From an optimization exercise on the open Yosys and OpenROAD flow, aimed at small area; shortcuts taken in it are not production practice. RTL that was checked went through simulation tests only; none was proved equivalent to the original. Not every run is shown, and edits may drop behaviour that the tests do not exercise. For runs 2 to 5 and 13, only the layout was checked, not whether the RTL still works.

==> design/flow/design.v <==
module quad_chk (
        input  [15:0] x_in,
        input  [15:0] y_in,
        input         neg,
        output [15:0] x_out,
        output [15:0] y_out
    );
    assign x_out = neg ? (~x_in + 16'd1) : x_in;
    assign y_out = neg ? (~y_in + 16'd1) : y_in;
endmodule
module ip_upscale #(parameter W = 22) (
        input  [W-1:0] a,
        input  [W-1:0] b,
        input          ci,
        output [W-1:0] s
    );
    wire [W:0] c;
    assign c[0] = ci;
    genvar j;
    generate
        for (j = 0; j < W; j = j + 1) begin : bitj
            assign s[j]   = a[j] ^ b[j] ^ c[j];
            assign c[j+1] = (a[j] & b[j]) | (c[j] & (a[j] ^ b[j]));
        end
    endgenerate
endmodule
module micro_rot_gen (
        input         clk,
        input  [13:0] r0,
        input  [15:1] am,
        input  [15:1] dir_in,
        output [15:1] dirs
    );
    localparam [4*14-1:0] WR = {4'd4,4'd4,4'd4,4'd5,4'd6,4'd7,4'd8,4'd9,4'd10,4'd11,4'd12,4'd13,4'd14,4'd14};
    localparam [16*14-1:0] AT = {16'h0001,16'h0002,16'h0005,16'h000A,16'h0014,16'h0028,16'h0051,
                                 16'h00A2,16'h0145,16'h028B,16'h0511,16'h09FB,16'h12E4,16'h2000};
    wire [15:1] asign;
    reg [13:0] rr0;
    always @(posedge clk) rr0 <= r0;
    wire [14*14-1:0] rv;
    assign rv[13:0] = rr0;
    assign asign[1] = rr0[13];
    genvar i;
    generate
        for (i = 1; i < 14; i = i + 1) begin : res
            localparam WI = WR[4*(i-1) +: 4];
            localparam WO = WR[4*i +: 4];
            wire [WO-1:0] rn;
            rot_block_last_stage #(.WI(WI), .WO(WO), .ATAN(AT[16*i +: 16])) st (
                .r_in(rv[14*(i-1) +: WI]), .r_out(rn)
            );
            reg [WO-1:0] rr;
            always @(posedge clk) rr <= {am[i] ? rn[WO-1] : rv[14*(i-1)+WI-1], rn[WO-2:0]};
            assign rv[14*i +: 14] = {{(14-WO){1'b0}}, rr};
            assign asign[i+1] = rr[WO-1];
        end
    endgenerate
    reg s14;
    always @(posedge clk) s14 <= asign[14];
    assign asign[15] = s14;
    assign dirs = asign ^ (~am & dir_in);
endmodule
module rot_block_first_stage (
        input  [15:0] x_in,
        input  [15:0] y_in,
        input         dir,
        output [15:0] x_out,
        output [15:0] y_out
    );
    ip_upscale #(.W(16)) ax (.a(x_in), .b(y_in ^ {16{dir}}),  .ci(dir),  .s(x_out));
    ip_upscale #(.W(16)) ay (.a(y_in), .b(x_in ^ {16{~dir}}), .ci(~dir), .s(y_out));
endmodule
module rot_block #(
        parameter W  = 22,
        parameter SH = 1,
        parameter LO = 0
    ) (
        input  [W-1:0] x_in,
        input  [W-1:0] y_in,
        input          dir,
        output [W-1:0] x_out,
        output [W-1:0] y_out
    );
    wire [W-1:0] ysh = {{SH{y_in[W-1]}}, y_in[W-1:SH]};
    wire [W-1:0] xsh = {{SH{x_in[W-1]}}, x_in[W-1:SH]};
    wire [W-1:LO] xa, ya;
    ip_upscale #(.W(W-LO)) ax (.a(x_in[W-1:LO]), .b(ysh[W-1:LO] ^ {(W-LO){dir}}),  .ci(dir),  .s(xa));
    ip_upscale #(.W(W-LO)) ay (.a(y_in[W-1:LO]), .b(xsh[W-1:LO] ^ {(W-LO){~dir}}), .ci(~dir), .s(ya));
    generate
        if (LO > 0) begin : pad
            assign x_out = {xa, {LO{1'b0}}};
            assign y_out = {ya, {LO{1'b0}}};
        end else begin : nopad
            assign x_out = xa;
            assign y_out = ya;
        end
    endgenerate
endmodule
module rot_block_last_stage #(
        parameter WI = 14,
        parameter WO = 14,
        parameter [15:0] ATAN = 16'h0
    ) (
        input  [WI-1:0] r_in,
        output [WO-1:0] r_out
    );
    wire [WO-1:0] ri = r_in[WO-1:0];
    wire [WO-1:0] at = ATAN[WO-1:0];
    assign r_out = r_in[WI-1] ? ri + at : ri - at;
endmodule
module output_scale (
        input  [21:0] x_in,
        input  [21:0] y_in,
        output [15:0] x_out,
        output [15:0] y_out
    );
    function [21:0] scl(input [21:0] a);
        scl = {{1{a[21]}},  a[21:1]}  + {{4{a[21]}},  a[21:4]}  + {{5{a[21]}},  a[21:5]}  +
              {{7{a[21]}},  a[21:7]}  + {{8{a[21]}},  a[21:8]}  + {{10{a[21]}}, a[21:10]} +
              {{11{a[21]}}, a[21:11]} + {{12{a[21]}}, a[21:12]} + {{14{a[21]}}, a[21:14]};
    endfunction
    wire [21:0] xs = scl(x_in);
    wire [21:0] ys = scl(y_in);
    assign x_out = xs[21:6];
    assign y_out = ys[21:6];
endmodule
module op_downscale (
        input             clk,
        input             nreset,
        input             en,
        input      [15:0] x_in,
        input      [15:0] y_in,
        output reg [15:0] x_out,
        output reg [15:0] y_out
    );
    always @(posedge clk or negedge nreset) begin
        if (~nreset) begin
            x_out <= 16'd0;
            y_out <= 16'd0;
        end else if (en) begin
            x_out <= x_in;
            y_out <= y_in;
        end
    end
endmodule
module CORDIC_Rotation_top #(
        parameter DATA_WIDTH = 16,
        parameter CORDIC_WIDTH = 22,
        parameter ANGLE_WIDTH = 16,
        parameter CORDIC_STAGES = 16
    ) (
        input clk,
        input nreset,
        input enable_in,
        input angle_microRot_n,
        input signed [DATA_WIDTH-1:0] x_in,
        input signed [DATA_WIDTH-1:0] y_in,
        input signed [ANGLE_WIDTH-1:0] angle_in,
        input [CORDIC_STAGES-1:0] microRot_dir_in,
        input microRot_vld,
        input [1:0] quad_in,
        output signed [DATA_WIDTH-1:0] x_out,
        output signed [DATA_WIDTH-1:0] y_out,
        output output_valid_o,
        output rot_active_o
    );
    localparam W = 22;
    wire [1:0] quad = angle_microRot_n ? angle_in[15:14] : {quad_in[1], quad_in[1] ^ quad_in[0]};
    wire       neg  = quad[1] ^ quad[0];
    wire       dir0 = angle_microRot_n ? angle_in[14] : (microRot_dir_in[0] ^ quad[0]);
    wire [15:0] xq, yq;
    quad_chk qc (.x_in(x_in), .y_in(y_in), .neg(neg), .x_out(xq), .y_out(yq));
    wire [15:0] x1, y1;
    rot_block_first_stage s0 (.x_in(xq), .y_in(yq), .dir(dir0), .x_out(x1), .y_out(y1));
    wire [13:0] r0 = {angle_microRot_n ? ~angle_in[13] : quad[0], angle_in[12:0]};
    reg [16:1] v;
    reg        v17, v18;
    always @(posedge clk or negedge nreset) begin
        if (~nreset) begin
            v   <= 16'd0;
            v17 <= 1'b0;
            v18 <= 1'b0;
        end else begin
            v   <= {v[15:1], enable_in};
            v17 <= v[16];
            v18 <= v17;
        end
    end
    assign rot_active_o   = v[1];
    assign output_valid_o = v18;
    reg [15:1] am;
    always @(posedge clk) am <= {am[14:1], angle_microRot_n};
    wire [W*17-1:0] xs, ys;
    wire [15:0] dirs;
    assign dirs[0] = dir0;
    micro_rot_gen mrg (
        .clk(clk), .r0(r0), .am(am), .dir_in(microRot_dir_in[15:1]), .dirs(dirs[15:1])
    );
    reg [15:0] x1r, y1r;
    always @(posedge clk) begin
        x1r <= ~x1;
        y1r <= ~y1;
    end
    assign xs[W*1 +: W] = {~x1r, 6'd0};
    assign ys[W*1 +: W] = {~y1r, 6'd0};
    genvar k;
    generate
        for (k = 1; k < 16; k = k + 1) begin : stg
            localparam LI = (k == 1) ? 6 : (k == 2) ? 5 : (k == 3) ? 3 : 0;    
            localparam LO = (LI > k) ? LI - k : 0;                                
            wire [W-1:0] xi = xs[W*k +: W];
            wire [W-1:0] yi = ys[W*k +: W];
            wire [W-1:0] xn, yn;
            rot_block #(.W(W), .SH(k), .LO(LO)) rb (
                .x_in(xi), .y_in(yi), .dir(dirs[k]), .x_out(xn), .y_out(yn)
            );
            reg [W-1:LO] xr, yr;
            always @(posedge clk) begin
                xr <= ~xn[W-1:LO];
                yr <= ~yn[W-1:LO];
            end
            if (LO > 0) begin : pad
                assign xs[W*(k+1) +: W] = {~xr, {LO{1'b0}}};
                assign ys[W*(k+1) +: W] = {~yr, {LO{1'b0}}};
            end else begin : nopad
                assign xs[W*(k+1) +: W] = ~xr;
                assign ys[W*(k+1) +: W] = ~yr;
            end
        end
    endgenerate
    wire [15:0] xo, yo;
    output_scale sc (.x_in(xs[W*16 +: W]), .y_in(ys[W*16 +: W]), .x_out(xo), .y_out(yo));
    op_downscale od (.clk(clk), .nreset(nreset), .en(v[16]), .x_in(xo), .y_in(yo), .x_out(x_out), .y_out(y_out));
endmodule
==> design/flow/run.sh <==
#!/bin/bash
# synth_recipe.tcl (not shown) runs the flow's synth.tcl, then flattens the netlist and writes it again
# the make line also repeats each setting of config.mk as NAME=value (left out here)
make -C /OpenROAD-flow-scripts/flow DESIGN_CONFIG=/design/flow/config.mk WORK_HOME=/design/flow/orfs CLKGATE_MAP_FILE= SYNTH_SCRIPT=/design/flow/synth_recipe.tcl finish
==> design/flow/config.mk <==
export PLATFORM = sky130hd
export DESIGN_NAME = CORDIC_Rotation_top
export DESIGN_NICKNAME = CORDIC_Rotation_top
export VERILOG_FILES = /design/flow/design.v
export SDC_FILE = /design/flow/constraint.sdc
export NUM_CORES = 4
export LEC_CHECK = 0
export CAP_MARGIN = 20
export CORE_MARGIN = 2
export CORE_UTILIZATION = 60
export CTS_BUF_LIST = sky130_fd_sc_hd__clkbuf_8
export CTS_CLUSTER_SIZE = 30
export PLACE_DENSITY = 0.75
export SLEW_MARGIN = 20
==> design/flow/constraint.sdc <==
create_clock -name core_clock -period 10.0 [get_ports {clk}]
set_input_delay 2.0000 -clock core_clock [delete_from_list [all_inputs] [get_ports {clk}]]
set_output_delay 2.0000 -clock core_clock [all_outputs]
set_load 0.01 [all_outputs]
==> summary.txt, run 1 <==
register share of the cell area=between 30% and 40%; Clock Network Area Fraction=roughly 5.5%; WL final=about 80 mm; Slew headroom=a little under a third; met1 Track Usage GR=between 20% and 30%; Non-CTS inverters=369; setup TNS=0 ps; worst path bufs/invs=3; crit-path max FO=5; met3 wire len=approximately 2.5 mm; M2 GR Usage=between 40 and 50%; RSZ-0062 raised after global routing=yes; Register-to-Register Path Depth=27; post-CTS setup repair buffer count=26; flop and latch count out of synthesis=roughly 850; Mapped Area=~45000 um^2; CTS buffer count=around 140; max-cap viol count=0; status=finished clean; CTS H-Tree Depth=4; EDFF count, synth=0; Non-clock buffer share=under 10%; Slew @ Worst Pin=1024 ps; die height=between 200 and 300 um; WHS=about 320 ps; # setup viols final=0; Avg Inst Size Synth=between 10 and 15 um^2
Figure 1. Nets reached from selected ports (run 1).
Scale: 2 px per um.
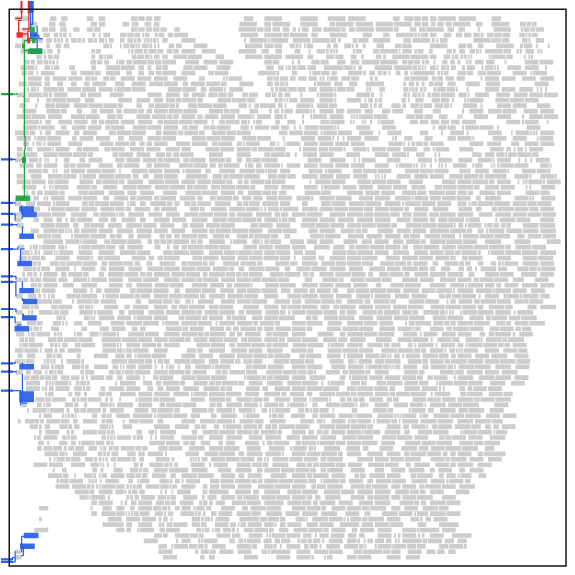
angle_microRot_n -> green  # bits 1, direction input, edge west, end cells 8, buffers 1, wire 104 um
quad_in -> red  # bits 2, direction input, edge north, end cells 2, buffers 2, wire 37.9 um
angle_in -> blue  # bits 16, direction input, edge 14 west, 2 north, end cells 16, buffers 16, wire 191 um
IO buf count: 103
Boundary Pins: 105

Figure 2. Clock distribution (run 1).
Scale: 3 px per um.
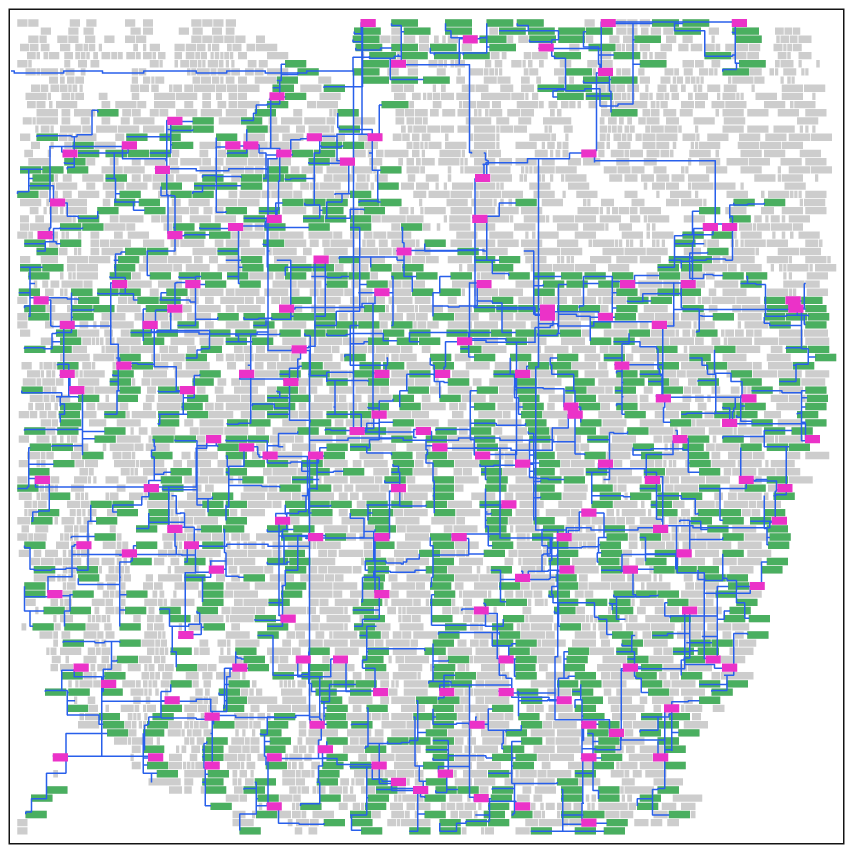
flip-flops -> green  # count 854
clock wires -> blue  # length 10700 um
clock-net drivers -> magenta  # count 143
flops lie = all over the die
Clock Latency Late Sink: 790 ps
clk_skew: 30.67 ps

Figure 3. Cell density map (run 1).
Scale: 1.5 px per um. 28 x 28 tiles, from black (low) to pale yellow (high), 0 to 100% covered.
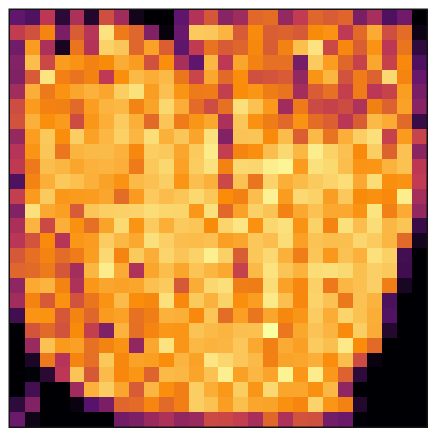
tiles over 75% full = 53%
fullest tile = 100%
mean over tiles = 67%
starting density of the core: 60.47%
final core utilization: 70.95%
Core Area: 74320 um^2

## Run 2: what changed since run 1
--- a/design/flow/design.v
+++ b/design/flow/design.v
@@ -29,4 +29,5 @@
         input  [13:0] r0,
         input  [15:1] am,
+        input  [15:1] qp,
         input  [15:1] dir_in,
         output [15:1] dirs
@@ -51,5 +52,5 @@
             );
             reg [WO-1:0] rr;
-            always @(posedge clk) rr <= {am[i] ? rn[WO-1] : rv[14*(i-1)+WI-1], rn[WO-2:0]};
+            always @(posedge clk) rr <= rn;
             assign rv[14*i +: 14] = {{(14-WO){1'b0}}, rr};
             assign asign[i+1] = rr[WO-1];
@@ -59,5 +60,5 @@
     always @(posedge clk) s14 <= asign[14];
     assign asign[15] = s14;
-    assign dirs = asign ^ (~am & dir_in);
+    assign dirs = (am & asign) | (~am & (dir_in ^ qp));
 endmodule
 module rot_block_first_stage (
@@ -173,5 +174,5 @@
     wire [15:0] x1, y1;
     rot_block_first_stage s0 (.x_in(xq), .y_in(yq), .dir(dir0), .x_out(x1), .y_out(y1));
-    wire [13:0] r0 = {angle_microRot_n ? ~angle_in[13] : quad[0], angle_in[12:0]};
+    wire [13:0] r0 = {~angle_in[13], angle_in[12:0]};
     reg [16:1] v;
     reg        v17, v18;
@@ -189,11 +190,14 @@
     assign rot_active_o   = v[1];
     assign output_valid_o = v18;
-    reg [15:1] am;
-    always @(posedge clk) am <= {am[14:1], angle_microRot_n};
+    reg [15:1] am, qp;
+    always @(posedge clk) begin
+        am <= {am[14:1], angle_microRot_n};
+        qp <= {qp[14:1], quad[0]};
+    end
     wire [W*17-1:0] xs, ys;
     wire [15:0] dirs;
     assign dirs[0] = dir0;
     micro_rot_gen mrg (
-        .clk(clk), .r0(r0), .am(am), .dir_in(microRot_dir_in[15:1]), .dirs(dirs[15:1])
+        .clk(clk), .r0(r0), .am(am), .qp(qp), .dir_in(microRot_dir_in[15:1]), .dirs(dirs[15:1])
     );
     reg [15:0] x1r, y1r;
--- a/design/flow/config.mk
+++ b/design/flow/config.mk
@@ -8,7 +8,5 @@
 export CAP_MARGIN = 20
 export CORE_MARGIN = 2
-export CORE_UTILIZATION = 60
-export CTS_BUF_LIST = sky130_fd_sc_hd__clkbuf_8
-export CTS_CLUSTER_SIZE = 30
-export PLACE_DENSITY = 0.75
+export CORE_UTILIZATION = 40
+export PLACE_DENSITY = 0.6
 export SLEW_MARGIN = 20
Figure 4. Met2 routing (run 2).
Scale: 1 px per um.
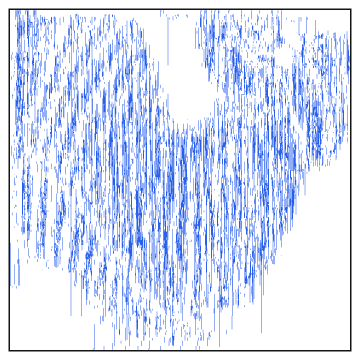
wire length on this layer = 45.1 mm
longest straight run = 135 um
via count: 22430
WL final: 76.64 mm

Figure 5. Cell density map (run 2).
Scale: 1 px per um. 34 x 34 tiles, from black (low) to pale yellow (high), 0 to 100% covered.
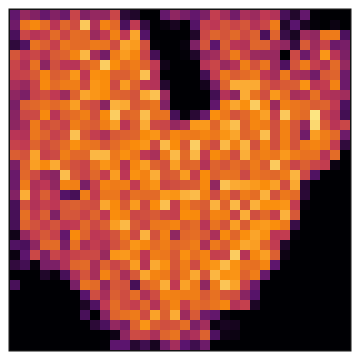
nearly empty tiles = 21%
emptiest ninth of the die = south-east
mean over tiles = 45%
fullest tile = 94%
tiles over 75% full = 12%
densest ninth of the die = center
starting density of the core: 40.27%
Core Area: 112200 um^2
final core utilization: 48.13%

==> run 2 against run 1 <==
Compared with the run above:
- the layout now fails its checks (negative setup slack)
- worst setup slack worse by 160 ps
- global-route usage down 8.0 points
- first-iteration DRC count down 23%
- cell count up 9.5%
- flip-flop and latch count up 15
- register-to-register slack worse by 90 ps
- area after synthesis up 0.53%
- utilization down 23 points
- maximum frequency down 1.5%
- highest routed layer unchanged
==> summary.txt, run 2 <==
status=failed layout checks; SO Faults=negative setup slack; Final WS setup=-63.10 ps; Clock Network Area Fraction=under 10%; max-cap viol count=0; GR Util met3=2.357%; Avg Inst Size Synth=around 14 um^2; WHS=between 300 and 400 ps; clk_skew=37.87 ps; # setup viols final=1; Boundary Pins=approximately 110; crit-path max FO=4; post-CTS setup repair buffer count=23; Register-to-Register Path Depth=28; M2 GR Usage=28.40%; setup TNS=-63.10 ps; Slew headroom=40.97%; Clock Latency Late Sink=between 600 and 700 ps; met3 wire len=about 2.4 mm; CTS clk-pin slew, worst paths=about 60 ps; EDFF count, synth=0; flop and latch count out of synthesis=869; met1 Track Usage GR=between 10% and 20%; worst path bufs/invs=4; die height=roughly 340 um; RSZ-0062 raised after global routing=yes; IO buf count=just over 100; Non-CTS inverters=362
Figure 6. CTS result over the die (run 2).
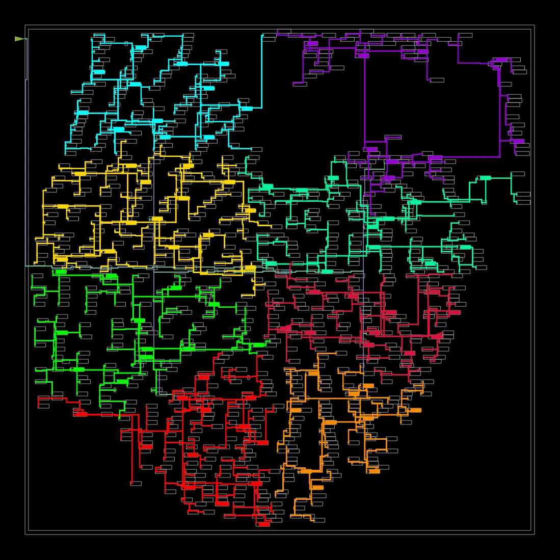
CTS sink cnt: 869
CTS H-Tree Depth: 3
seq_cells: 869
root buffer cell: clkbuf_16

--- run 3 (changed files replaced; the others as in run 2) ---
==> design/flow/design.v <==
module quad_chk #(
        parameter DATA_WIDTH = 16,
        parameter ANGLE_WIDTH = 16,
        parameter CORDIC_STAGES = 16
    ) (
    	input clk,
    	input nreset,
    	input signed [DATA_WIDTH-1:0] x_in,
        input signed [DATA_WIDTH-1:0] y_in,
        input signed [ANGLE_WIDTH-1:0] angle_in,
        input [CORDIC_STAGES-1:0] micro_rot_in,
        input enable,
        input angle_microRot_n,
        input [1:0] quad_in,
        output reg signed [DATA_WIDTH-1:0] x_out,
        output reg signed [DATA_WIDTH-1:0] y_out,  
        output reg signed [ANGLE_WIDTH-1:0] angle_out,
        output [CORDIC_STAGES-1:0] micro_rot_out    
    );
	wire [1:0] quad;
	assign quad = angle_microRot_n ? angle_in[ANGLE_WIDTH-1:ANGLE_WIDTH-2] : {quad_in[1],quad_in[1]^quad_in[0]};	
    reg [CORDIC_STAGES-2:0] quad_r;
    always @(posedge clk or negedge nreset) begin
        if (~nreset)
            quad_r <= {CORDIC_STAGES-1{1'b0}};
        else
            quad_r <= {quad_r[CORDIC_STAGES-3:0],enable && quad[0]};
    end
    assign micro_rot_out = {quad_r,quad[0]} ^ micro_rot_in;
	always @* begin
	    case ({enable,quad})
	        3'b100:									 
			    begin
			        x_out = x_in;
					y_out = y_in;
					angle_out = angle_in;
				end
			3'b101: 
			    begin						 
				    x_out = ~x_in + 1'b1;	 
					y_out = ~y_in + 1'b1;
				    angle_out = {1'b1,angle_in[ANGLE_WIDTH-2:0]};
				end
			3'b110:
			    begin						 
				    x_out = ~x_in + 1'b1;	 
					y_out = ~y_in + 1'b1;
				    angle_out = {1'b0,angle_in[ANGLE_WIDTH-2:0]};
				end
			3'b111: 
			    begin						 
				    x_out = x_in;
					y_out = y_in;
					angle_out = angle_in;
				end
			default: 
			    begin
				    x_out = x_in;
					y_out = y_in;
					angle_out = angle_in;
				end
		endcase
	end	
endmodule
module ip_upscale #(
        parameter DATA_WIDTH = 16,
        parameter CORDIC_WIDTH = 22
    ) (
	    input [DATA_WIDTH-1:0] x_in,
        input [DATA_WIDTH-1:0] y_in,
        output [CORDIC_WIDTH-1:0] x_out,
        output [CORDIC_WIDTH-1:0] y_out
    );
    assign x_out = {x_in,{CORDIC_WIDTH-DATA_WIDTH{1'b0}}};
    assign y_out = {y_in,{CORDIC_WIDTH-DATA_WIDTH{1'b0}}};
endmodule
module micro_rot_gen #(
        parameter ANGLE_WIDTH = 16,
        parameter CORDIC_STAGES = 16
    ) (
        input clk,
        input nreset,
        input enable_in,
        input angle_microRot_n,
        input signed [ANGLE_WIDTH-1:0] angle_in,     
        input [CORDIC_STAGES-1:0] micro_rot_in,   
        output [CORDIC_STAGES-1:0] micro_rot_out
    );
    reg [ANGLE_WIDTH-1:0] atan [CORDIC_STAGES-1:0];
    always @(posedge clk) begin
        atan[0] <= 16'h2000;
        atan[1] <= 16'h12E4;
        atan[2] <= 16'h09FB;
        atan[3] <= 16'h0511;
        atan[4] <= 16'h028B;
        atan[5] <= 16'h0145;
        atan[6] <= 16'h00A2;
        atan[7] <= 16'h0051;
        atan[8] <= 16'h0028;
        atan[9] <= 16'h0014;
        atan[10] <= 16'h000A;
        atan[11] <= 16'h0005;
        atan[12] <= 16'h0002;
        atan[13] <= 16'h0001;
        atan[14] <= 16'h0000;
        atan[15] <= 16'h0000;
    end
    reg [CORDIC_STAGES-2:0] angle_microRot_n_r;
    always @(posedge clk or negedge nreset) begin
        if (~nreset)
            angle_microRot_n_r <= {CORDIC_STAGES-1{1'b0}};
        else
            angle_microRot_n_r <= {angle_microRot_n_r[CORDIC_STAGES-3:0],enable_in && angle_microRot_n};
    end
    reg signed [ANGLE_WIDTH-1:0] angle_diff [CORDIC_STAGES-2:0];
    always @(posedge clk or negedge nreset) begin
        if (~nreset)
            angle_diff[0] <= {ANGLE_WIDTH{1'b0}};
        else begin
            if (enable_in && angle_microRot_n) begin
                if (angle_in[ANGLE_WIDTH-1])
                    angle_diff[0] <= angle_in + atan[0]; 
                else
                    angle_diff[0] <= angle_in - atan[0];
            end
            else if (~enable_in && angle_microRot_n_r[0])
                angle_diff[0] <= {ANGLE_WIDTH{1'b0}};
        end 
    end
    genvar i;        
    generate
        for (i=1;i<CORDIC_STAGES-1;i=i+1) begin:genblk_CRM_angle_diff
            always @(posedge clk or negedge nreset) begin
                if (~nreset)
                    angle_diff[i] <= {ANGLE_WIDTH{1'b0}};
                else if (angle_microRot_n_r[i-1]) begin
                    if (angle_diff[i-1][ANGLE_WIDTH-1])
                        angle_diff[i] <= angle_diff[i-1] + atan[i];
                    else
                        angle_diff[i] <= angle_diff[i-1] - atan[i];
                end
            end
        end
    endgenerate 
    wire [CORDIC_STAGES-1:0] micro_rot;
    assign micro_rot[0] = angle_in[ANGLE_WIDTH-1];
    generate  
        for (i=1;i<CORDIC_STAGES;i=i+1) begin:genblk_microRot_angle_direct
            assign micro_rot[i] = angle_diff[i-1][ANGLE_WIDTH-1];
        end
    endgenerate
    assign micro_rot_out[0] = angle_microRot_n ? micro_rot[0] : micro_rot_in[0];
    generate  
        for (i=1;i<CORDIC_STAGES;i=i+1) begin:genblk_microRot_out  
            assign micro_rot_out[i] = angle_microRot_n_r[i-1] ? micro_rot[i] : micro_rot_in[i];
        end
    endgenerate
endmodule
module rot_block_first_stage #(
        parameter CORDIC_WIDTH = 22
    ) (
        input clk,
        input nreset,
        input enable,    
        input signed [CORDIC_WIDTH-1:0] x_in,
        input signed [CORDIC_WIDTH-1:0] y_in,
        input microRot_dir_in,
        output reg signed [CORDIC_WIDTH-1:0] x_out,
        output reg signed [CORDIC_WIDTH-1:0] y_out,    
        output reg enable_next,
        output reg rot_active
    );
    always @(posedge clk or negedge nreset) begin
        if (~nreset) begin
            x_out <= {CORDIC_WIDTH{1'b0}};
            y_out <= {CORDIC_WIDTH{1'b0}};
            enable_next <= 1'b0;
            rot_active <= 1'b0;
        end
        else begin
            if (!enable) begin
                x_out <= {CORDIC_WIDTH{1'b0}};
                y_out <= {CORDIC_WIDTH{1'b0}};
                enable_next <= 1'b0;
                rot_active <= 1'b0;
            end
            else begin
                enable_next <= 1'b1;
                rot_active <= 1'b1;
                if (~microRot_dir_in) begin
                    x_out <= x_in + y_in;       
                    y_out <= y_in - x_in;
                end
                else begin
                    x_out <= x_in - y_in;
                    y_out <= y_in + x_in;
                end
            end
        end
    end 
endmodule
module rot_block #(
        parameter CORDIC_WIDTH = 22,
        parameter MICRO_ROT_STAGE = 1
    ) (
        input clk,
        input nreset,
        input enable,    
        input signed [CORDIC_WIDTH-1:0] x_in,
        input signed [CORDIC_WIDTH-1:0] y_in,
        input microRot_dir_in,
        output reg signed [CORDIC_WIDTH-1:0] x_out,
        output reg signed [CORDIC_WIDTH-1:0] y_out,    
        output reg enable_next
    );
    always @(posedge clk or negedge nreset) begin
        if (~nreset) begin
            x_out <= {CORDIC_WIDTH{1'b0}};
            y_out <= {CORDIC_WIDTH{1'b0}};
            enable_next <= 1'b0;
        end
        else begin
            if (!enable) begin
                x_out <= {CORDIC_WIDTH{1'b0}};
                y_out <= {CORDIC_WIDTH{1'b0}};
                enable_next <= 1'b0;
            end
            else begin
                enable_next <= 1'b1;
                if (~microRot_dir_in) begin     
                    x_out <= x_in + {{MICRO_ROT_STAGE{y_in[CORDIC_WIDTH-1]}},y_in[CORDIC_WIDTH-1:MICRO_ROT_STAGE]};       
                    y_out <= y_in - {{MICRO_ROT_STAGE{x_in[CORDIC_WIDTH-1]}},x_in[CORDIC_WIDTH-1:MICRO_ROT_STAGE]};
                end
                else begin                           
                    x_out <= x_in - {{MICRO_ROT_STAGE{y_in[CORDIC_WIDTH-1]}},y_in[CORDIC_WIDTH-1:MICRO_ROT_STAGE]};
                    y_out <= y_in + {{MICRO_ROT_STAGE{x_in[CORDIC_WIDTH-1]}},x_in[CORDIC_WIDTH-1:MICRO_ROT_STAGE]};
                end
            end
        end
    end 
endmodule
module rot_block_last_stage #(
        parameter CORDIC_WIDTH = 22,
        parameter MICRO_ROT_STAGE = 15
    ) (
        input clk,
        input nreset,
        input enable,    
        input signed [CORDIC_WIDTH-1:0] x_in,
        input signed [CORDIC_WIDTH-1:0] y_in,
        input microRot_dir_in,
        output reg signed [CORDIC_WIDTH-1:0] x_out,
        output reg signed [CORDIC_WIDTH-1:0] y_out,
        output reg op_valid
    );
    always @(posedge clk or negedge nreset) begin
        if (~nreset) begin
            x_out <= {CORDIC_WIDTH{1'b0}};
            y_out <= {CORDIC_WIDTH{1'b0}};
            op_valid <= 1'b0;
        end
        else begin
            if (!enable) begin
                x_out <= {CORDIC_WIDTH{1'b0}};
                y_out <= {CORDIC_WIDTH{1'b0}};
                op_valid <= 1'b0;
            end
            else begin
                op_valid <= 1'b1;
                if (~microRot_dir_in) begin
                    x_out <= x_in + {{MICRO_ROT_STAGE{y_in[CORDIC_WIDTH-1]}},y_in[CORDIC_WIDTH-1:MICRO_ROT_STAGE]};       
                    y_out <= y_in - {{MICRO_ROT_STAGE{x_in[CORDIC_WIDTH-1]}},x_in[CORDIC_WIDTH-1:MICRO_ROT_STAGE]};
                end
                else begin
                    x_out <= x_in - {{MICRO_ROT_STAGE{y_in[CORDIC_WIDTH-1]}},y_in[CORDIC_WIDTH-1:MICRO_ROT_STAGE]};
                    y_out <= y_in + {{MICRO_ROT_STAGE{x_in[CORDIC_WIDTH-1]}},x_in[CORDIC_WIDTH-1:MICRO_ROT_STAGE]};
                end
            end
        end
    end 
endmodule
module output_scale #(
        parameter CORDIC_WIDTH = 22
    ) (
	    input signed [CORDIC_WIDTH-1:0] x_in,
        input signed [CORDIC_WIDTH-1:0] y_in,
        input en,
        output reg signed [CORDIC_WIDTH-1:0] x_out,
        output reg signed [CORDIC_WIDTH-1:0] y_out    
    );
	always @* begin 
	   if (en) begin
	       x_out = {x_in[CORDIC_WIDTH-1],x_in[CORDIC_WIDTH-1:1]} + {{4{x_in[CORDIC_WIDTH-1]}},x_in[CORDIC_WIDTH-1:4]} +
						{{5{x_in[CORDIC_WIDTH-1]}},x_in[CORDIC_WIDTH-1:5]} + {{7{x_in[CORDIC_WIDTH-1]}},x_in[CORDIC_WIDTH-1:7]} +
						{{8{x_in[CORDIC_WIDTH-1]}},x_in[CORDIC_WIDTH-1:8]} + {{10{x_in[CORDIC_WIDTH-1]}},x_in[CORDIC_WIDTH-1:10]} +
						{{11{x_in[CORDIC_WIDTH-1]}},x_in[CORDIC_WIDTH-1:11]} + {{12{x_in[CORDIC_WIDTH-1]}},x_in[CORDIC_WIDTH-1:12]} +
						{{14{x_in[CORDIC_WIDTH-1]}},x_in[CORDIC_WIDTH-1:14]};
	       y_out = {y_in[CORDIC_WIDTH-1],y_in[CORDIC_WIDTH-1:1]} + {{4{y_in[CORDIC_WIDTH-1]}},y_in[CORDIC_WIDTH-1:4]} +
                        {{5{y_in[CORDIC_WIDTH-1]}},y_in[CORDIC_WIDTH-1:5]} + {{7{y_in[CORDIC_WIDTH-1]}},y_in[CORDIC_WIDTH-1:7]} +
                        {{8{y_in[CORDIC_WIDTH-1]}},y_in[CORDIC_WIDTH-1:8]} + {{10{y_in[CORDIC_WIDTH-1]}},y_in[CORDIC_WIDTH-1:10]} +
                        {{11{y_in[CORDIC_WIDTH-1]}},y_in[CORDIC_WIDTH-1:11]} + {{12{y_in[CORDIC_WIDTH-1]}},y_in[CORDIC_WIDTH-1:12]} +
                        {{14{y_in[CORDIC_WIDTH-1]}},y_in[CORDIC_WIDTH-1:14]};
       end
	   else begin
	       x_out = {CORDIC_WIDTH{1'b0}};
	       y_out = {CORDIC_WIDTH{1'b0}};
       end
   end
endmodule
module op_downscale #(
        parameter CORDIC_WIDTH = 22,
        parameter DATA_WIDTH = 16
   ) (
	    input clk,
	    input nreset,
	    input [CORDIC_WIDTH-1:0] x_in,
        input [CORDIC_WIDTH-1:0] y_in,
        input enable,
        output [DATA_WIDTH-1:0] x_out,
        output [DATA_WIDTH-1:0] y_out,
        output op_vld
    );
	reg signed [DATA_WIDTH-1:0] x_downscaled;
    reg signed [DATA_WIDTH-1:0] y_downscaled;
    reg enable_r;
    always @(posedge clk or negedge nreset) begin
        if (~nreset) begin
            x_downscaled <= {DATA_WIDTH{1'b0}};
            y_downscaled <= {DATA_WIDTH{1'b0}};
            enable_r <= 1'b0;
        end
        else begin
            if (enable) begin   
                x_downscaled <= x_in [CORDIC_WIDTH-1:CORDIC_WIDTH-DATA_WIDTH];
                y_downscaled <= y_in [CORDIC_WIDTH-1:CORDIC_WIDTH-DATA_WIDTH];
                enable_r <= 1'b1;
            end
            else
                enable_r <= 1'b0;
        end
    end
    assign x_out = x_downscaled;
    assign y_out = y_downscaled;
    assign op_vld = enable_r;
endmodule
module CORDIC_Rotation_top #(
        parameter DATA_WIDTH = 16,
        parameter CORDIC_WIDTH = 22,
        parameter ANGLE_WIDTH = 16,
        parameter CORDIC_STAGES = 16
    ) (
        input clk,
        input nreset,
        input enable_in,
        input angle_microRot_n,                      
        input signed [DATA_WIDTH-1:0] x_in,
        input signed [DATA_WIDTH-1:0] y_in,
        input signed [ANGLE_WIDTH-1:0] angle_in,     
        input [CORDIC_STAGES-1:0] microRot_dir_in,   
        input microRot_vld,                          
        input [1:0] quad_in,                         
        output signed [DATA_WIDTH-1:0] x_out,
        output signed [DATA_WIDTH-1:0] y_out,
        output output_valid_o,
        output rot_active_o
    );
	wire signed [DATA_WIDTH-1:0] x_quadChk_out;	
    wire signed [DATA_WIDTH-1:0] y_quadChk_out;
	wire [CORDIC_STAGES-1:0] micro_rot_quadChk_out;
	wire signed [ANGLE_WIDTH-1:0] angle;
	wire signed [CORDIC_WIDTH-1:0] x_upscaled;
	wire signed [CORDIC_WIDTH-1:0] y_upscaled;	
	wire upscaled_opvld;
    wire [CORDIC_STAGES-1:0] microRot_dir;
    wire [CORDIC_STAGES-1:0] enable;
    wire [CORDIC_STAGES*CORDIC_WIDTH-1:0] rot_stage_xin;
    wire [CORDIC_STAGES*CORDIC_WIDTH-1:0] rot_stage_yin;            
    wire signed [CORDIC_WIDTH-1:0] rot_lastStage_xout;
    wire signed [CORDIC_WIDTH-1:0] rot_lastStage_yout;
	wire rot_LastStage_opvld;
	wire signed [CORDIC_WIDTH-1:0] x_scaled_out;
	wire signed [CORDIC_WIDTH-1:0] y_scaled_out;	
	wire signed [DATA_WIDTH-1:0] x_downscale;
    wire signed [DATA_WIDTH-1:0] y_downscale;
    reg downscale_vld;
    reg downscale_vld_real;
  always @(posedge clk or negedge nreset) begin
        if (~nreset)
           downscale_vld_real  <= 1'b0;
        else
            downscale_vld_real <= downscale_vld;
    end
	quad_chk #(
	    .DATA_WIDTH (DATA_WIDTH),
	    .ANGLE_WIDTH (ANGLE_WIDTH),
	    .CORDIC_STAGES (CORDIC_STAGES)
	) Quad( 
        .clk(clk),
        .nreset(nreset),
		.x_in (x_in),
		.y_in (y_in),
		.angle_in (angle_in),
		.micro_rot_in (microRot_dir_in),
		.enable (enable_in),
		.angle_microRot_n (angle_microRot_n),
		.quad_in (quad_in),
		.x_out (x_quadChk_out),
		.y_out (y_quadChk_out),
		.angle_out (angle),
		.micro_rot_out (micro_rot_quadChk_out)
	);
	ip_upscale #(
        .DATA_WIDTH (DATA_WIDTH),
        .CORDIC_WIDTH (CORDIC_WIDTH)
    ) ip_up(
        .x_in (x_quadChk_out),
        .y_in (y_quadChk_out),
        .x_out (x_upscaled),
        .y_out (y_upscaled)
    );
    micro_rot_gen #(
        .ANGLE_WIDTH (ANGLE_WIDTH),
        .CORDIC_STAGES (CORDIC_STAGES)
    ) microRot_Gen(
        .clk (clk),
        .nreset (nreset),
        .enable_in (enable_in),
        .angle_microRot_n (angle_microRot_n),
        .micro_rot_in (micro_rot_quadChk_out),
        .angle_in (angle),
        .micro_rot_out (microRot_dir)
    );
    assign rot_stage_xin[CORDIC_WIDTH-1:0] = x_upscaled;
    assign rot_stage_yin[CORDIC_WIDTH-1:0] = y_upscaled;
    assign enable[0] = enable_in;   
	rot_block_first_stage #(
	    .CORDIC_WIDTH (CORDIC_WIDTH)
	) Rot_Stage_0 (
	    .clk (clk),
	    .nreset (nreset),
	    .enable (enable[0]),
	    .x_in (rot_stage_xin[CORDIC_WIDTH-1:0]),
	    .y_in (rot_stage_yin[CORDIC_WIDTH-1:0]),
        .microRot_dir_in (microRot_dir[0]),
        .x_out (rot_stage_xin[CORDIC_WIDTH*2-1:CORDIC_WIDTH]),
        .y_out (rot_stage_yin[CORDIC_WIDTH*2-1:CORDIC_WIDTH]),    
        .enable_next (enable[1]),
        .rot_active (rot_active_o)
	);    	
	genvar i;
	generate
        for (i=1;i<CORDIC_STAGES-1;i=i+1) begin: Rot_Stage
	        rot_block #(
	            .CORDIC_WIDTH (CORDIC_WIDTH),
	            .MICRO_ROT_STAGE (i)
	        ) MicroRot_Stage (
        	    .clk (clk),
                .nreset (nreset),
                .enable (enable[i]),
                .x_in (rot_stage_xin[CORDIC_WIDTH*(i+1)-1:CORDIC_WIDTH*i]),
                .y_in (rot_stage_yin[CORDIC_WIDTH*(i+1)-1:CORDIC_WIDTH*i]),
                .microRot_dir_in (microRot_dir[i]),
                .x_out (rot_stage_xin[CORDIC_WIDTH*(i+2)-1:CORDIC_WIDTH*(i+1)]),
                .y_out (rot_stage_yin[CORDIC_WIDTH*(i+2)-1:CORDIC_WIDTH*(i+1)]),    
                .enable_next (enable[i+1])
            );	            
	    end
	endgenerate
	rot_block_last_stage #(
	    .CORDIC_WIDTH (CORDIC_WIDTH)
	) Rot_Stage_Last (
	    .clk (clk),
	    .nreset (nreset),
	    .enable (enable[CORDIC_STAGES-1]),
	    .x_in (rot_stage_xin[CORDIC_WIDTH*(CORDIC_STAGES)-1:CORDIC_WIDTH*(CORDIC_STAGES-1)]),
	    .y_in (rot_stage_yin[CORDIC_WIDTH*(CORDIC_STAGES)-1:CORDIC_WIDTH*(CORDIC_STAGES-1)]),
        .microRot_dir_in (microRot_dir[CORDIC_STAGES-1]),
        .x_out (rot_lastStage_xout),
        .y_out (rot_lastStage_yout),    
        .op_valid (rot_LastStage_opvld)
	);    		
	output_scale #(
	    .CORDIC_WIDTH (CORDIC_WIDTH)
	) scaling (
		.x_in (rot_lastStage_xout),
		.y_in (rot_lastStage_yout),
		.en (rot_LastStage_opvld),
		.x_out (x_scaled_out),
		.y_out (y_scaled_out)
    );
	op_downscale #(
	    .DATA_WIDTH (DATA_WIDTH),
        .CORDIC_WIDTH (CORDIC_WIDTH)
    ) op_down(
        .clk (clk),
        .nreset (nreset),
        .enable (rot_LastStage_opvld),
		.x_in (x_scaled_out),
		.y_in (y_scaled_out),
		.x_out (x_downscale),
		.y_out (y_downscale),
      .op_vld (downscale_vld)
    );
	assign x_out = x_downscale;
	assign y_out = y_downscale;
    assign output_valid_o = downscale_vld_real;
endmodule
Figure 7. Cell density map (run 3).
23 x 23 tiles, from black (low) to pale yellow (high), 0 to 100% covered.
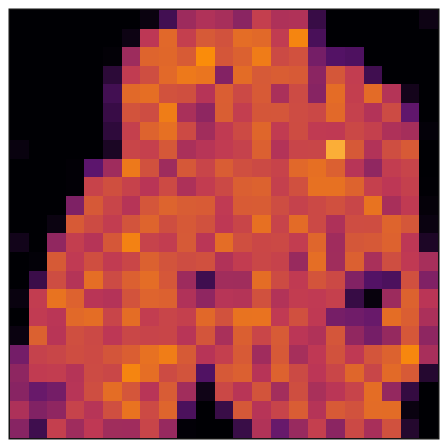
final core utilization: 44.30%
Core Area: 202500 um^2
starting density of the core: 40.34%

Figure 8. CTS result over the die (run 3).
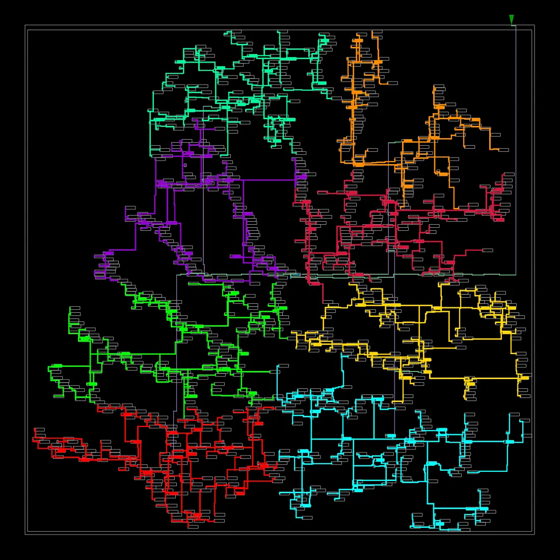
seq_cells: 960
CTS buffer count: 115
CTS sink cnt: 960

==> run 3 against run 2 <==
Compared with the run above:
- the run now finishes clean
- critical endpoint is now Rot_Stage_0.x_out[20]
- cell area up 66%
- global-route usage up 5.3 points
- cell count up 130%
- sequential share of layout area down 5.9 points
- flip-flop and latch count up 91
==> summary.txt, run 3 <==
Slew @ Worst Pin=approximately 1000 ps; RSZ-0062 raised after global routing=no; register share of the cell area=26.78%; commonest cells after routing, fill and taps aside=dfrtp_1, ha_1, nor2_1, a21oi_1, inv_1; xor/xnor share of the synthesized area=a little over a tenth; max-cap viol count=0; Critical R2R Launch=Rot_Stage_Last.x_out[15]; Top class by area=multi-input combinational cells; Synth Area in Adders=19.23%; GR Util All Layers=about 19%; status=finished clean; cts repair resizes=0; area growth from synthesis to layout=9.799%; Clock Latency Late Sink=between 700 and 800 ps; die height=around 460 um; via count=64410; root buffer cell=clkbuf_16; clk_skew=between 50 and 60 ps; EDFF count, synth=0; met1 Track Usage GR=between 20% and 30%; Clock Network Area Fraction=4.393%; Boundary Pins=about 110; CTS clk-pin slew, worst paths=roughly 60 ps; die area=just over 200000 um^2; worst hold path type=flop to flop; Synth Area in Compound Gates=between 10% and 20%; Final WS setup=between 3000 and 4000 ps; Mapped Area=a little over 80000 um^2; synth cell count leaders=dfrtp_1, ha_1, nor2_1; # setup viols final=0; GR Util met3=between 1.5 and 2%; Final HPWL DP=roughly 160 mm; Synthesized Nets=around 10000; CTS tree=built; Non-CTS inverters=661; Slew headroom=roughly 29%; final net count=between 10000 and 15000; Non-clock buffer share=1.628%; worst path bufs/invs=3; top-area cell type share of the netlist area=29.40%; CTS H-Tree Depth=3; setup TNS=0 ps; Avg Inst Size Synth=8.947 um^2; Register-to-Register Path Depth=19; IO buf count=~100; WHS=~350 ps; crit-path max FO=32; flop and latch count out of synthesis=960; met3 wire len=between 7 and 8 mm
Figure 9. Met2 routing (run 3).
Scale: 1 px per um.
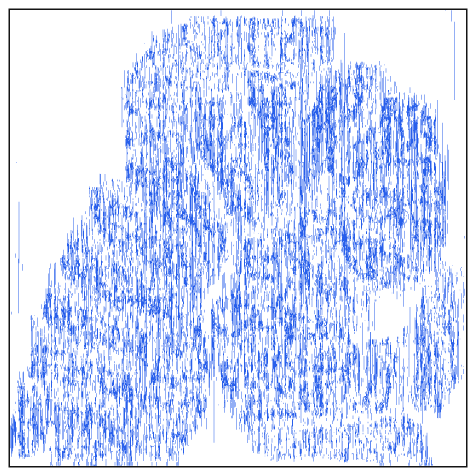
main direction = vertical
nets with wire on the layer = 8773
longest straight run = 284 um
wire length on this layer = 94.4 mm
WL final: 202.8 mm
M2 GR Usage: 32.25%

==> run 4: too many edits to list; what changed since run 3 <==
design/flow/design.v: 507 -> 685 lines; modules unchanged: 0
  quad_chk: edited, 64 -> 10 lines
  ip_upscale: edited, 12 -> 16 lines
  micro_rot_gen: edited, 82 -> 36 lines
  rot_block_first_stage: edited, 43 -> 10 lines
  rot_block: edited, 40 -> 26 lines
  rot_block_last_stage: edited, 40 -> 12 lines
  output_scale: edited, 28 -> 467 lines
  op_downscale: edited, 36 -> 19 lines
  CORDIC_Rotation_top: edited, 162 -> 89 lines
==> module rot_block as of run 4 <==
module rot_block #(
        parameter W  = 22,
        parameter SH = 1,
        parameter LO = 0
    ) (
        input  [W-1:0] x_in,
        input  [W-1:0] y_in,
        input          dir,
        output [W-1:0] x_out,
        output [W-1:0] y_out
    );
    wire [W-1:0] ysh = {{SH{y_in[W-1]}}, y_in[W-1:SH]};
    wire [W-1:0] xsh = {{SH{x_in[W-1]}}, x_in[W-1:SH]};
    wire [W-1:LO] xa, ya;
    ip_upscale #(.W(W-LO)) ax (.a(x_in[W-1:LO]), .b(ysh[W-1:LO] ^ {(W-LO){dir}}),  .ci(dir),  .s(xa));
    ip_upscale #(.W(W-LO)) ay (.a(y_in[W-1:LO]), .b(xsh[W-1:LO] ^ {(W-LO){~dir}}), .ci(~dir), .s(ya));
    generate
        if (LO > 0) begin : pad
            assign x_out = {xa, {LO{1'b0}}};
            assign y_out = {ya, {LO{1'b0}}};
        end else begin : nopad
            assign x_out = xa;
            assign y_out = ya;
        end
    endgenerate
endmodule
==> module quad_chk as of run 4 <==
module quad_chk (
        input  [15:0] x_in,
        input  [15:0] y_in,
        input         neg,
        output [15:0] x_out,
        output [15:0] y_out
    );
    assign x_out = neg ? (~x_in + 16'd1) : x_in;
    assign y_out = neg ? (~y_in + 16'd1) : y_in;
endmodule
==> module CORDIC_Rotation_top as of run 4 <==
module CORDIC_Rotation_top #(
        parameter DATA_WIDTH = 16,
        parameter CORDIC_WIDTH = 22,
        parameter ANGLE_WIDTH = 16,
        parameter CORDIC_STAGES = 16
    ) (
        input clk,
        input nreset,
        input enable_in,
        input angle_microRot_n,
        input signed [DATA_WIDTH-1:0] x_in,
        input signed [DATA_WIDTH-1:0] y_in,
        input signed [ANGLE_WIDTH-1:0] angle_in,
        input [CORDIC_STAGES-1:0] microRot_dir_in,
        input microRot_vld,
        input [1:0] quad_in,
        output signed [DATA_WIDTH-1:0] x_out,
        output signed [DATA_WIDTH-1:0] y_out,
        output output_valid_o,
        output rot_active_o
    );
    localparam W = 22;
    wire [1:0] quad = angle_microRot_n ? angle_in[15:14] : {quad_in[1], quad_in[1] ^ quad_in[0]};
    wire       neg  = quad[1] ^ quad[0];
    wire       dir0 = angle_microRot_n ? angle_in[14] : (microRot_dir_in[0] ^ quad[0]);
    wire [15:0] xq, yq;
    quad_chk qc (.x_in(x_in), .y_in(y_in), .neg(neg), .x_out(xq), .y_out(yq));
    wire [15:0] x1, y1;
    rot_block_first_stage s0 (.x_in(xq), .y_in(yq), .dir(dir0), .x_out(x1), .y_out(y1));
    wire [13:0] r0 = {angle_microRot_n ? ~angle_in[13] : quad[0], angle_in[12:0]};
    reg [16:1] v;
    reg        v17, v18;
    always @(posedge clk or negedge nreset) begin
        if (~nreset) begin
            v   <= 16'd0;
            v17 <= 1'b0;
            v18 <= 1'b0;
        end else begin
            v   <= {v[15:1], enable_in};
            v17 <= v[16];
            v18 <= v17;
        end
    end
    assign rot_active_o   = v[1];
    assign output_valid_o = v18;
    reg [15:1] am;
    always @(posedge clk) am <= {am[14:1], angle_microRot_n};
    wire [W*17-1:0] xs, ys;
    wire [15:0] dirs;
    assign dirs[0] = dir0;
    micro_rot_gen mrg (
        .clk(clk), .r0(r0), .am(am), .dir_in(microRot_dir_in[15:1]), .dirs(dirs[15:1])
    );
    reg [15:0] x1r, y1r;
    always @(posedge clk) begin
        x1r <= ~x1;
        y1r <= ~y1;
    end
    assign xs[W*1 +: W] = {~x1r, 6'd0};
    assign ys[W*1 +: W] = {~y1r, 6'd0};
    genvar k;
    generate
        for (k = 1; k < 16; k = k + 1) begin : stg
            localparam LI = (k == 1) ? 6 : (k == 2) ? 5 : (k == 3) ? 3 : 0;    
            localparam LO = (LI > k) ? LI - k : 0;                                
            wire [W-1:0] xi = xs[W*k +: W];
            wire [W-1:0] yi = ys[W*k +: W];
            wire [W-1:0] xn, yn;
            rot_block #(.W(W), .SH(k), .LO(LO)) rb (
                .x_in(xi), .y_in(yi), .dir(dirs[k]), .x_out(xn), .y_out(yn)
            );
            reg [W-1:LO] xr, yr;
            always @(posedge clk) begin
                xr <= ~xn[W-1:LO];
                yr <= ~yn[W-1:LO];
            end
            if (LO > 0) begin : pad
                assign xs[W*(k+1) +: W] = {~xr, {LO{1'b0}}};
                assign ys[W*(k+1) +: W] = {~yr, {LO{1'b0}}};
            end else begin : nopad
                assign xs[W*(k+1) +: W] = ~xr;
                assign ys[W*(k+1) +: W] = ~yr;
            end
        end
    endgenerate
    wire [15:0] xo, yo;
    output_scale sc (.x_in(xs[W*16 +: W]), .y_in(ys[W*16 +: W]), .x_out(xo), .y_out(yo));
    op_downscale od (.clk(clk), .nreset(nreset), .en(v[16]), .x_in(xo), .y_in(yo), .x_out(x_out), .y_out(y_out));
endmodule
==> module ip_upscale as of run 4 <==
module ip_upscale #(parameter W = 22) (
        input  [W-1:0] a,
        input  [W-1:0] b,
        input          ci,
        output [W-1:0] s
    );
    wire [W:0] c;
    assign c[0] = ci;
    genvar j;
    generate
        for (j = 0; j < W; j = j + 1) begin : bitj
            assign s[j]   = a[j] ^ b[j] ^ c[j];
            assign c[j+1] = (a[j] & b[j]) | (c[j] & (a[j] ^ b[j]));
        end
    endgenerate
endmodule
==> module rot_block_first_stage as of run 4 <==
module rot_block_first_stage (
        input  [15:0] x_in,
        input  [15:0] y_in,
        input         dir,
        output [15:0] x_out,
        output [15:0] y_out
    );
    ip_upscale #(.W(16)) ax (.a(x_in), .b(y_in ^ {16{dir}}),  .ci(dir),  .s(x_out));
    ip_upscale #(.W(16)) ay (.a(y_in), .b(x_in ^ {16{~dir}}), .ci(~dir), .s(y_out));
endmodule
==> module micro_rot_gen as of run 4 <==
module micro_rot_gen (
        input         clk,
        input  [13:0] r0,
        input  [15:1] am,
        input  [15:1] dir_in,
        output [15:1] dirs
    );
    localparam [4*14-1:0] WR = {4'd4,4'd4,4'd4,4'd5,4'd6,4'd7,4'd8,4'd9,4'd10,4'd11,4'd12,4'd13,4'd14,4'd14};
    localparam [16*14-1:0] AT = {16'h0001,16'h0002,16'h0005,16'h000A,16'h0014,16'h0028,16'h0051,
                                 16'h00A2,16'h0145,16'h028B,16'h0511,16'h09FB,16'h12E4,16'h2000};
    wire [15:1] asign;
    reg [13:0] rr0;
    always @(posedge clk) rr0 <= r0;
    wire [14*14-1:0] rv;
    assign rv[13:0] = rr0;
    assign asign[1] = rr0[13];
    genvar i;
    generate
        for (i = 1; i < 14; i = i + 1) begin : res
            localparam WI = WR[4*(i-1) +: 4];
            localparam WO = WR[4*i +: 4];
            wire [WO-1:0] rn;
            rot_block_last_stage #(.WI(WI), .WO(WO), .ATAN(AT[16*i +: 16])) st (
                .r_in(rv[14*(i-1) +: WI]), .r_out(rn)
            );
            reg [WO-1:0] rr;
            always @(posedge clk) rr <= {am[i] ? rn[WO-1] : rv[14*(i-1)+WI-1], rn[WO-2:0]};
            assign rv[14*i +: 14] = {{(14-WO){1'b0}}, rr};
            assign asign[i+1] = rr[WO-1];
        end
    endgenerate
    reg s14;
    always @(posedge clk) s14 <= asign[14];
    assign asign[15] = s14;
    assign dirs = asign ^ (~am & dir_in);
endmodule
==> module rot_block_last_stage as of run 4 <==
module rot_block_last_stage #(
        parameter WI = 14,
        parameter WO = 14,
        parameter [15:0] ATAN = 16'h0
    ) (
        input  [WI-1:0] r_in,
        output [WO-1:0] r_out
    );
    wire [WO-1:0] ri = r_in[WO-1:0];
    wire [WO-1:0] at = ATAN[WO-1:0];
    assign r_out = r_in[WI-1] ? ri + at : ri - at;
endmodule
==> module op_downscale as of run 4 <==
module op_downscale (
        input             clk,
        input             nreset,
        input             en,
        input      [15:0] x_in,
        input      [15:0] y_in,
        output reg [15:0] x_out,
        output reg [15:0] y_out
    );
    always @(posedge clk or negedge nreset) begin
        if (~nreset) begin
            x_out <= 16'd0;
            y_out <= 16'd0;
        end else if (en) begin
            x_out <= x_in;
            y_out <= y_in;
        end
    end
endmodule
--- a/design/flow/config.mk
+++ b/design/flow/config.mk
@@ -8,5 +8,8 @@
 export CAP_MARGIN = 20
 export CORE_MARGIN = 2
-export CORE_UTILIZATION = 40
-export PLACE_DENSITY = 0.6
+export CORE_UTILIZATION = 60
+export CTS_BUF_LIST = sky130_fd_sc_hd__clkbuf_8
+export CTS_CLUSTER_DIAMETER = 80
+export CTS_CLUSTER_SIZE = 20
+export PLACE_DENSITY = 0.75
 export SLEW_MARGIN = 20
Figure 10. Clock distribution (run 4).
Scale: 3 px per um.
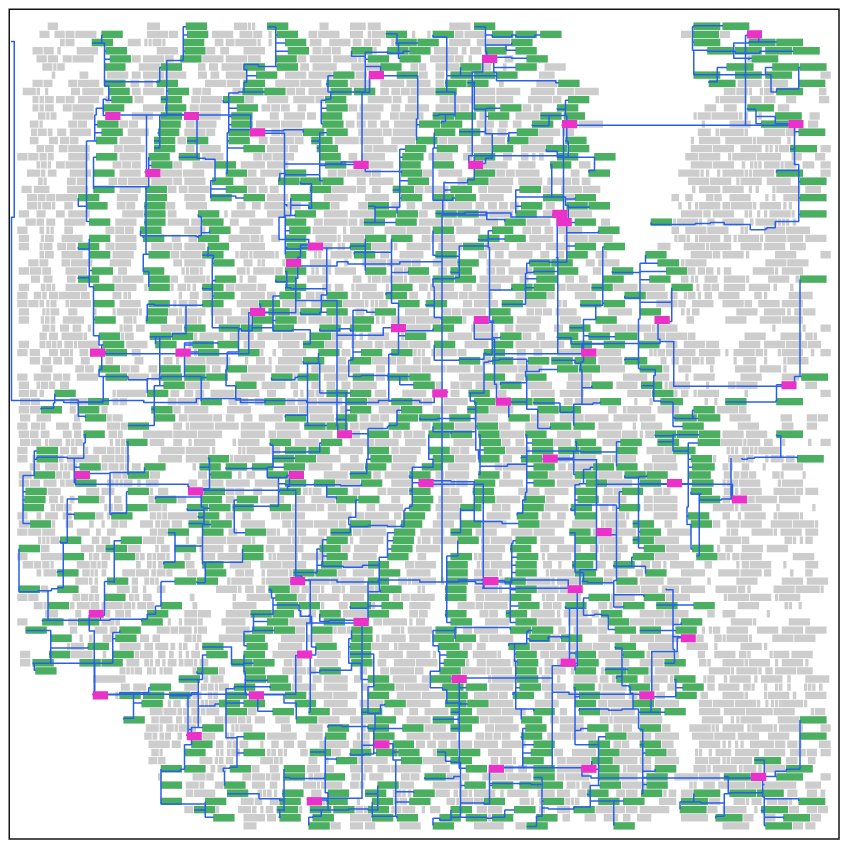
clock-net drivers -> magenta  # count 52
flip-flops -> green  # count 854
clock wires -> blue  # length 8550 um
flops lie = all over the die

Figure 11. Nets reached from selected ports (run 4).
Scale: 2 px per um.
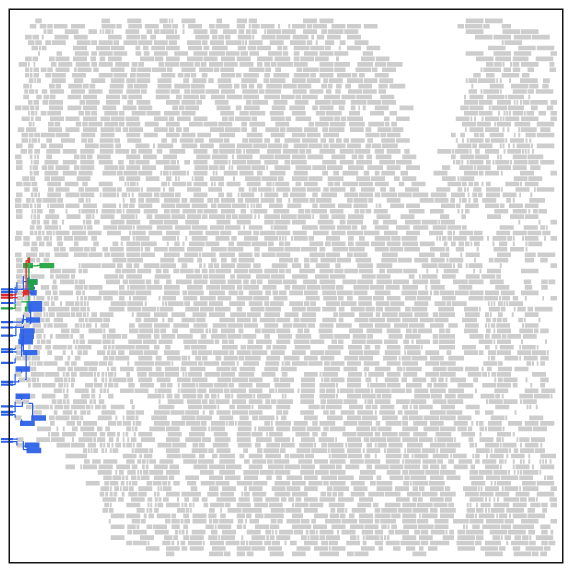
angle_in -> blue  # bits 16, direction input, edge west, end cells 16, buffers 16, wire 218 um
quad_in -> red  # bits 2, direction input, edge west, end cells 2, buffers 2, wire 27.9 um
angle_microRot_n -> green  # bits 1, direction input, edge west, end cells 7, buffers 1, wire 43.9 um

==> run 4 against run 3 <==
Compared with the run above:
- the layout now fails its checks (negative setup slack)
- non-clock buffer count rose by 98
- area after synthesis decreased by 46%
- flip-flop and latch count fell by 106
- critical path depth rose by 43
- register-to-register slack worse by 9900 ps
- critical endpoint is now od.x_out[14]
==> summary.txt, run 4 <==
status=failed layout checks; SO Faults=negative setup slack; vias in the first global route=25410; worst path bufs/invs=15; register share of the cell area=~35%; via count=between 20000 and 25000; post-CTS setup repair buffer count=6; Top class by area=multi-input combinational cells; CTS sink cnt=roughly 850; # setup viols final=24; GR Util All Layers=between 20% and 30%; clk_skew=around 29 ps; Non-clock buffer share=roughly 4.3%; Final HPWL DP=67.63 mm; area growth from synthesis to layout=13.03%; cts repair resizes=37; final net count=between 4000 and 5000; crit-path max FO=1; M2 GR Usage=about two fifths; die area=approximately 76000 um^2; met1 Track Usage GR=between 20% and 30%; Mapped Area=about 44000 um^2; met3 wire len=roughly 2.7 mm; WHS=323.9 ps; worst hold path type=flop to flop; synth cell count leaders=fa_1, dfxtp_1, inv_1; Synth Area in Compound Gates=about 2.4%; Critical R2R Launch=stg[15].xr[1]; xor/xnor share of the synthesized area=11.70%; CTS tree=built; Synthesized Nets=around 4200; Register-to-Register Path Depth=59; seq_cells=about 850; setup TNS=-94080 ps; Boundary Pins=roughly 110; Avg Inst Size Synth=around 14 um^2; RSZ-0062 raised after global routing=yes; Final WS setup=-5860 ps; starting density of the core=60.76%; Slew @ Worst Pin=approximately 1100 ps; commonest cells after routing, fill and taps aside=dfxtp_1, fa_2, inv_1, fa_1, xnor2_1; Clock Latency Late Sink=700 ps; CTS H-Tree Depth=2; Synth Area in Adders=between 30% and 40%; max-cap viol count=0; Non-CTS inverters=420; EDFF count, synth=0
Figure 12. Cell density map (run 4).
Scale: 1.5 px per um. 28 x 28 tiles, from black (low) to pale yellow (high), 0 to 100% covered.
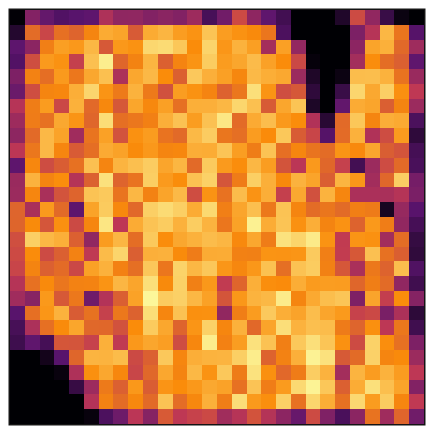
Core Area: 73080 um^2
final core utilization: 68.68%

## Run 5: what changed since run 4
--- a/design/flow/config.mk
+++ b/design/flow/config.mk
@@ -9,7 +9,7 @@
 export CORE_MARGIN = 2
 export CORE_UTILIZATION = 60
-export CTS_BUF_LIST = sky130_fd_sc_hd__clkbuf_8
-export CTS_CLUSTER_DIAMETER = 80
-export CTS_CLUSTER_SIZE = 20
+export CTS_BUF_LIST = sky130_fd_sc_hd__clkbuf_16
+export CTS_CLUSTER_DIAMETER = 100
+export CTS_CLUSTER_SIZE = 35
 export PLACE_DENSITY = 0.75
 export SLEW_MARGIN = 20
Figure 13. Clock distribution (run 5).
Scale: 3 px per um.
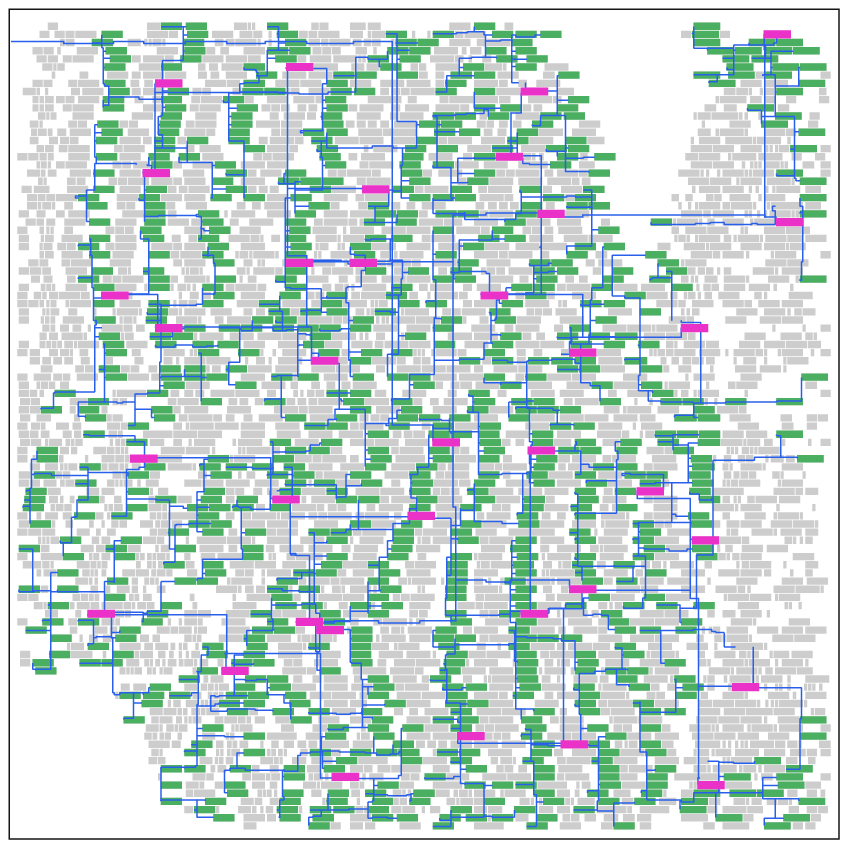
clock wires -> blue  # length 8240 um
flip-flops -> green  # count 854
clock-net drivers -> magenta  # count 35
routed clock nets = 36
flops lie = all over the die
Clock Latency Late Sink: 600 ps
clk_skew: 33.94 ps

Figure 14. Met2 routing (run 5).
Scale: 1.5 px per um.
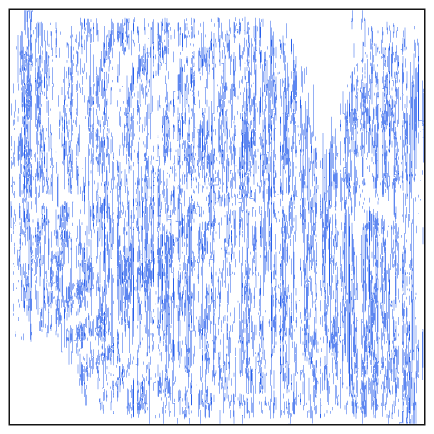
wire length on this layer = 44.4 mm
main direction = vertical
longest straight run = 148 um
nets with wire on the layer = 3920
share of all routed wire = 56%
via count: 21930
WL final: 79.94 mm
M2 GR Usage: 42.15%

==> run 5 against run 4 <==
Compared with the run above:
- the layout still fails its checks (negative setup slack)
- global-route usage increased by 0.31 points
- utilization increased by 0.79 points
- non-clock buffer count increased by 10
- cell area increased by 1.1%
- maximum frequency decreased by 0.15%
- clock skew increased by 5.3 ps
- wire length increased by 1.9%
- count of clock-buffer cells in the layout decreased by 17
- largest cell class unchanged
==> summary.txt, run 5 <==
Critical R2R Launch=stg[15].xr[1]; IO buf count=slightly above 100; WHS=approximately 340 ps; die height=around 280 um; starting density of the core=around three fifths; Non-clock buffer share=about 4.6%; Mapped Area=around 44000 um^2; Clock Network Area Fraction=under 10%; Register-to-Register Path Depth=about 60; EDFF count, synth=0; status=failed layout checks; worst hold path type=flop to flop; SO Faults=negative setup slack; Slew headroom=a little over a quarter; # setup viols final=24; GR Util met3=2.501%; register share of the cell area=between 30% and 40%; xor/xnor share of the synthesized area=roughly an eighth; final net count=approximately 4500; RSZ-0062 raised after global routing=yes; Final WS setup=-5885 ps; root buffer cell=clkbuf_16; met1 Track Usage GR=approximately a quarter; Non-CTS inverters=420; max-cap viol count=0; die area=76200 um^2; Boundary Pins=105; CTS clk-pin slew, worst paths=around 120 ps; met3 wire len=about 2.2 mm; Avg Inst Size Synth=between 10 and 15 um^2
Figure 15. CTS result over the die (run 5).
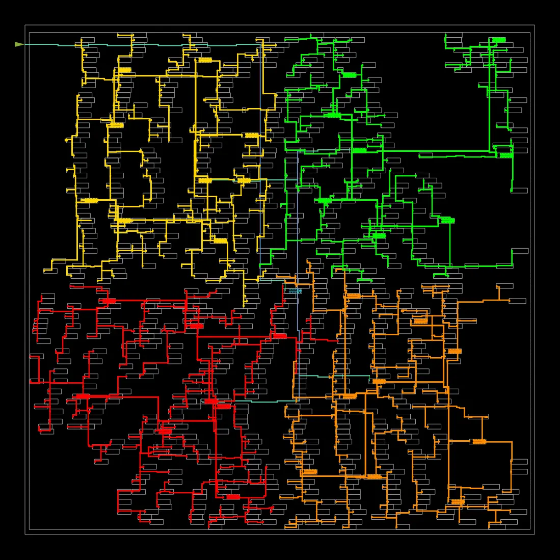
CTS sink cnt: 854
seq_cells: 854
CTS H-Tree Depth: 2
CTS buffer count: 35

## Run 6: large edit since run 5, in outline
design/flow/design.v: 685 -> 648 lines; modules unchanged: 8
  output_scale: edited, 467 -> 430 lines
--- a/design/flow/config.mk
+++ b/design/flow/config.mk
@@ -9,7 +9,7 @@
 export CORE_MARGIN = 2
 export CORE_UTILIZATION = 60
-export CTS_BUF_LIST = sky130_fd_sc_hd__clkbuf_16
-export CTS_CLUSTER_DIAMETER = 100
-export CTS_CLUSTER_SIZE = 35
+export CTS_BUF_LIST = sky130_fd_sc_hd__clkbuf_8
+export CTS_CLUSTER_DIAMETER = 70
+export CTS_CLUSTER_SIZE = 16
 export PLACE_DENSITY = 0.75
 export SLEW_MARGIN = 20
Figure 16. Clock distribution (run 6).
Scale: 3 px per um.
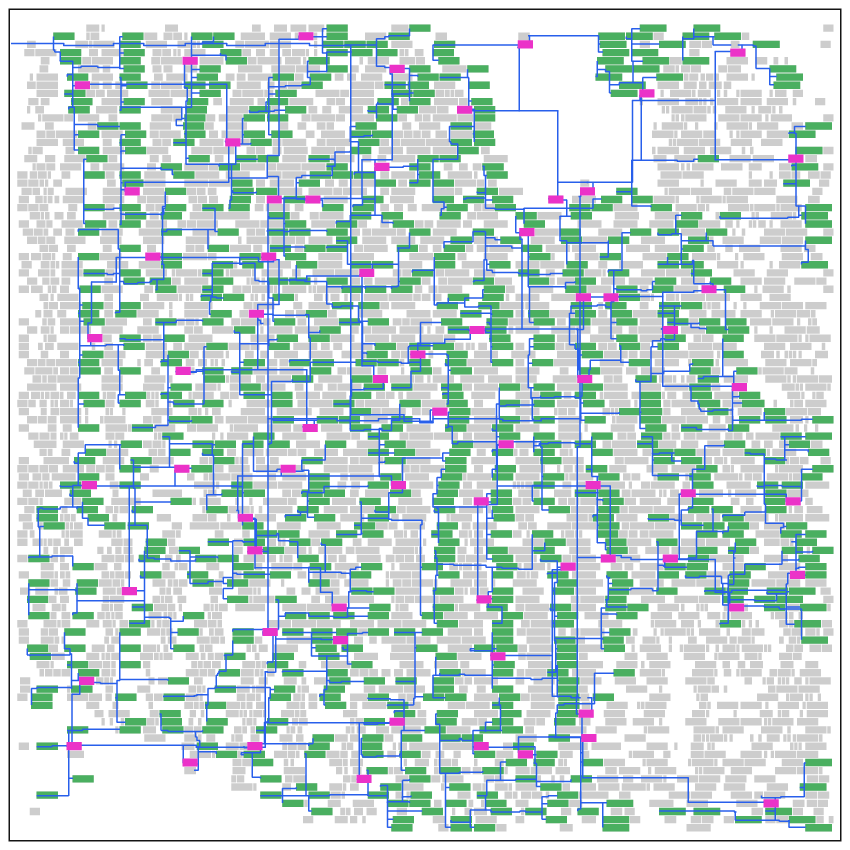
clock wires -> blue  # length 9340 um
flip-flops -> green  # count 854
clock-net drivers -> magenta  # count 67
routed clock nets = 68
Clock Latency Late Sink: 690 ps
clk_skew: 32.99 ps

Figure 17. Met2 routing (run 6).
Scale: 1.5 px per um.
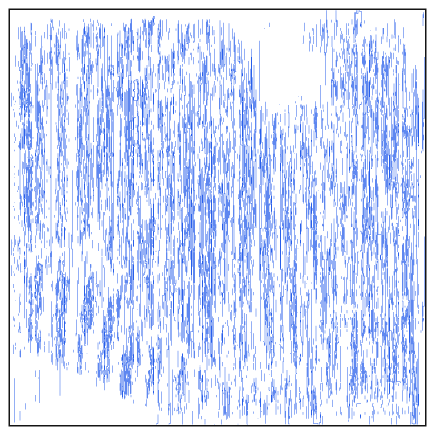
share of all routed wire = 58%
nets with wire on the layer = 3899
main direction = vertical
longest straight run = 116 um
M2 GR Usage: 43.14%
WL final: 77.60 mm
via count: 21850

==> run 6 against run 5 <==
Compared with the run above:
- now clean on timing, DRC and antenna
- hold slack got worse by 11 ps
- count of clock-buffer cells in the layout increased by 33
- clock skew decreased by 0.95 ps
- area after synthesis increased by 0.47%
- largest cell class unchanged
==> summary.txt, run 6 <==
root buffer cell=clkbuf_8; die area=around 77000 um^2; register share of the cell area=between 30 and 40%; met1 Track Usage GR=roughly 23%; Mapped Area=around 45000 um^2; Synth Area in Compound Gates=roughly 2.9%; xor/xnor share of the synthesized area=about an eighth; met3 wire len=2.107 mm; DR WL/cell=between 15 and 20 um; reg-to-reg slack, setup=410 ps; Final HPWL DP=between 60 and 70 mm; top-area cell type share of the netlist area=a little over a third; worst path bufs/invs=3; status=finished clean; synth cell count leaders=fa_1, dfxtp_1, inv_1; starting density of the core=just over 60%; startpoint types=input port; Boundary Pins=roughly 110; crit-path max FO=3; CTS tree=built; num rows=between 90 and 100; Critical R2R Launch=stg[15].yr[11]; Core Area=about 73000 um^2; CTS buffer count=67; Avg Inst Size Synth=about 14 um^2; Non-clock buffer share=roughly 4%; Clock Network Area Fraction=approximately 2.2%; CTS sink cnt=approximately 850; final core utilization=between 60% and 70%; Slew headroom=38.39%; GR Util All Layers=between 20% and 30%; flop and latch count out of synthesis=around 850; vias in the first global route=25750; area growth from synthesis to layout=12.59%; GR Util met3=under 10%; setup TNS=0 ps; RSZ-0062 raised after global routing=yes; Synthesized Nets=about 4200; commonest cells after routing, fill and taps aside=dfxtp_1, fa_2, inv_1, fa_1, xnor2_1; Non-CTS inverters=about 400; die height=around 280 um; # setup viols final=0; IO buf count=just over 100; seq_cells=854; post-CTS setup repair buffer count=9; worst hold path type=flop to flop; Slew @ Worst Pin=~900 ps; EDFF count, synth=0; Synth Area in Adders=39.85%; Final WS setup=118.4 ps; Top class by area=multi-input combinational cells
Figure 18. Nets reached from selected ports (run 6).
Scale: 2 px per um.
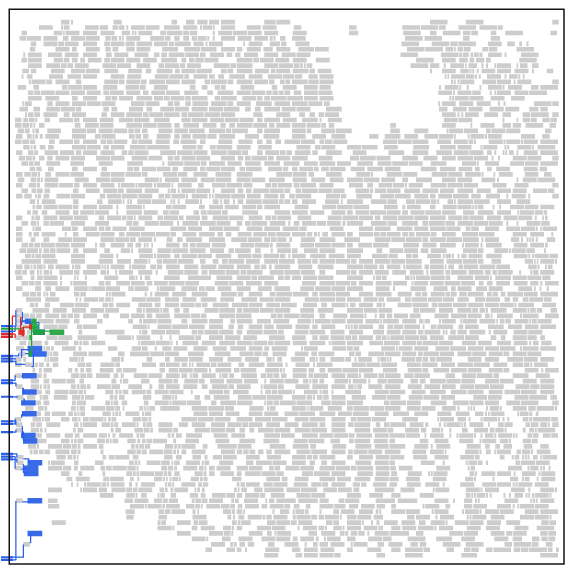

## Run 7: what changed since run 6
--- a/design/flow/design.v
+++ b/design/flow/design.v
@@ -25,4 +25,33 @@
     endgenerate
 endmodule
+module addsub_sh #(
+        parameter W = 22,
+        parameter M = 21,
+        parameter L = 0
+    ) (
+        input  [W-1:0] a,
+        input  [W-1:0] t,
+        input          d,
+        output [W-1:0] s
+    );
+    wire [W-1:0] b = t ^ {W{d}};
+    wire [W:0] c;
+    assign s[0] = a[0] ^ t[0];
+    assign c[1] = d ? (a[0] | ~t[0]) : (a[0] & t[0]);
+    genvar j;
+    generate
+        for (j = 1; j < W; j = j + 1) begin : bitj
+            wire cj;
+            if (L > 0 && j == M + L) begin : skip
+                wire e = b[M];
+                assign cj = ~(e ? (~c[M] & ~(|a[M+L-1:M])) : (~c[M] | ~(&a[M+L-1:M])));
+            end else begin : rip
+                assign cj = c[j];
+            end
+            assign s[j]   = a[j] ^ b[j] ^ cj;
+            assign c[j+1] = (a[j] & b[j]) | (cj & (a[j] ^ b[j]));
+        end
+    endgenerate
+endmodule
 module micro_rot_gen (
         input         clk,
@@ -84,7 +113,10 @@
     wire [W-1:0] ysh = {{SH{y_in[W-1]}}, y_in[W-1:SH]};
     wire [W-1:0] xsh = {{SH{x_in[W-1]}}, x_in[W-1:SH]};
+    localparam M = W - 1 - SH - LO;              
+    localparam R = SH + 1;                       
+    localparam L = (R >= 3) ? (R + 1) / 2 : 0;   
     wire [W-1:LO] xa, ya;
-    ip_upscale #(.W(W-LO)) ax (.a(x_in[W-1:LO]), .b(ysh[W-1:LO] ^ {(W-LO){dir}}),  .ci(dir),  .s(xa));
-    ip_upscale #(.W(W-LO)) ay (.a(y_in[W-1:LO]), .b(xsh[W-1:LO] ^ {(W-LO){~dir}}), .ci(~dir), .s(ya));
+    addsub_sh #(.W(W-LO), .M(M), .L(L)) ax (.a(x_in[W-1:LO]), .t(ysh[W-1:LO]), .d(dir),  .s(xa));
+    addsub_sh #(.W(W-LO), .M(M), .L(L)) ay (.a(y_in[W-1:LO]), .t(xsh[W-1:LO]), .d(~dir), .s(ya));
     generate
         if (LO > 0) begin : pad
Figure 19. CTS result over the die (run 7).
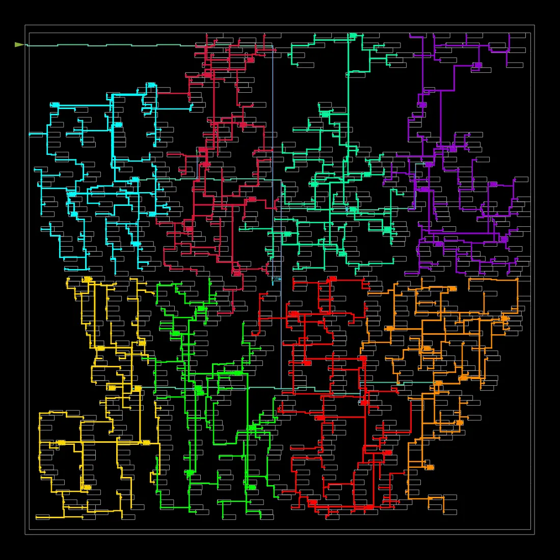
CTS buffer count: 66
root buffer cell: clkbuf_8
CTS H-Tree Depth: 3

Figure 20. Cell density map (run 7).
Scale: 1.5 px per um. 28 x 28 tiles, from black (low) to pale yellow (high), 0 to 100% covered.
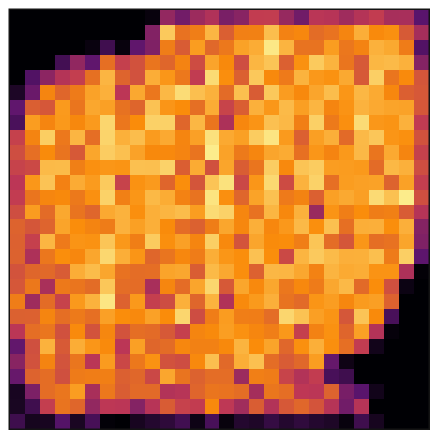
emptiest ninth of the die = south-east
mean over tiles = 62%
fullest tile = 96%
tiles over 75% full = 38%
starting density of the core: 60.76%
Core Area: 74700 um^2
final core utilization: 65.79%

==> run 7 against run 6 <==
Compared with the run above:
- critical endpoint is now stg[5].xr[21]
- highest routed layer is now met4
- via count up 4.8%
- still clean on timing, DRC and antenna
- non-clock buffer count is 53 lower
- critical path depth down 2
- register-to-register slack improved by 420 ps
- clock skew is 4.3 ps lower
- worst setup slack improved by 170 ps
- utilization fell by 2.7 points
- synthesized cell count is 6.9% higher
- cell count is 3.9% higher
- hold slack got worse by 1.4 ps
- wire length is 4.7% lower
==> summary.txt, run 7 <==
comb_multi_in=~2100; met3 wire len=roughly 1.9 mm; Final WS setup=285.7 ps; GR Util All Layers=between 20% and 30%; crit-path max FO=6; Slew @ Worst Pin=843.7 ps; WHS=between 300 and 400 ps; DR WL/cell=between 15 and 20 um; setup TNS=0 ps; synth cell count leaders=dfxtp_1, fa_1, inv_1; register share of the cell area=between 30% and 40%; critical path's slowest cell=clkdlybuf4s50_1; worst path bufs/invs=3; Clock Network Area Fraction=~2.3%; Slew headroom=43.35%; seq_cells=roughly 850; cts repair resizes=0; area growth from synthesis to layout=8.267%; M2 GR Usage=41.59%; CTS sink cnt=854; vias in the first global route=25830; max-cap viol count=0; xor/xnor share of the synthesized area=approximately 13%; IO buf count=between 100 and 150; CTS tree=built; Critical R2R Launch=stg[15].xr[9]; CTS clk-pin slew, worst paths=approximately 90 ps; Mapped Area=between 40000 and 50000 um^2; startpoint types=input port; flop and latch count out of synthesis=around 850; # setup viols final=0; status=finished clean; via count=22890; met1 Track Usage GR=21.93%; Final HPWL DP=between 60 and 70 mm; num rows=100; commonest cells after routing, fill and taps aside=dfxtp_1, fa_1, inv_1, xnor2_1, xor2_1; GR Util met3=roughly 2.7%; Avg Inst Size Synth=~13 um^2; WL final=around 74 mm; Synth Area in Compound Gates=around 3.1%; Top class by area=multi-input combinational cells; Register-to-Register Path Depth=32; TAP cells=969; Clock Latency Late Sink=690 ps; die area=between 70000 and 80000 um^2; RSZ-0062 raised after global routing=no; top-area cell type share of the netlist area=about 35%
Figure 21. Clock distribution (run 7).
Scale: 3 px per um.
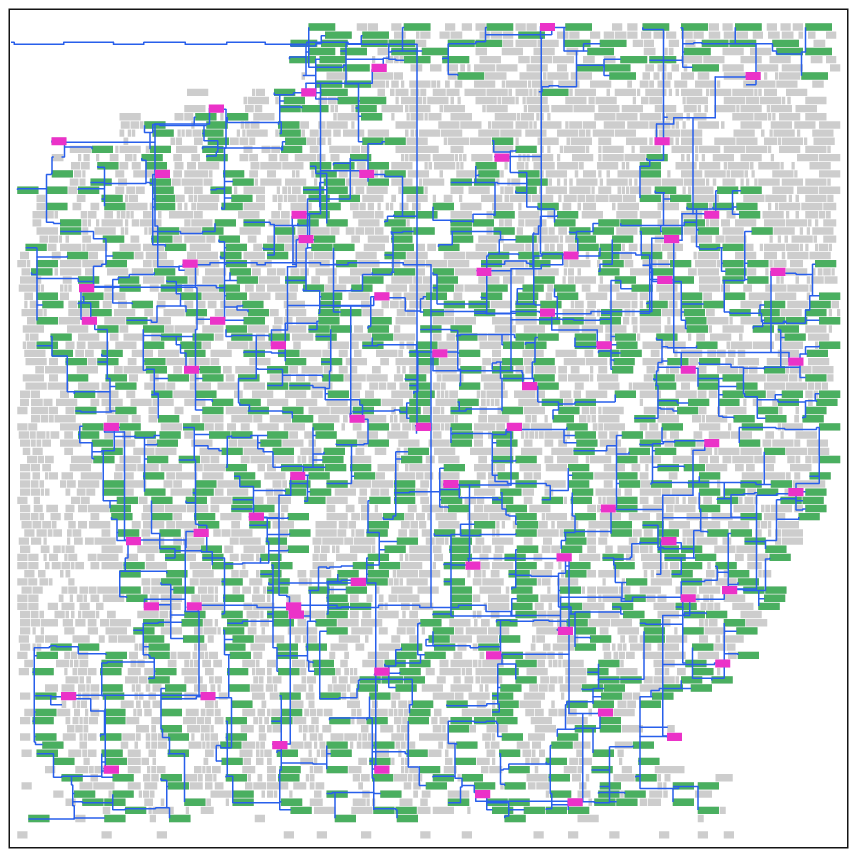
clk_skew: 28.74 ps

## Run 8: what changed since run 7
--- a/design/flow/design.v
+++ b/design/flow/design.v
@@ -45,5 +45,5 @@
             if (L > 0 && j == M + L) begin : skip
                 wire e = b[M];
-                assign cj = ~(e ? (~c[M] & ~(|a[M+L-1:M])) : (~c[M] | ~(&a[M+L-1:M])));
+                assign cj = (c[M] & ((&a[M+L-1:M]) | e)) | (e & (|a[M+L-1:M]));
             end else begin : rip
                 assign cj = c[j];
Figure 22. Nets reached from selected ports (run 8).
Scale: 2 px per um.
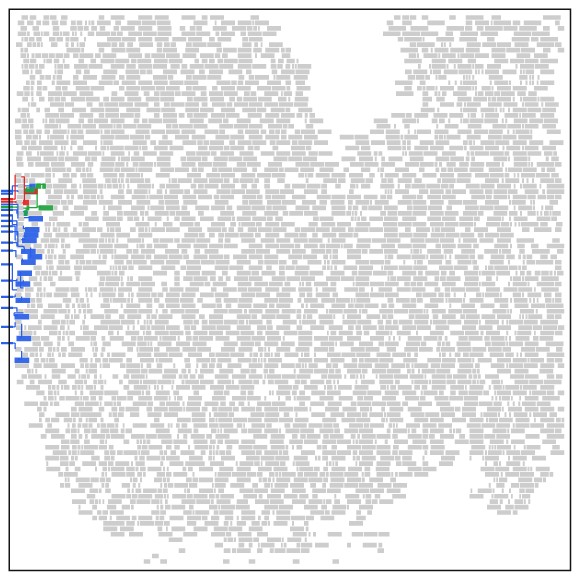
angle_in -> blue  # bits 16, direction input, edge west, end cells 16, buffers 16, wire 186 um
angle_microRot_n -> green  # bits 1, direction input, edge west, end cells 7, buffers 1, wire 38.7 um
quad_in -> red  # bits 2, direction input, edge west, end cells 2, buffers 2, wire 38.9 um

Figure 23. Met2 routing (run 8).
Scale: 1.5 px per um.
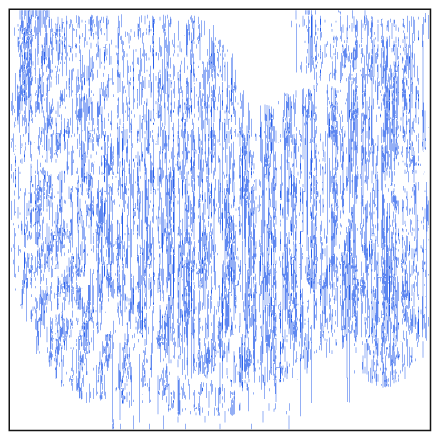
M2 GR Usage: 40.83%
via count: 23390
WL final: 75.93 mm

==> run 8 against run 7 <==
Compared with the run above:
- cell count increased by 1.3%
- largest cell class unchanged
- synthesized cell count increased by 1.3%
- non-clock buffer count increased by 4
- sequential share of layout area decreased by 0.22 points
- maximum frequency increased by 0.48%
- critical path depth unchanged
- utilization decreased by 0.36 points
- cell area increased by 0.62%
- die area increased by 0.56%
==> summary.txt, run 8 <==
status=finished clean; final core utilization=roughly 65%; DR WL/cell=around 16 um; CTS clk-pin slew, worst paths=approximately 100 ps; GR Util met3=2.602%; CTS tree=built; xor/xnor share of the synthesized area=between 10% and 20%; critical path's slowest cell=clkdlybuf4s50_1; post-CTS setup repair buffer count=0; Clock Network Area Fraction=2.285%; cts repair resizes=0; reg-to-reg slack, setup=approximately 730 ps; Boundary Pins=between 100 and 150; synth cell count leaders=dfxtp_1, fa_1, inv_1; seq_cells=approximately 850; root buffer cell=clkbuf_8; worst hold path type=flop to flop; max-cap viol count=0; CTS buffer count=67; top-area cell type share of the netlist area=around a third; worst path bufs/invs=3; EDFF count, synth=0; met3 wire len=between 1.5 and 2 mm; Non-clock buffer share=3.006%; # setup viols final=0; WHS=between 300 and 400 ps; Core Area=approximately 76000 um^2; IO buf count=a little over 100; flop and latch count out of synthesis=roughly 850; TAP cells=between 900 and 1000; final net count=4643; CTS sink cnt=around 850
Figure 24. Clock distribution (run 8).
Scale: 3 px per um.
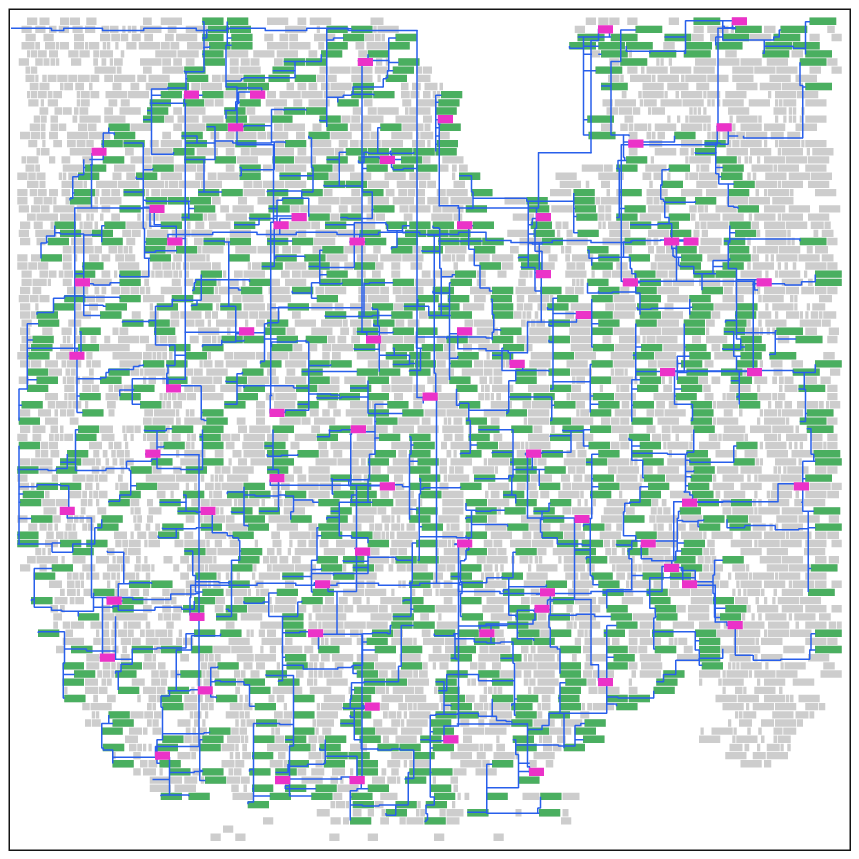
clock-net drivers -> magenta  # count 67
clock wires -> blue  # length 9380 um
flip-flops -> green  # count 854
routed clock nets = 68
flops lie = all over the die
Clock Latency Late Sink: 680 ps
clk_skew: 46.64 ps

## Run 9: what changed since run 8
==> design/flow/flow/run.sh (new file) <==
#!/bin/bash
set -o pipefail
bash standard.sh BUFFER_PORTS_ARGS="-buffer_cell sky130_fd_sc_hd__buf_1" finish > standard_flow.log 2>&1
==> design/flow/standard.sh (new file) <==
#!/bin/bash
# synth_recipe.tcl (not shown) runs the flow's synth.tcl, then flattens the netlist and writes it again
# the make line also repeats each setting of config.mk as NAME=value (left out here)
make -C /OpenROAD-flow-scripts/flow DESIGN_CONFIG=/design/flow/config.mk WORK_HOME=/design/flow/orfs CLKGATE_MAP_FILE= SYNTH_SCRIPT=/design/flow/synth_recipe.tcl "${@:-finish}"
removed: design/flow/run.sh
Figure 25. Clock distribution (run 9).
Scale: 3 px per um.
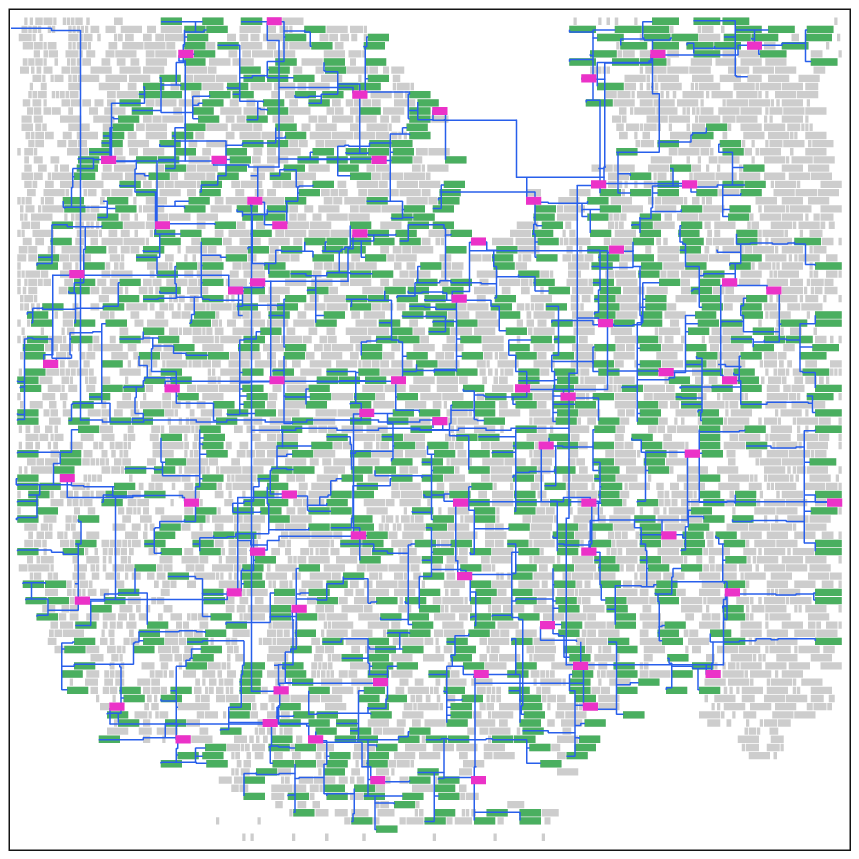
clock-net drivers -> magenta  # count 66
flip-flops -> green  # count 854
clock wires -> blue  # length 9370 um
flops lie = all over the die
routed clock nets = 67
clk_skew: 48.54 ps

Figure 26. Met2 routing (run 9).
Scale: 1.5 px per um.
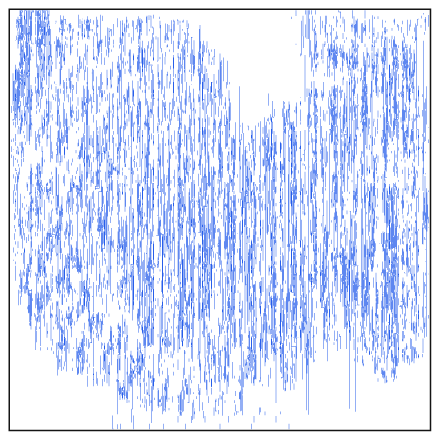
wire length on this layer = 43.2 mm
longest straight run = 136 um
main direction = vertical
share of all routed wire = 58%
WL final: 74.96 mm
via count: 23270
M2 GR Usage: 40.47%

==> run 9 against run 8 <==
Compared with the run above:
- die area is the same
- worst setup slack gained 350 ps
- register-to-register slack is essentially flat
- critical path depth grew 3
- wire length shrank 1.3%
- count of clock-buffer cells in the layout grew 1
- via count shrank 0.50%
- critical path type unchanged
- critical endpoint is now stg[3].yr[21]
- largest cell class unchanged
==> summary.txt, run 9 <==
final net count=approximately 4600; Mapped Area=45650 um^2; met3 wire len=1.835 mm; DR WL/cell=between 15 and 20 um; GR Util met3=under 10%; met1 Track Usage GR=21.29%; commonest cells after routing, fill and taps aside=dfxtp_1, fa_1, inv_1, xnor2_1, xor2_1; post-CTS setup repair buffer count=0; flop and latch count out of synthesis=about 850; die area=78300 um^2; Clock Latency Late Sink=between 600 and 700 ps; CTS H-Tree Depth=3; CTS tree=built; Critical R2R Launch=stg[15].yr[8]; Final WS setup=around 700 ps; Synthesized Nets=4459; startpoint types=input port; Slew headroom=between 30% and 40%; top-area cell type share of the netlist area=a little over a third; CTS sink cnt=~850; seq_cells=854; Clock Network Area Fraction=under 10%; EDFF count, synth=0; GR Util All Layers=between 20% and 30%; reg-to-reg slack, setup=740 ps; Final HPWL DP=63.46 mm; CTS clk-pin slew, worst paths=approximately 100 ps; status=finished clean; area growth from synthesis to layout=6.614%; max-cap viol count=0; WHS=~330 ps; Slew @ Worst Pin=1003 ps; RSZ-0062 raised after global routing=no; CTS buffer count=66
Figure 27. Cell density map (run 9).
Scale: 1.5 px per um. 28 x 28 tiles, from black (low) to pale yellow (high), 0 to 100% covered.
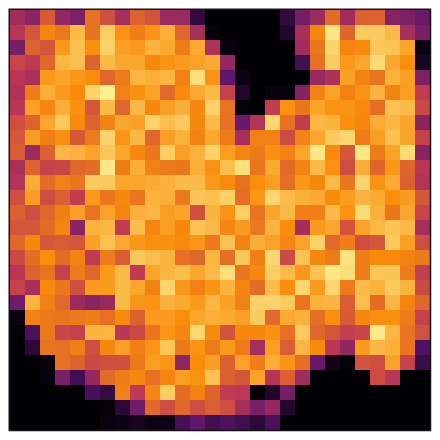
fullest tile = 96%
mean over tiles = 61%
nearly empty tiles = 11%
tiles over 75% full = 40%
Core Area: 75570 um^2
final core utilization: 64.40%
starting density of the core: 60.40%

## Run 10: what changed since run 9
--- a/design/flow/design.v
+++ b/design/flow/design.v
@@ -45,5 +45,5 @@
             if (L > 0 && j == M + L) begin : skip
                 wire e = b[M];
-                assign cj = (c[M] & ((&a[M+L-1:M]) | e)) | (e & (|a[M+L-1:M]));
+                assign cj = ~(e ? (~c[M] & ~(|a[M+L-1:M])) : (~c[M] | ~(&a[M+L-1:M])));
             end else begin : rip
                 assign cj = c[j];
--- a/design/flow/config.mk
+++ b/design/flow/config.mk
@@ -8,8 +8,8 @@
 export CAP_MARGIN = 20
 export CORE_MARGIN = 2
-export CORE_UTILIZATION = 60
+export CORE_UTILIZATION = 75
 export CTS_BUF_LIST = sky130_fd_sc_hd__clkbuf_8
 export CTS_CLUSTER_DIAMETER = 70
 export CTS_CLUSTER_SIZE = 16
-export PLACE_DENSITY = 0.75
+export PLACE_DENSITY = 0.85
 export SLEW_MARGIN = 20
Figure 28. Nets reached from selected ports (run 10).
Scale: 2 px per um.
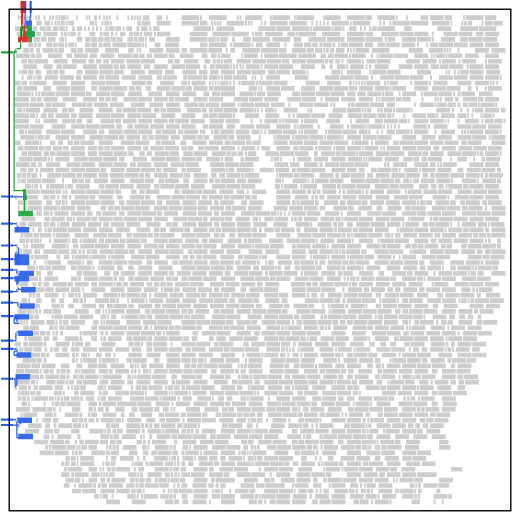

Figure 29. Clock distribution (run 10).
Scale: 3 px per um.
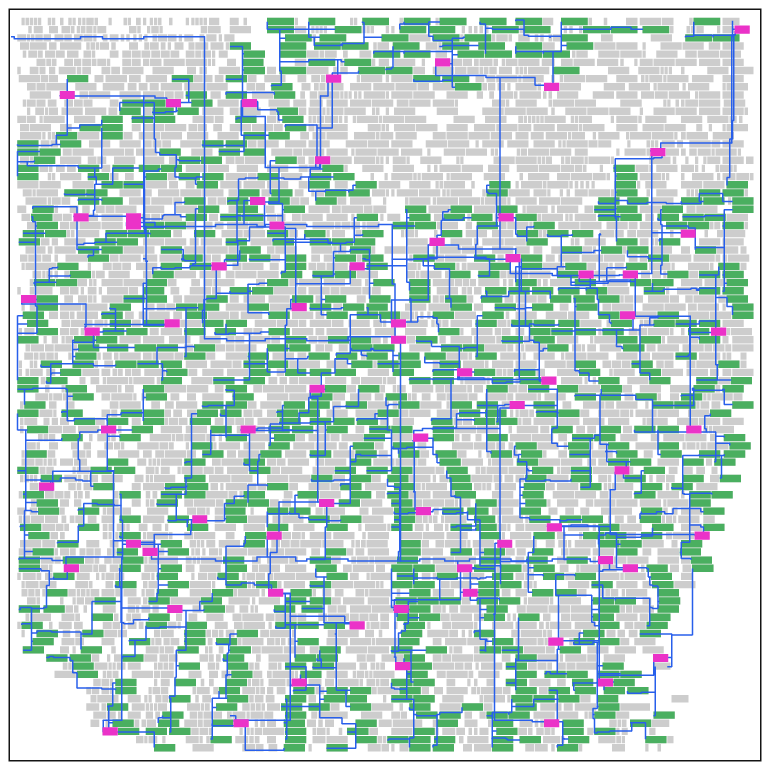
flip-flops -> green  # count 854
clock-net drivers -> magenta  # count 66
clock wires -> blue  # length 8880 um
routed clock nets = 67
clk_skew: 41.56 ps

==> run 10 against run 9 <==
Compared with the run above:
- still clean on timing, DRC and antenna
- maximum frequency down 1.6%
- first-iteration DRC count is 21% higher
- worst setup slack worse by 150 ps
==> summary.txt, run 10 <==
Core Area=~60000 um^2; Non-clock buffer share=1.307%; CTS tree=built; num rows=90; status=finished clean; Final HPWL DP=roughly 66 mm; Boundary Pins=between 100 and 150; vias in the first global route=between 20000 and 30000; # setup viols final=0; startpoint types=input port; Avg Inst Size Synth=~13 um^2; starting density of the core=75.48%; final core utilization=79.92%; Non-CTS inverters=~450; flop and latch count out of synthesis=around 850; CTS H-Tree Depth=3; setup TNS=0 ps; GR Util met3=~3.7%; comb_multi_in=2092; Register-to-Register Path Depth=32; cts repair resizes=0; Top class by area=multi-input combinational cells; final net count=4571; CTS buffer count=between 60 and 70; WHS=between 300 and 400 ps; GR Util All Layers=roughly 27%; xor/xnor share of the synthesized area=between 10% and 20%; met3 wire len=around 2.3 mm; max-cap viol count=0; die height=between 200 and 300 um; Clock Latency Late Sink=about 700 ps; critical path's slowest cell=fa_1; Final WS setup=528.9 ps; commonest cells after routing, fill and taps aside=dfxtp_1, fa_1, inv_1, xnor2_1, xor2_1; Slew @ Worst Pin=1012 ps; CTS clk-pin slew, worst paths=~90 ps; Synthesized Nets=4414; seq_cells=854; register share of the cell area=a little over a third; TAP cells=between 700 and 800; RSZ-0062 raised after global routing=no; synth cell count leaders=dfxtp_1, fa_1, inv_1; DR WL/cell=17.97 um; area growth from synthesis to layout=5.886%; post-CTS setup repair buffer count=0; Clock Network Area Fraction=under 10%; Mapped Area=~45000 um^2; worst hold path type=flop to flop
Figure 30. Met2 routing (run 10).
Scale: 1.5 px per um.
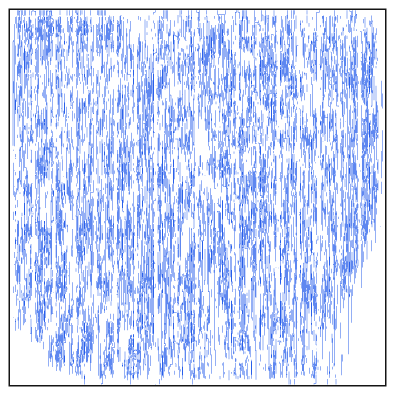
longest straight run = 133 um
wire length on this layer = 44.7 mm
M2 GR Usage: 51.44%
WL final: 78.99 mm
via count: 23680

## Run 11: what changed since run 10
==> design/flow/flow/run.sh (replaced) <==
#!/bin/bash
set -o pipefail
CTS="-sink_clustering_enable -repair_clock_nets -sink_clustering_size 16 -sink_clustering_max_diameter 70 -buf_list sky130_fd_sc_hd__clkbuf_8 -dont_use_dummy_load"
bash standard.sh \
    BUFFER_PORTS_ARGS="-buffer_cell sky130_fd_sc_hd__buf_1" \
    CTS_ARGS="$CTS" \
    RECOVER_POWER=100 \
    finish > standard_flow.log 2>&1
Figure 31. Clock distribution (run 11).
Scale: 3 px per um.
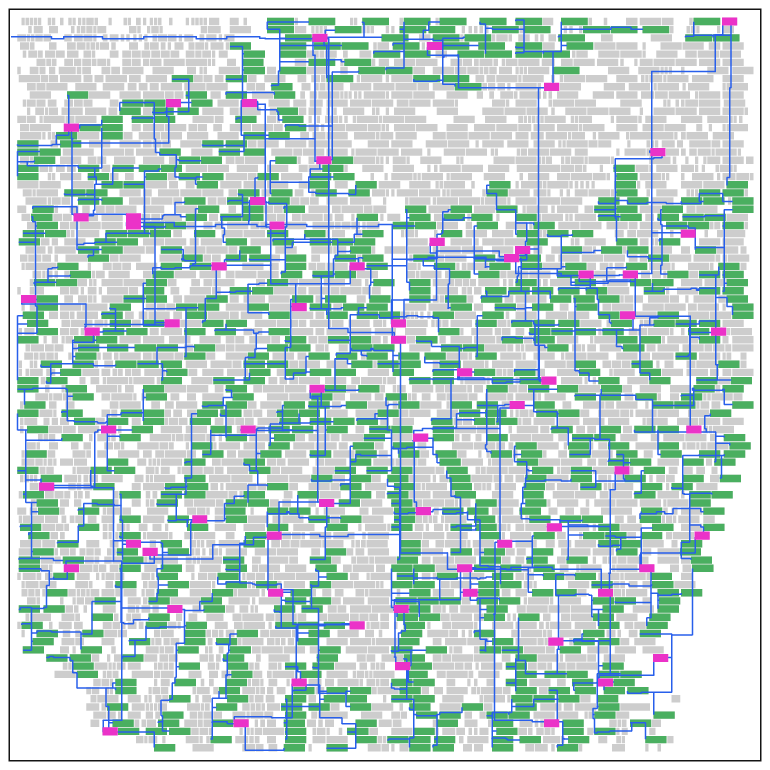
clk_skew: 74.67 ps

Figure 32. Met2 routing (run 11).
Scale: 1.5 px per um.
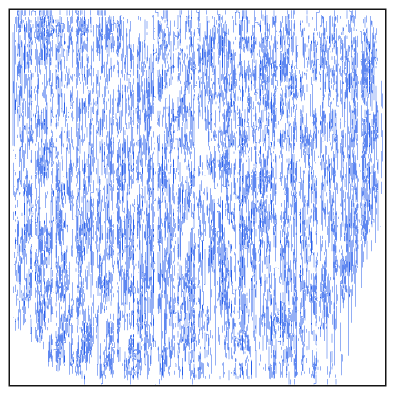
nets with wire on the layer = 4127
main direction = vertical
wire length on this layer = 44.4 mm
M2 GR Usage: 51.21%
via count: 23660

==> run 11 against run 10 <==
Compared with the run above:
- the layout now fails its checks (max-capacitance violations, max-slew violations)
- cell area decreased by 0.67%
- clock skew increased by 33 ps
- synthesized cell count unchanged
- critical endpoint is now stg[2].yr[21]
- register-to-register slack got worse by 30 ps
- highest routed layer unchanged
- die area unchanged
==> summary.txt, run 11 <==
post-CTS setup repair buffer count=0; SO Faults=max-capacitance violations, max-slew violations; Boundary Pins=between 100 and 150; flop and latch count out of synthesis=around 850; CTS buffer count=66; worst path bufs/invs=2; TAP cells=782; Final HPWL DP=about 66 mm; Avg Inst Size Synth=~13 um^2; commonest cells after routing, fill and taps aside=dfxtp_1, fa_1, inv_1, xnor2_1, xor2_1; DR WL/cell=17.96 um; Clock Network Area Fraction=around 1.9%; Core Area=60130 um^2; CTS H-Tree Depth=3; status=failed layout checks; worst hold path type=flop to flop; setup TNS=0 ps; Synth Area in Compound Gates=3.143%; Register-to-Register Path Depth=32; EDFF count, synth=0; critical path's slowest cell=xnor2_1; seq_cells=between 800 and 900; CTS clk-pin slew, worst paths=~90 ps; GR Util met3=3.734%; reg-to-reg slack, setup=610 ps; die area=approximately 63000 um^2; WHS=306.7 ps; Non-clock buffer share=~1.3%; register share of the cell area=36.34%; Slew Viols, Final=63; met1 Track Usage GR=32.32%; root buffer cell=clkbuf_8; die height=approximately 250 um; vias in the first global route=about 28000; Clock Latency Late Sink=680 ps; CTS tree=built; Final WS setup=around 430 ps; crit-path max FO=11; WL final=between 70 and 80 mm; synth cell count leaders=dfxtp_1, fa_1, inv_1; Top class by area=multi-input combinational cells; xor/xnor share of the synthesized area=between 10% and 20%; starting density of the core=75.48%; area growth from synthesis to layout=5.180%; cts repair resizes=0; final core utilization=between 70% and 80%; Synthesized Nets=4414; met3 wire len=approximately 2.5 mm; max-cap viol count=2; Slew @ Worst Pin=about 2600 ps; Slew headroom=-73.98%; RSZ-0062 raised after global routing=no
Figure 33. CTS result over the die (run 11).
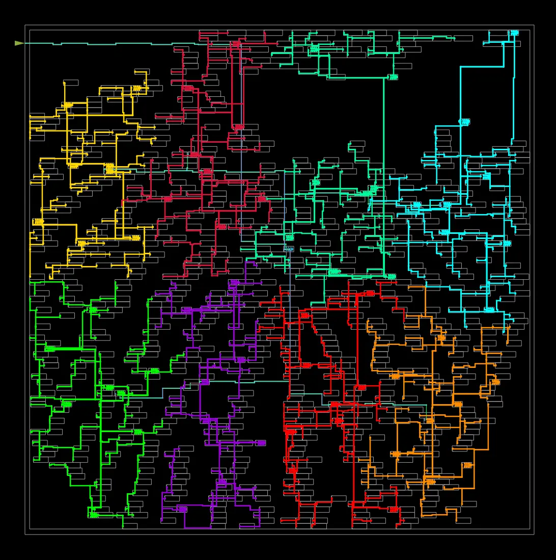

## Run 12: what changed since run 11
--- a/design/flow/flow/run.sh
+++ b/design/flow/flow/run.sh
@@ -6,3 +6,4 @@
     CTS_ARGS="$CTS" \
     RECOVER_POWER=100 \
+    POST_GLOBAL_ROUTE_TCL="$PWD/flow/post_grt.tcl" \
     finish > standard_flow.log 2>&1
==> design/flow/flow/post_grt.tcl (new file) <==
# After the power recovery at the end of global routing: repair max slew / max capacitance /
# fanout again (the recovery may have downsized drivers of high-fanout nets such as the
# reset), then re-route the changed nets and rewrite the route guides.
global_route -start_incremental
repair_design_helper
detailed_placement
global_route -end_incremental
estimate_parasitics -global_routing
write_guides $::env(RESULTS_DIR)/route.guide
Figure 34. CTS result over the die (run 12).
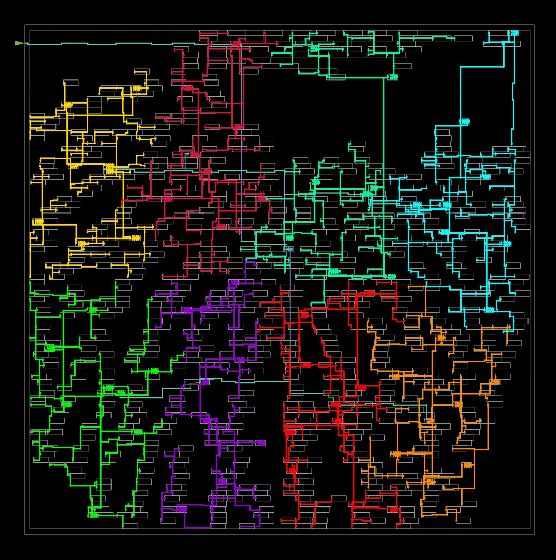

Figure 35. Clock distribution (run 12).
Scale: 3 px per um.
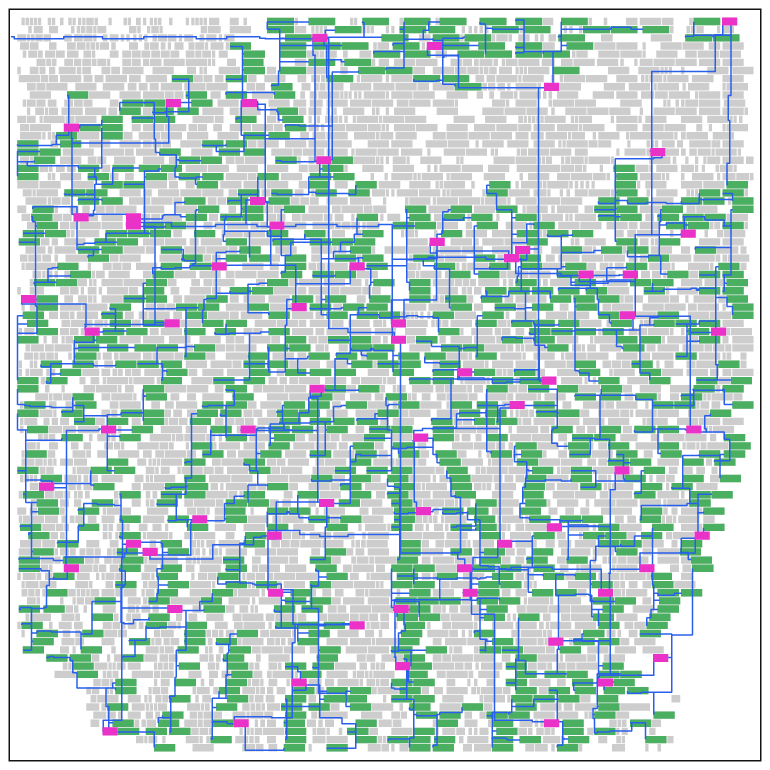
flip-flops -> green  # count 854
clock wires -> blue  # length 8880 um
clock-net drivers -> magenta  # count 66
routed clock nets = 67
flops lie = all over the die
clk_skew: 75.50 ps

==> run 12 against run 11 <==
Compared with the run above:
- the run now finishes clean
- synthesized cell count is the same
- wire length is essentially flat
- highest routed layer unchanged
- utilization grew 0.056 points
- global-route usage is the same
- sequential share of layout area is essentially flat
- clock skew grew 0.82 ps
- worst setup slack gained 46 ps
- register-to-register slack is essentially flat
- area after synthesis is the same
==> summary.txt, run 12 <==
status=finished clean; CTS sink cnt=roughly 850; top-area cell type share of the netlist area=35.46%; worst hold path type=flop to flop; Synth Area in Adders=37.77%; die height=approximately 250 um; post-CTS setup repair buffer count=0; cts repair resizes=0; seq_cells=854; commonest cells after routing, fill and taps aside=dfxtp_1, fa_1, inv_1, xnor2_1, xor2_1; num rows=90; worst path bufs/invs=4; CTS buffer count=66; crit-path max FO=9; CTS tree=built; root buffer cell=clkbuf_8; met1 Track Usage GR=between 30 and 40%; Final WS setup=~480 ps; CTS H-Tree Depth=3; Avg Inst Size Synth=between 10 and 15 um^2; Final HPWL DP=between 60 and 70 mm; M2 GR Usage=between 50% and 60%; share of cells above drive strength 1=about 4.2%; largest area contributor in the netlist=dfxtp_1; Slew @ Worst Pin=a little over 1000 ps; Non-CTS inverters=around 450; critical path's slowest cell=clkbuf_1; Clock Network Area Fraction=under 10%; Mapped Area=between 40000 and 50000 um^2; Synthesized Nets=4414; via count=23660; flop and latch count out of synthesis=around 850; GR Util All Layers=a little over a quarter; max-cap viol count=0; TAP cells=a little under 800; comb_multi_in=between 2000 and 2500; Register-to-Register Path Depth=32; vias in the first global route=~28000; Clock Latency Late Sink=680 ps; DR WL/cell=between 15 and 20 um; Slew Viols, Final=0; IO buf count=just over 100; Slew headroom=a little under a third; final net count=between 4000 and 5000; GR Util met3=approximately 3.7%; WL final=between 70 and 80 mm; final core utilization=between 70% and 80%; met3 wire len=about 2.3 mm; WHS=between 300 and 400 ps; Synth Area in Compound Gates=between 3 and 4%; Non-clock buffer share=1.283%; EDFF count, synth=0; area growth from synthesis to layout=5.254%
Figure 36. Cell density map (run 12).
Scale: 1.5 px per um. 25 x 25 tiles, from black (low) to pale yellow (high), 0 to 100% covered.
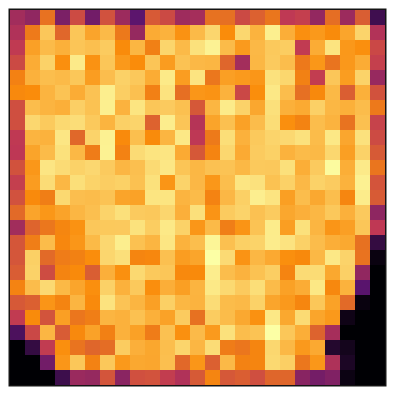
mean over tiles = 75%
fullest tile = 100%
tiles over 75% full = 67%
nearly empty tiles = 3.2%
emptiest ninth of the die = south-east
starting density of the core: 75.48%
Core Area: 60130 um^2

==> run 13: too many edits to list; what changed since run 12 <==
design/flow/design.v: 680 -> 728 lines; modules unchanged: 2
  fa_cell: new, 10 lines
  micro_rot_gen: edited, 36 -> 8 lines
  rot_block_first_stage: edited, 10 -> 22 lines
  rot_block: edited, 29 -> 64 lines
  output_scale: edited, 430 -> 469 lines
  ha_cell: new, 9 lines
  CORDIC_Rotation_top: edited, 89 -> 124 lines
  removed: ip_upscale, addsub_sh, op_downscale
==> module fa_cell as of run 13 <==
module fa_cell (
        input  a,
        input  b,
        input  c,
        output s,
        output co
    );
    assign s  = a ^ b ^ c;
    assign co = (a & b) | (c & (a ^ b));
endmodule
==> module ha_cell as of run 13 <==
module ha_cell (
        input  a,
        input  b,
        output s,
        output co
    );
    assign s  = a ^ b;
    assign co = a & b;
endmodule
==> module rot_block_first_stage as of run 13 <==
module rot_block_first_stage (
        input  [15:0] x_in,
        input  [15:0] y_in,
        input         dir,
        output [15:0] x_out,
        output [15:0] y_out
    );
    wire [15:0] bx = y_in ^ {16{dir}};
    wire [15:0] by = x_in ^ {16{~dir}};
    wire [16:0] cx, cy;
    assign x_out[0] = x_in[0] ^ y_in[0];
    assign y_out[0] = y_in[0] ^ x_in[0];
    assign cx[1] = dir ? (x_in[0] | ~y_in[0]) : (x_in[0] & y_in[0]);
    assign cy[1] = dir ? (y_in[0] & x_in[0]) : (y_in[0] | ~x_in[0]);
    genvar j;
    generate
        for (j = 1; j < 16; j = j + 1) begin : bitj
            fa_cell fx (.a(x_in[j]), .b(bx[j]), .c(cx[j]), .s(x_out[j]), .co(cx[j+1]));
            fa_cell fy (.a(y_in[j]), .b(by[j]), .c(cy[j]), .s(y_out[j]), .co(cy[j+1]));
        end
    endgenerate
endmodule
==> module micro_rot_gen as of run 13 <==
module micro_rot_gen (
        input  [15:1] asign,
        input  [15:1] am,
        input  [15:1] dir_in,
        output [15:1] dirs
    );
    assign dirs = asign ^ (~am & dir_in);
endmodule
==> design/flow/run.sh (new file) <==
#!/bin/bash
# synth_recipe.tcl (not shown) runs the flow's synth.tcl, then flattens the netlist and writes it again
# the make line also repeats each setting of config.mk as NAME=value (left out here)
make -C /OpenROAD-flow-scripts/flow DESIGN_CONFIG=/design/flow/config.mk WORK_HOME=/design/flow/orfs CLKGATE_MAP_FILE= SYNTH_SCRIPT=/design/flow/synth_recipe.tcl finish
--- a/design/flow/config.mk
+++ b/design/flow/config.mk
@@ -8,8 +8,9 @@
 export CAP_MARGIN = 20
 export CORE_MARGIN = 2
-export CORE_UTILIZATION = 75
+export CORE_UTILIZATION = 60
 export CTS_BUF_LIST = sky130_fd_sc_hd__clkbuf_8
 export CTS_CLUSTER_DIAMETER = 70
 export CTS_CLUSTER_SIZE = 16
-export PLACE_DENSITY = 0.85
+export PLACE_DENSITY = 0.75
 export SLEW_MARGIN = 20
+export SYNTH_HIERARCHICAL = 1
removed: design/flow/flow/run.sh
removed: design/flow/flow/post_grt.tcl
removed: design/flow/standard.sh
Figure 37. Cell density map (run 13).
Scale: 1.5 px per um. 28 x 28 tiles, from black (low) to pale yellow (high), 0 to 100% covered.
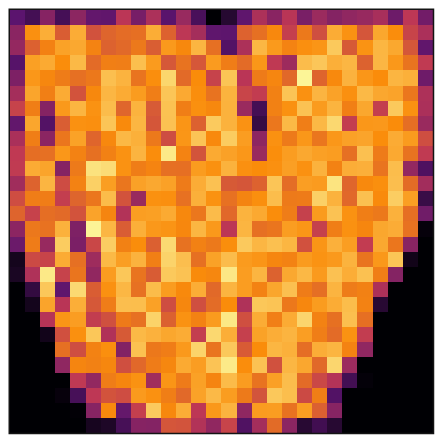
final core utilization: 64.76%
starting density of the core: 60.74%
Core Area: 76200 um^2

Figure 38. CTS result over the die (run 13).
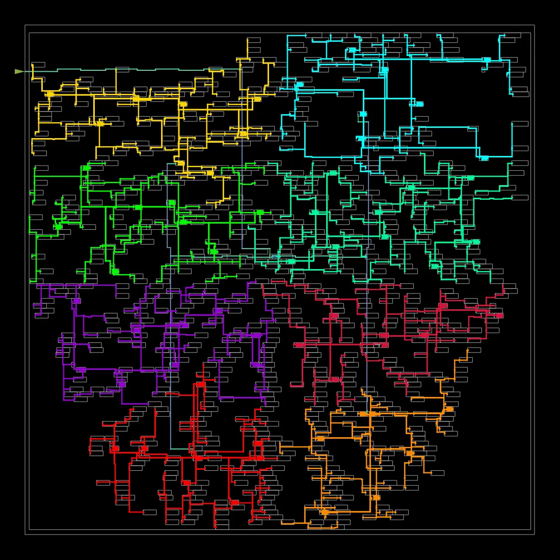
seq_cells: 858
CTS buffer count: 67

==> run 13 against run 12 <==
Compared with the run above:
- worst setup slack worse by 200 ps
- die area rose by 27%
- flip-flop and latch count up 4
- still clean
- synthesized cell count is 9.5% lower
- clock skew shrank 43 ps
- critical endpoint unchanged
- critical path depth fell by 2
- wire length fell by 3.5%
- via count is 7.0% lower
==> summary.txt, run 13 <==
met1 Track Usage GR=between 20 and 25%; M2 GR Usage=about two fifths; post-CTS setup repair buffer count=0; CTS clk-pin slew, worst paths=around 100 ps; Final WS setup=roughly 280 ps; setup TNS=0 ps; Register-to-Register Path Depth=26; reg-to-reg slack, setup=around 1000 ps; IO buf count=slightly above 100; status=finished clean; # setup viols final=0; Clock Latency Late Sink=around 680 ps; WL final=approximately 76 mm; Non-CTS inverters=84; Slew @ Worst Pin=about 1000 ps; vias in the first global route=around 26000; area growth from synthesis to layout=6.604%; Avg Inst Size Synth=between 10 and 15 um^2; register share of the cell area=between 30% and 40%; crit-path max FO=6; worst path bufs/invs=1; worst hold path type=flop to flop; Boundary Pins=105; startpoint types=input port
Figure 39. Clock distribution (run 13).
Scale: 3 px per um.
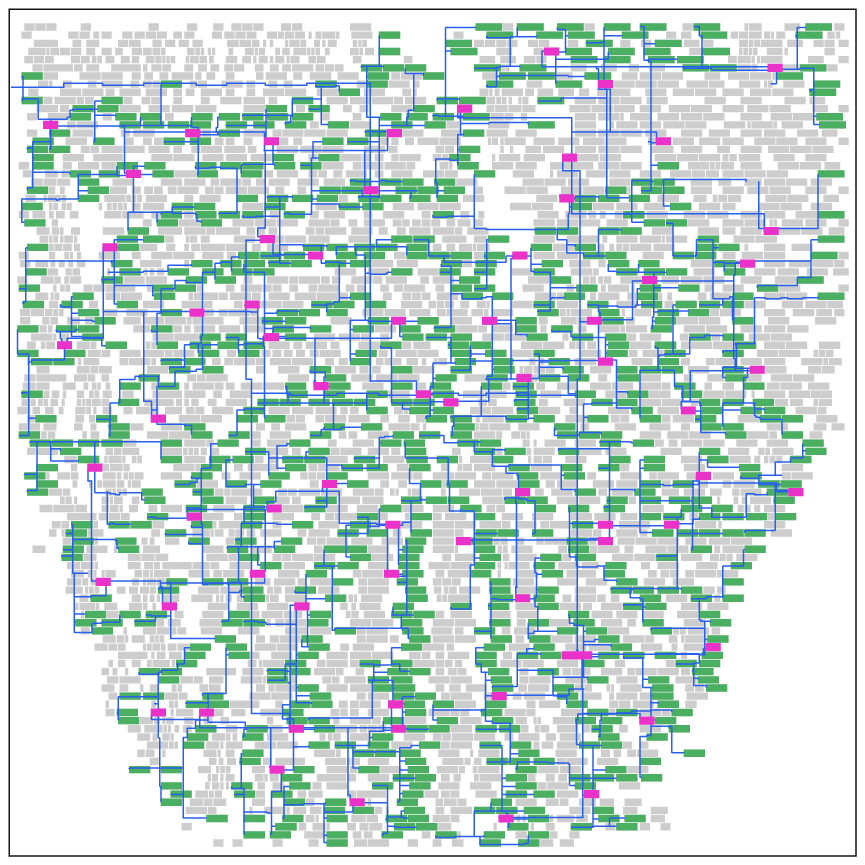
clock-net drivers -> magenta  # count 67
clock wires -> blue  # length 9370 um
flip-flops -> green  # count 858
routed clock nets = 68
clk_skew: 32.43 ps


## Gallery

Cell density map.
(a)
Scale: 1.5 px per um. 25 x 25 tiles, from black (low) to pale yellow (high), 0 to 100% covered.
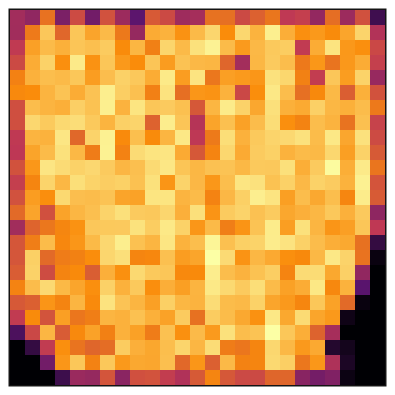
(b)
Scale: 1.5 px per um. 28 x 28 tiles, from black (low) to pale yellow (high), 0 to 100% covered.
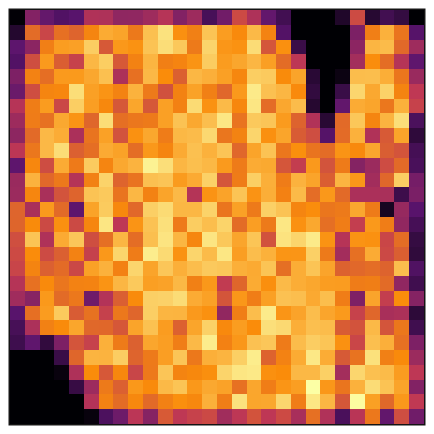
(c)
Scale: 1.5 px per um. 28 x 28 tiles, from black (low) to pale yellow (high), 0 to 100% covered.
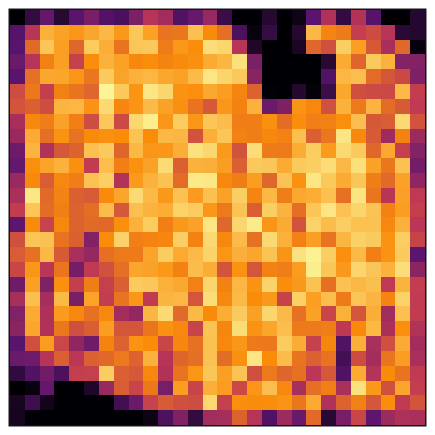
(d)
Scale: 1.5 px per um. 28 x 28 tiles, from black (low) to pale yellow (high), 0 to 100% covered.
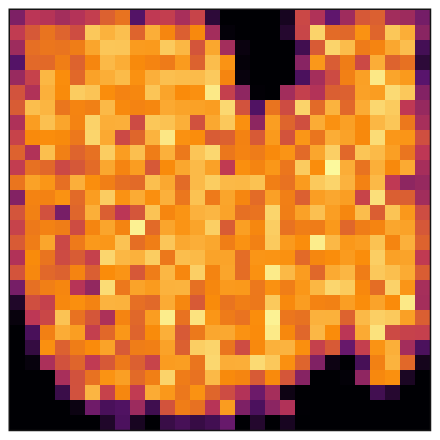
(b) is run 5.
(a) is run 11.
(d) is run 8.
(c) is run 6.
- smallest die: (a)


## Gallery

CTS result over the die.
panel A
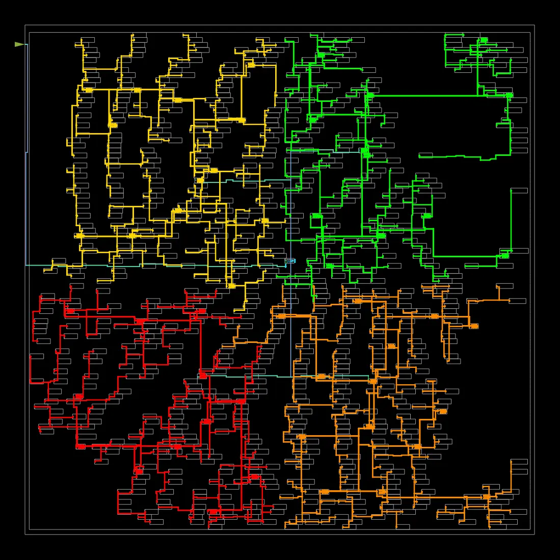
panel B
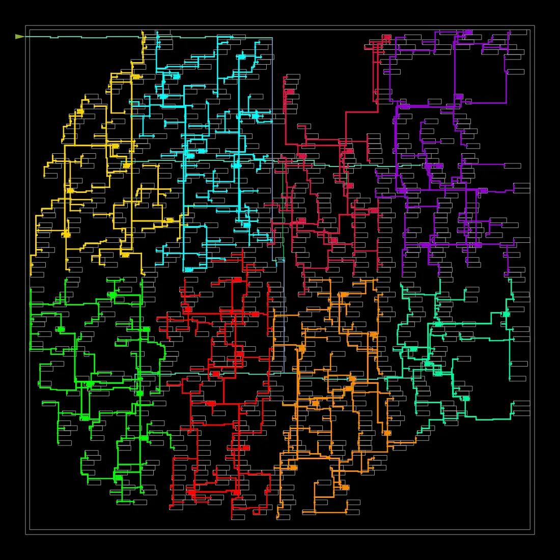
panel C
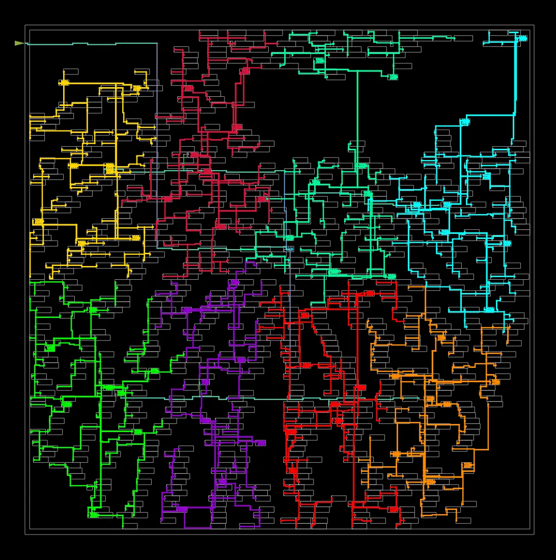
panel D
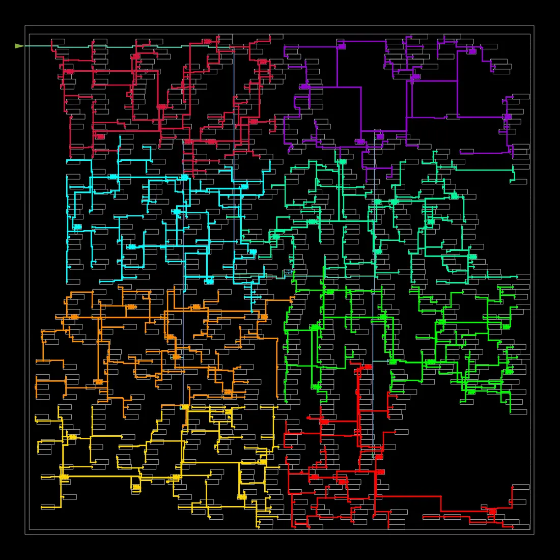
panel E
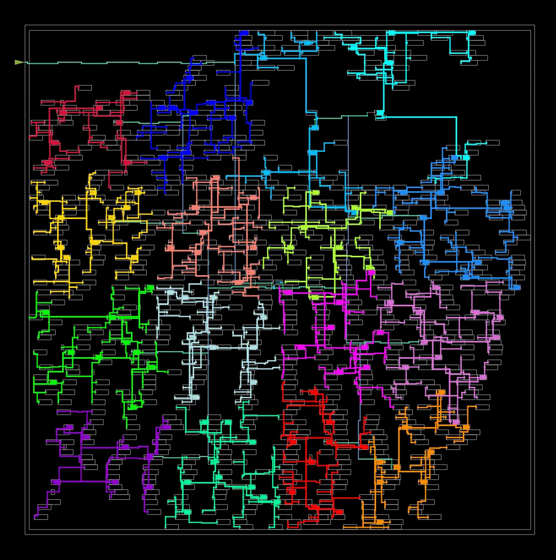
| from | picture |
|---|---|
| run 8 | panel B |
| run 4 | panel A |
| run 6 | panel D |
| run 10 | panel C |
| run 1 | panel E |

-- re-timing with driven ports --
How much do the figures lean on ideal ports? The routed layouts below were timed once more, with nothing changed but the port constraints.
Step 1, drivers: a clkbuf_16 drives clk and a buf_2 each remaining input, both assumed.
Step 2 also shifts input and output timing later by t, the mid clock arrival at the registers, as if the neighbouring blocks saw the same clock.
a / b / c = ideal ports / drivers / drivers and shift; a / b = the first two.
run	shift t [ns]	setup slack, ns	worst setup path after step 2	slew at the worst register clock pin (ns)	worst slew at a driven data input, ns
run 1	0.839	0.093 / 0.136 / -0.702	input to register	0.07 / 0.07	0.04
run 2	0.725	-0.063 / -0.027 / -0.752	input to register	0.06 / 0.06	0.06
run 3	0.840	3.552 / 3.620 / 2.780	input to register	0.07 / 0.07	0.09
run 4	0.750	-5.860 / -5.860 / -5.860	register to register	0.12 / 0.12	0.06
run 5	0.659	-5.885 / -5.885 / -5.885	register to register	0.12 / 0.12	0.07
run 6	0.736	0.118 / 0.149 / -0.587	input to register	0.10 / 0.10	0.06
run 7	0.730	0.286 / 0.325 / -0.406	input to register	0.10 / 0.10	0.04
run 8	0.726	0.332 / 0.377 / -0.349	input to register	0.11 / 0.11	0.05
run 9	0.724	0.684 / 0.730 / 0.006	input to register	0.10 / 0.10	0.05
run 10	0.721	0.529 / 0.541 / -0.180	input to register	0.10 / 0.10	0.05
run 11	0.697	0.430 / 0.462 / -0.234	input to register	0.10 / 0.10	0.05
run 12	0.698	0.476 / 0.511 / -0.187	input to register	0.10 / 0.10	0.05
run 13	0.722	0.275 / 0.310 / -0.411	input to register	0.11 / 0.11	0.05
For run 1, which loses most, drivers alone change the setup slack by +0.043 ns; drivers and shift together by -0.795 ns.
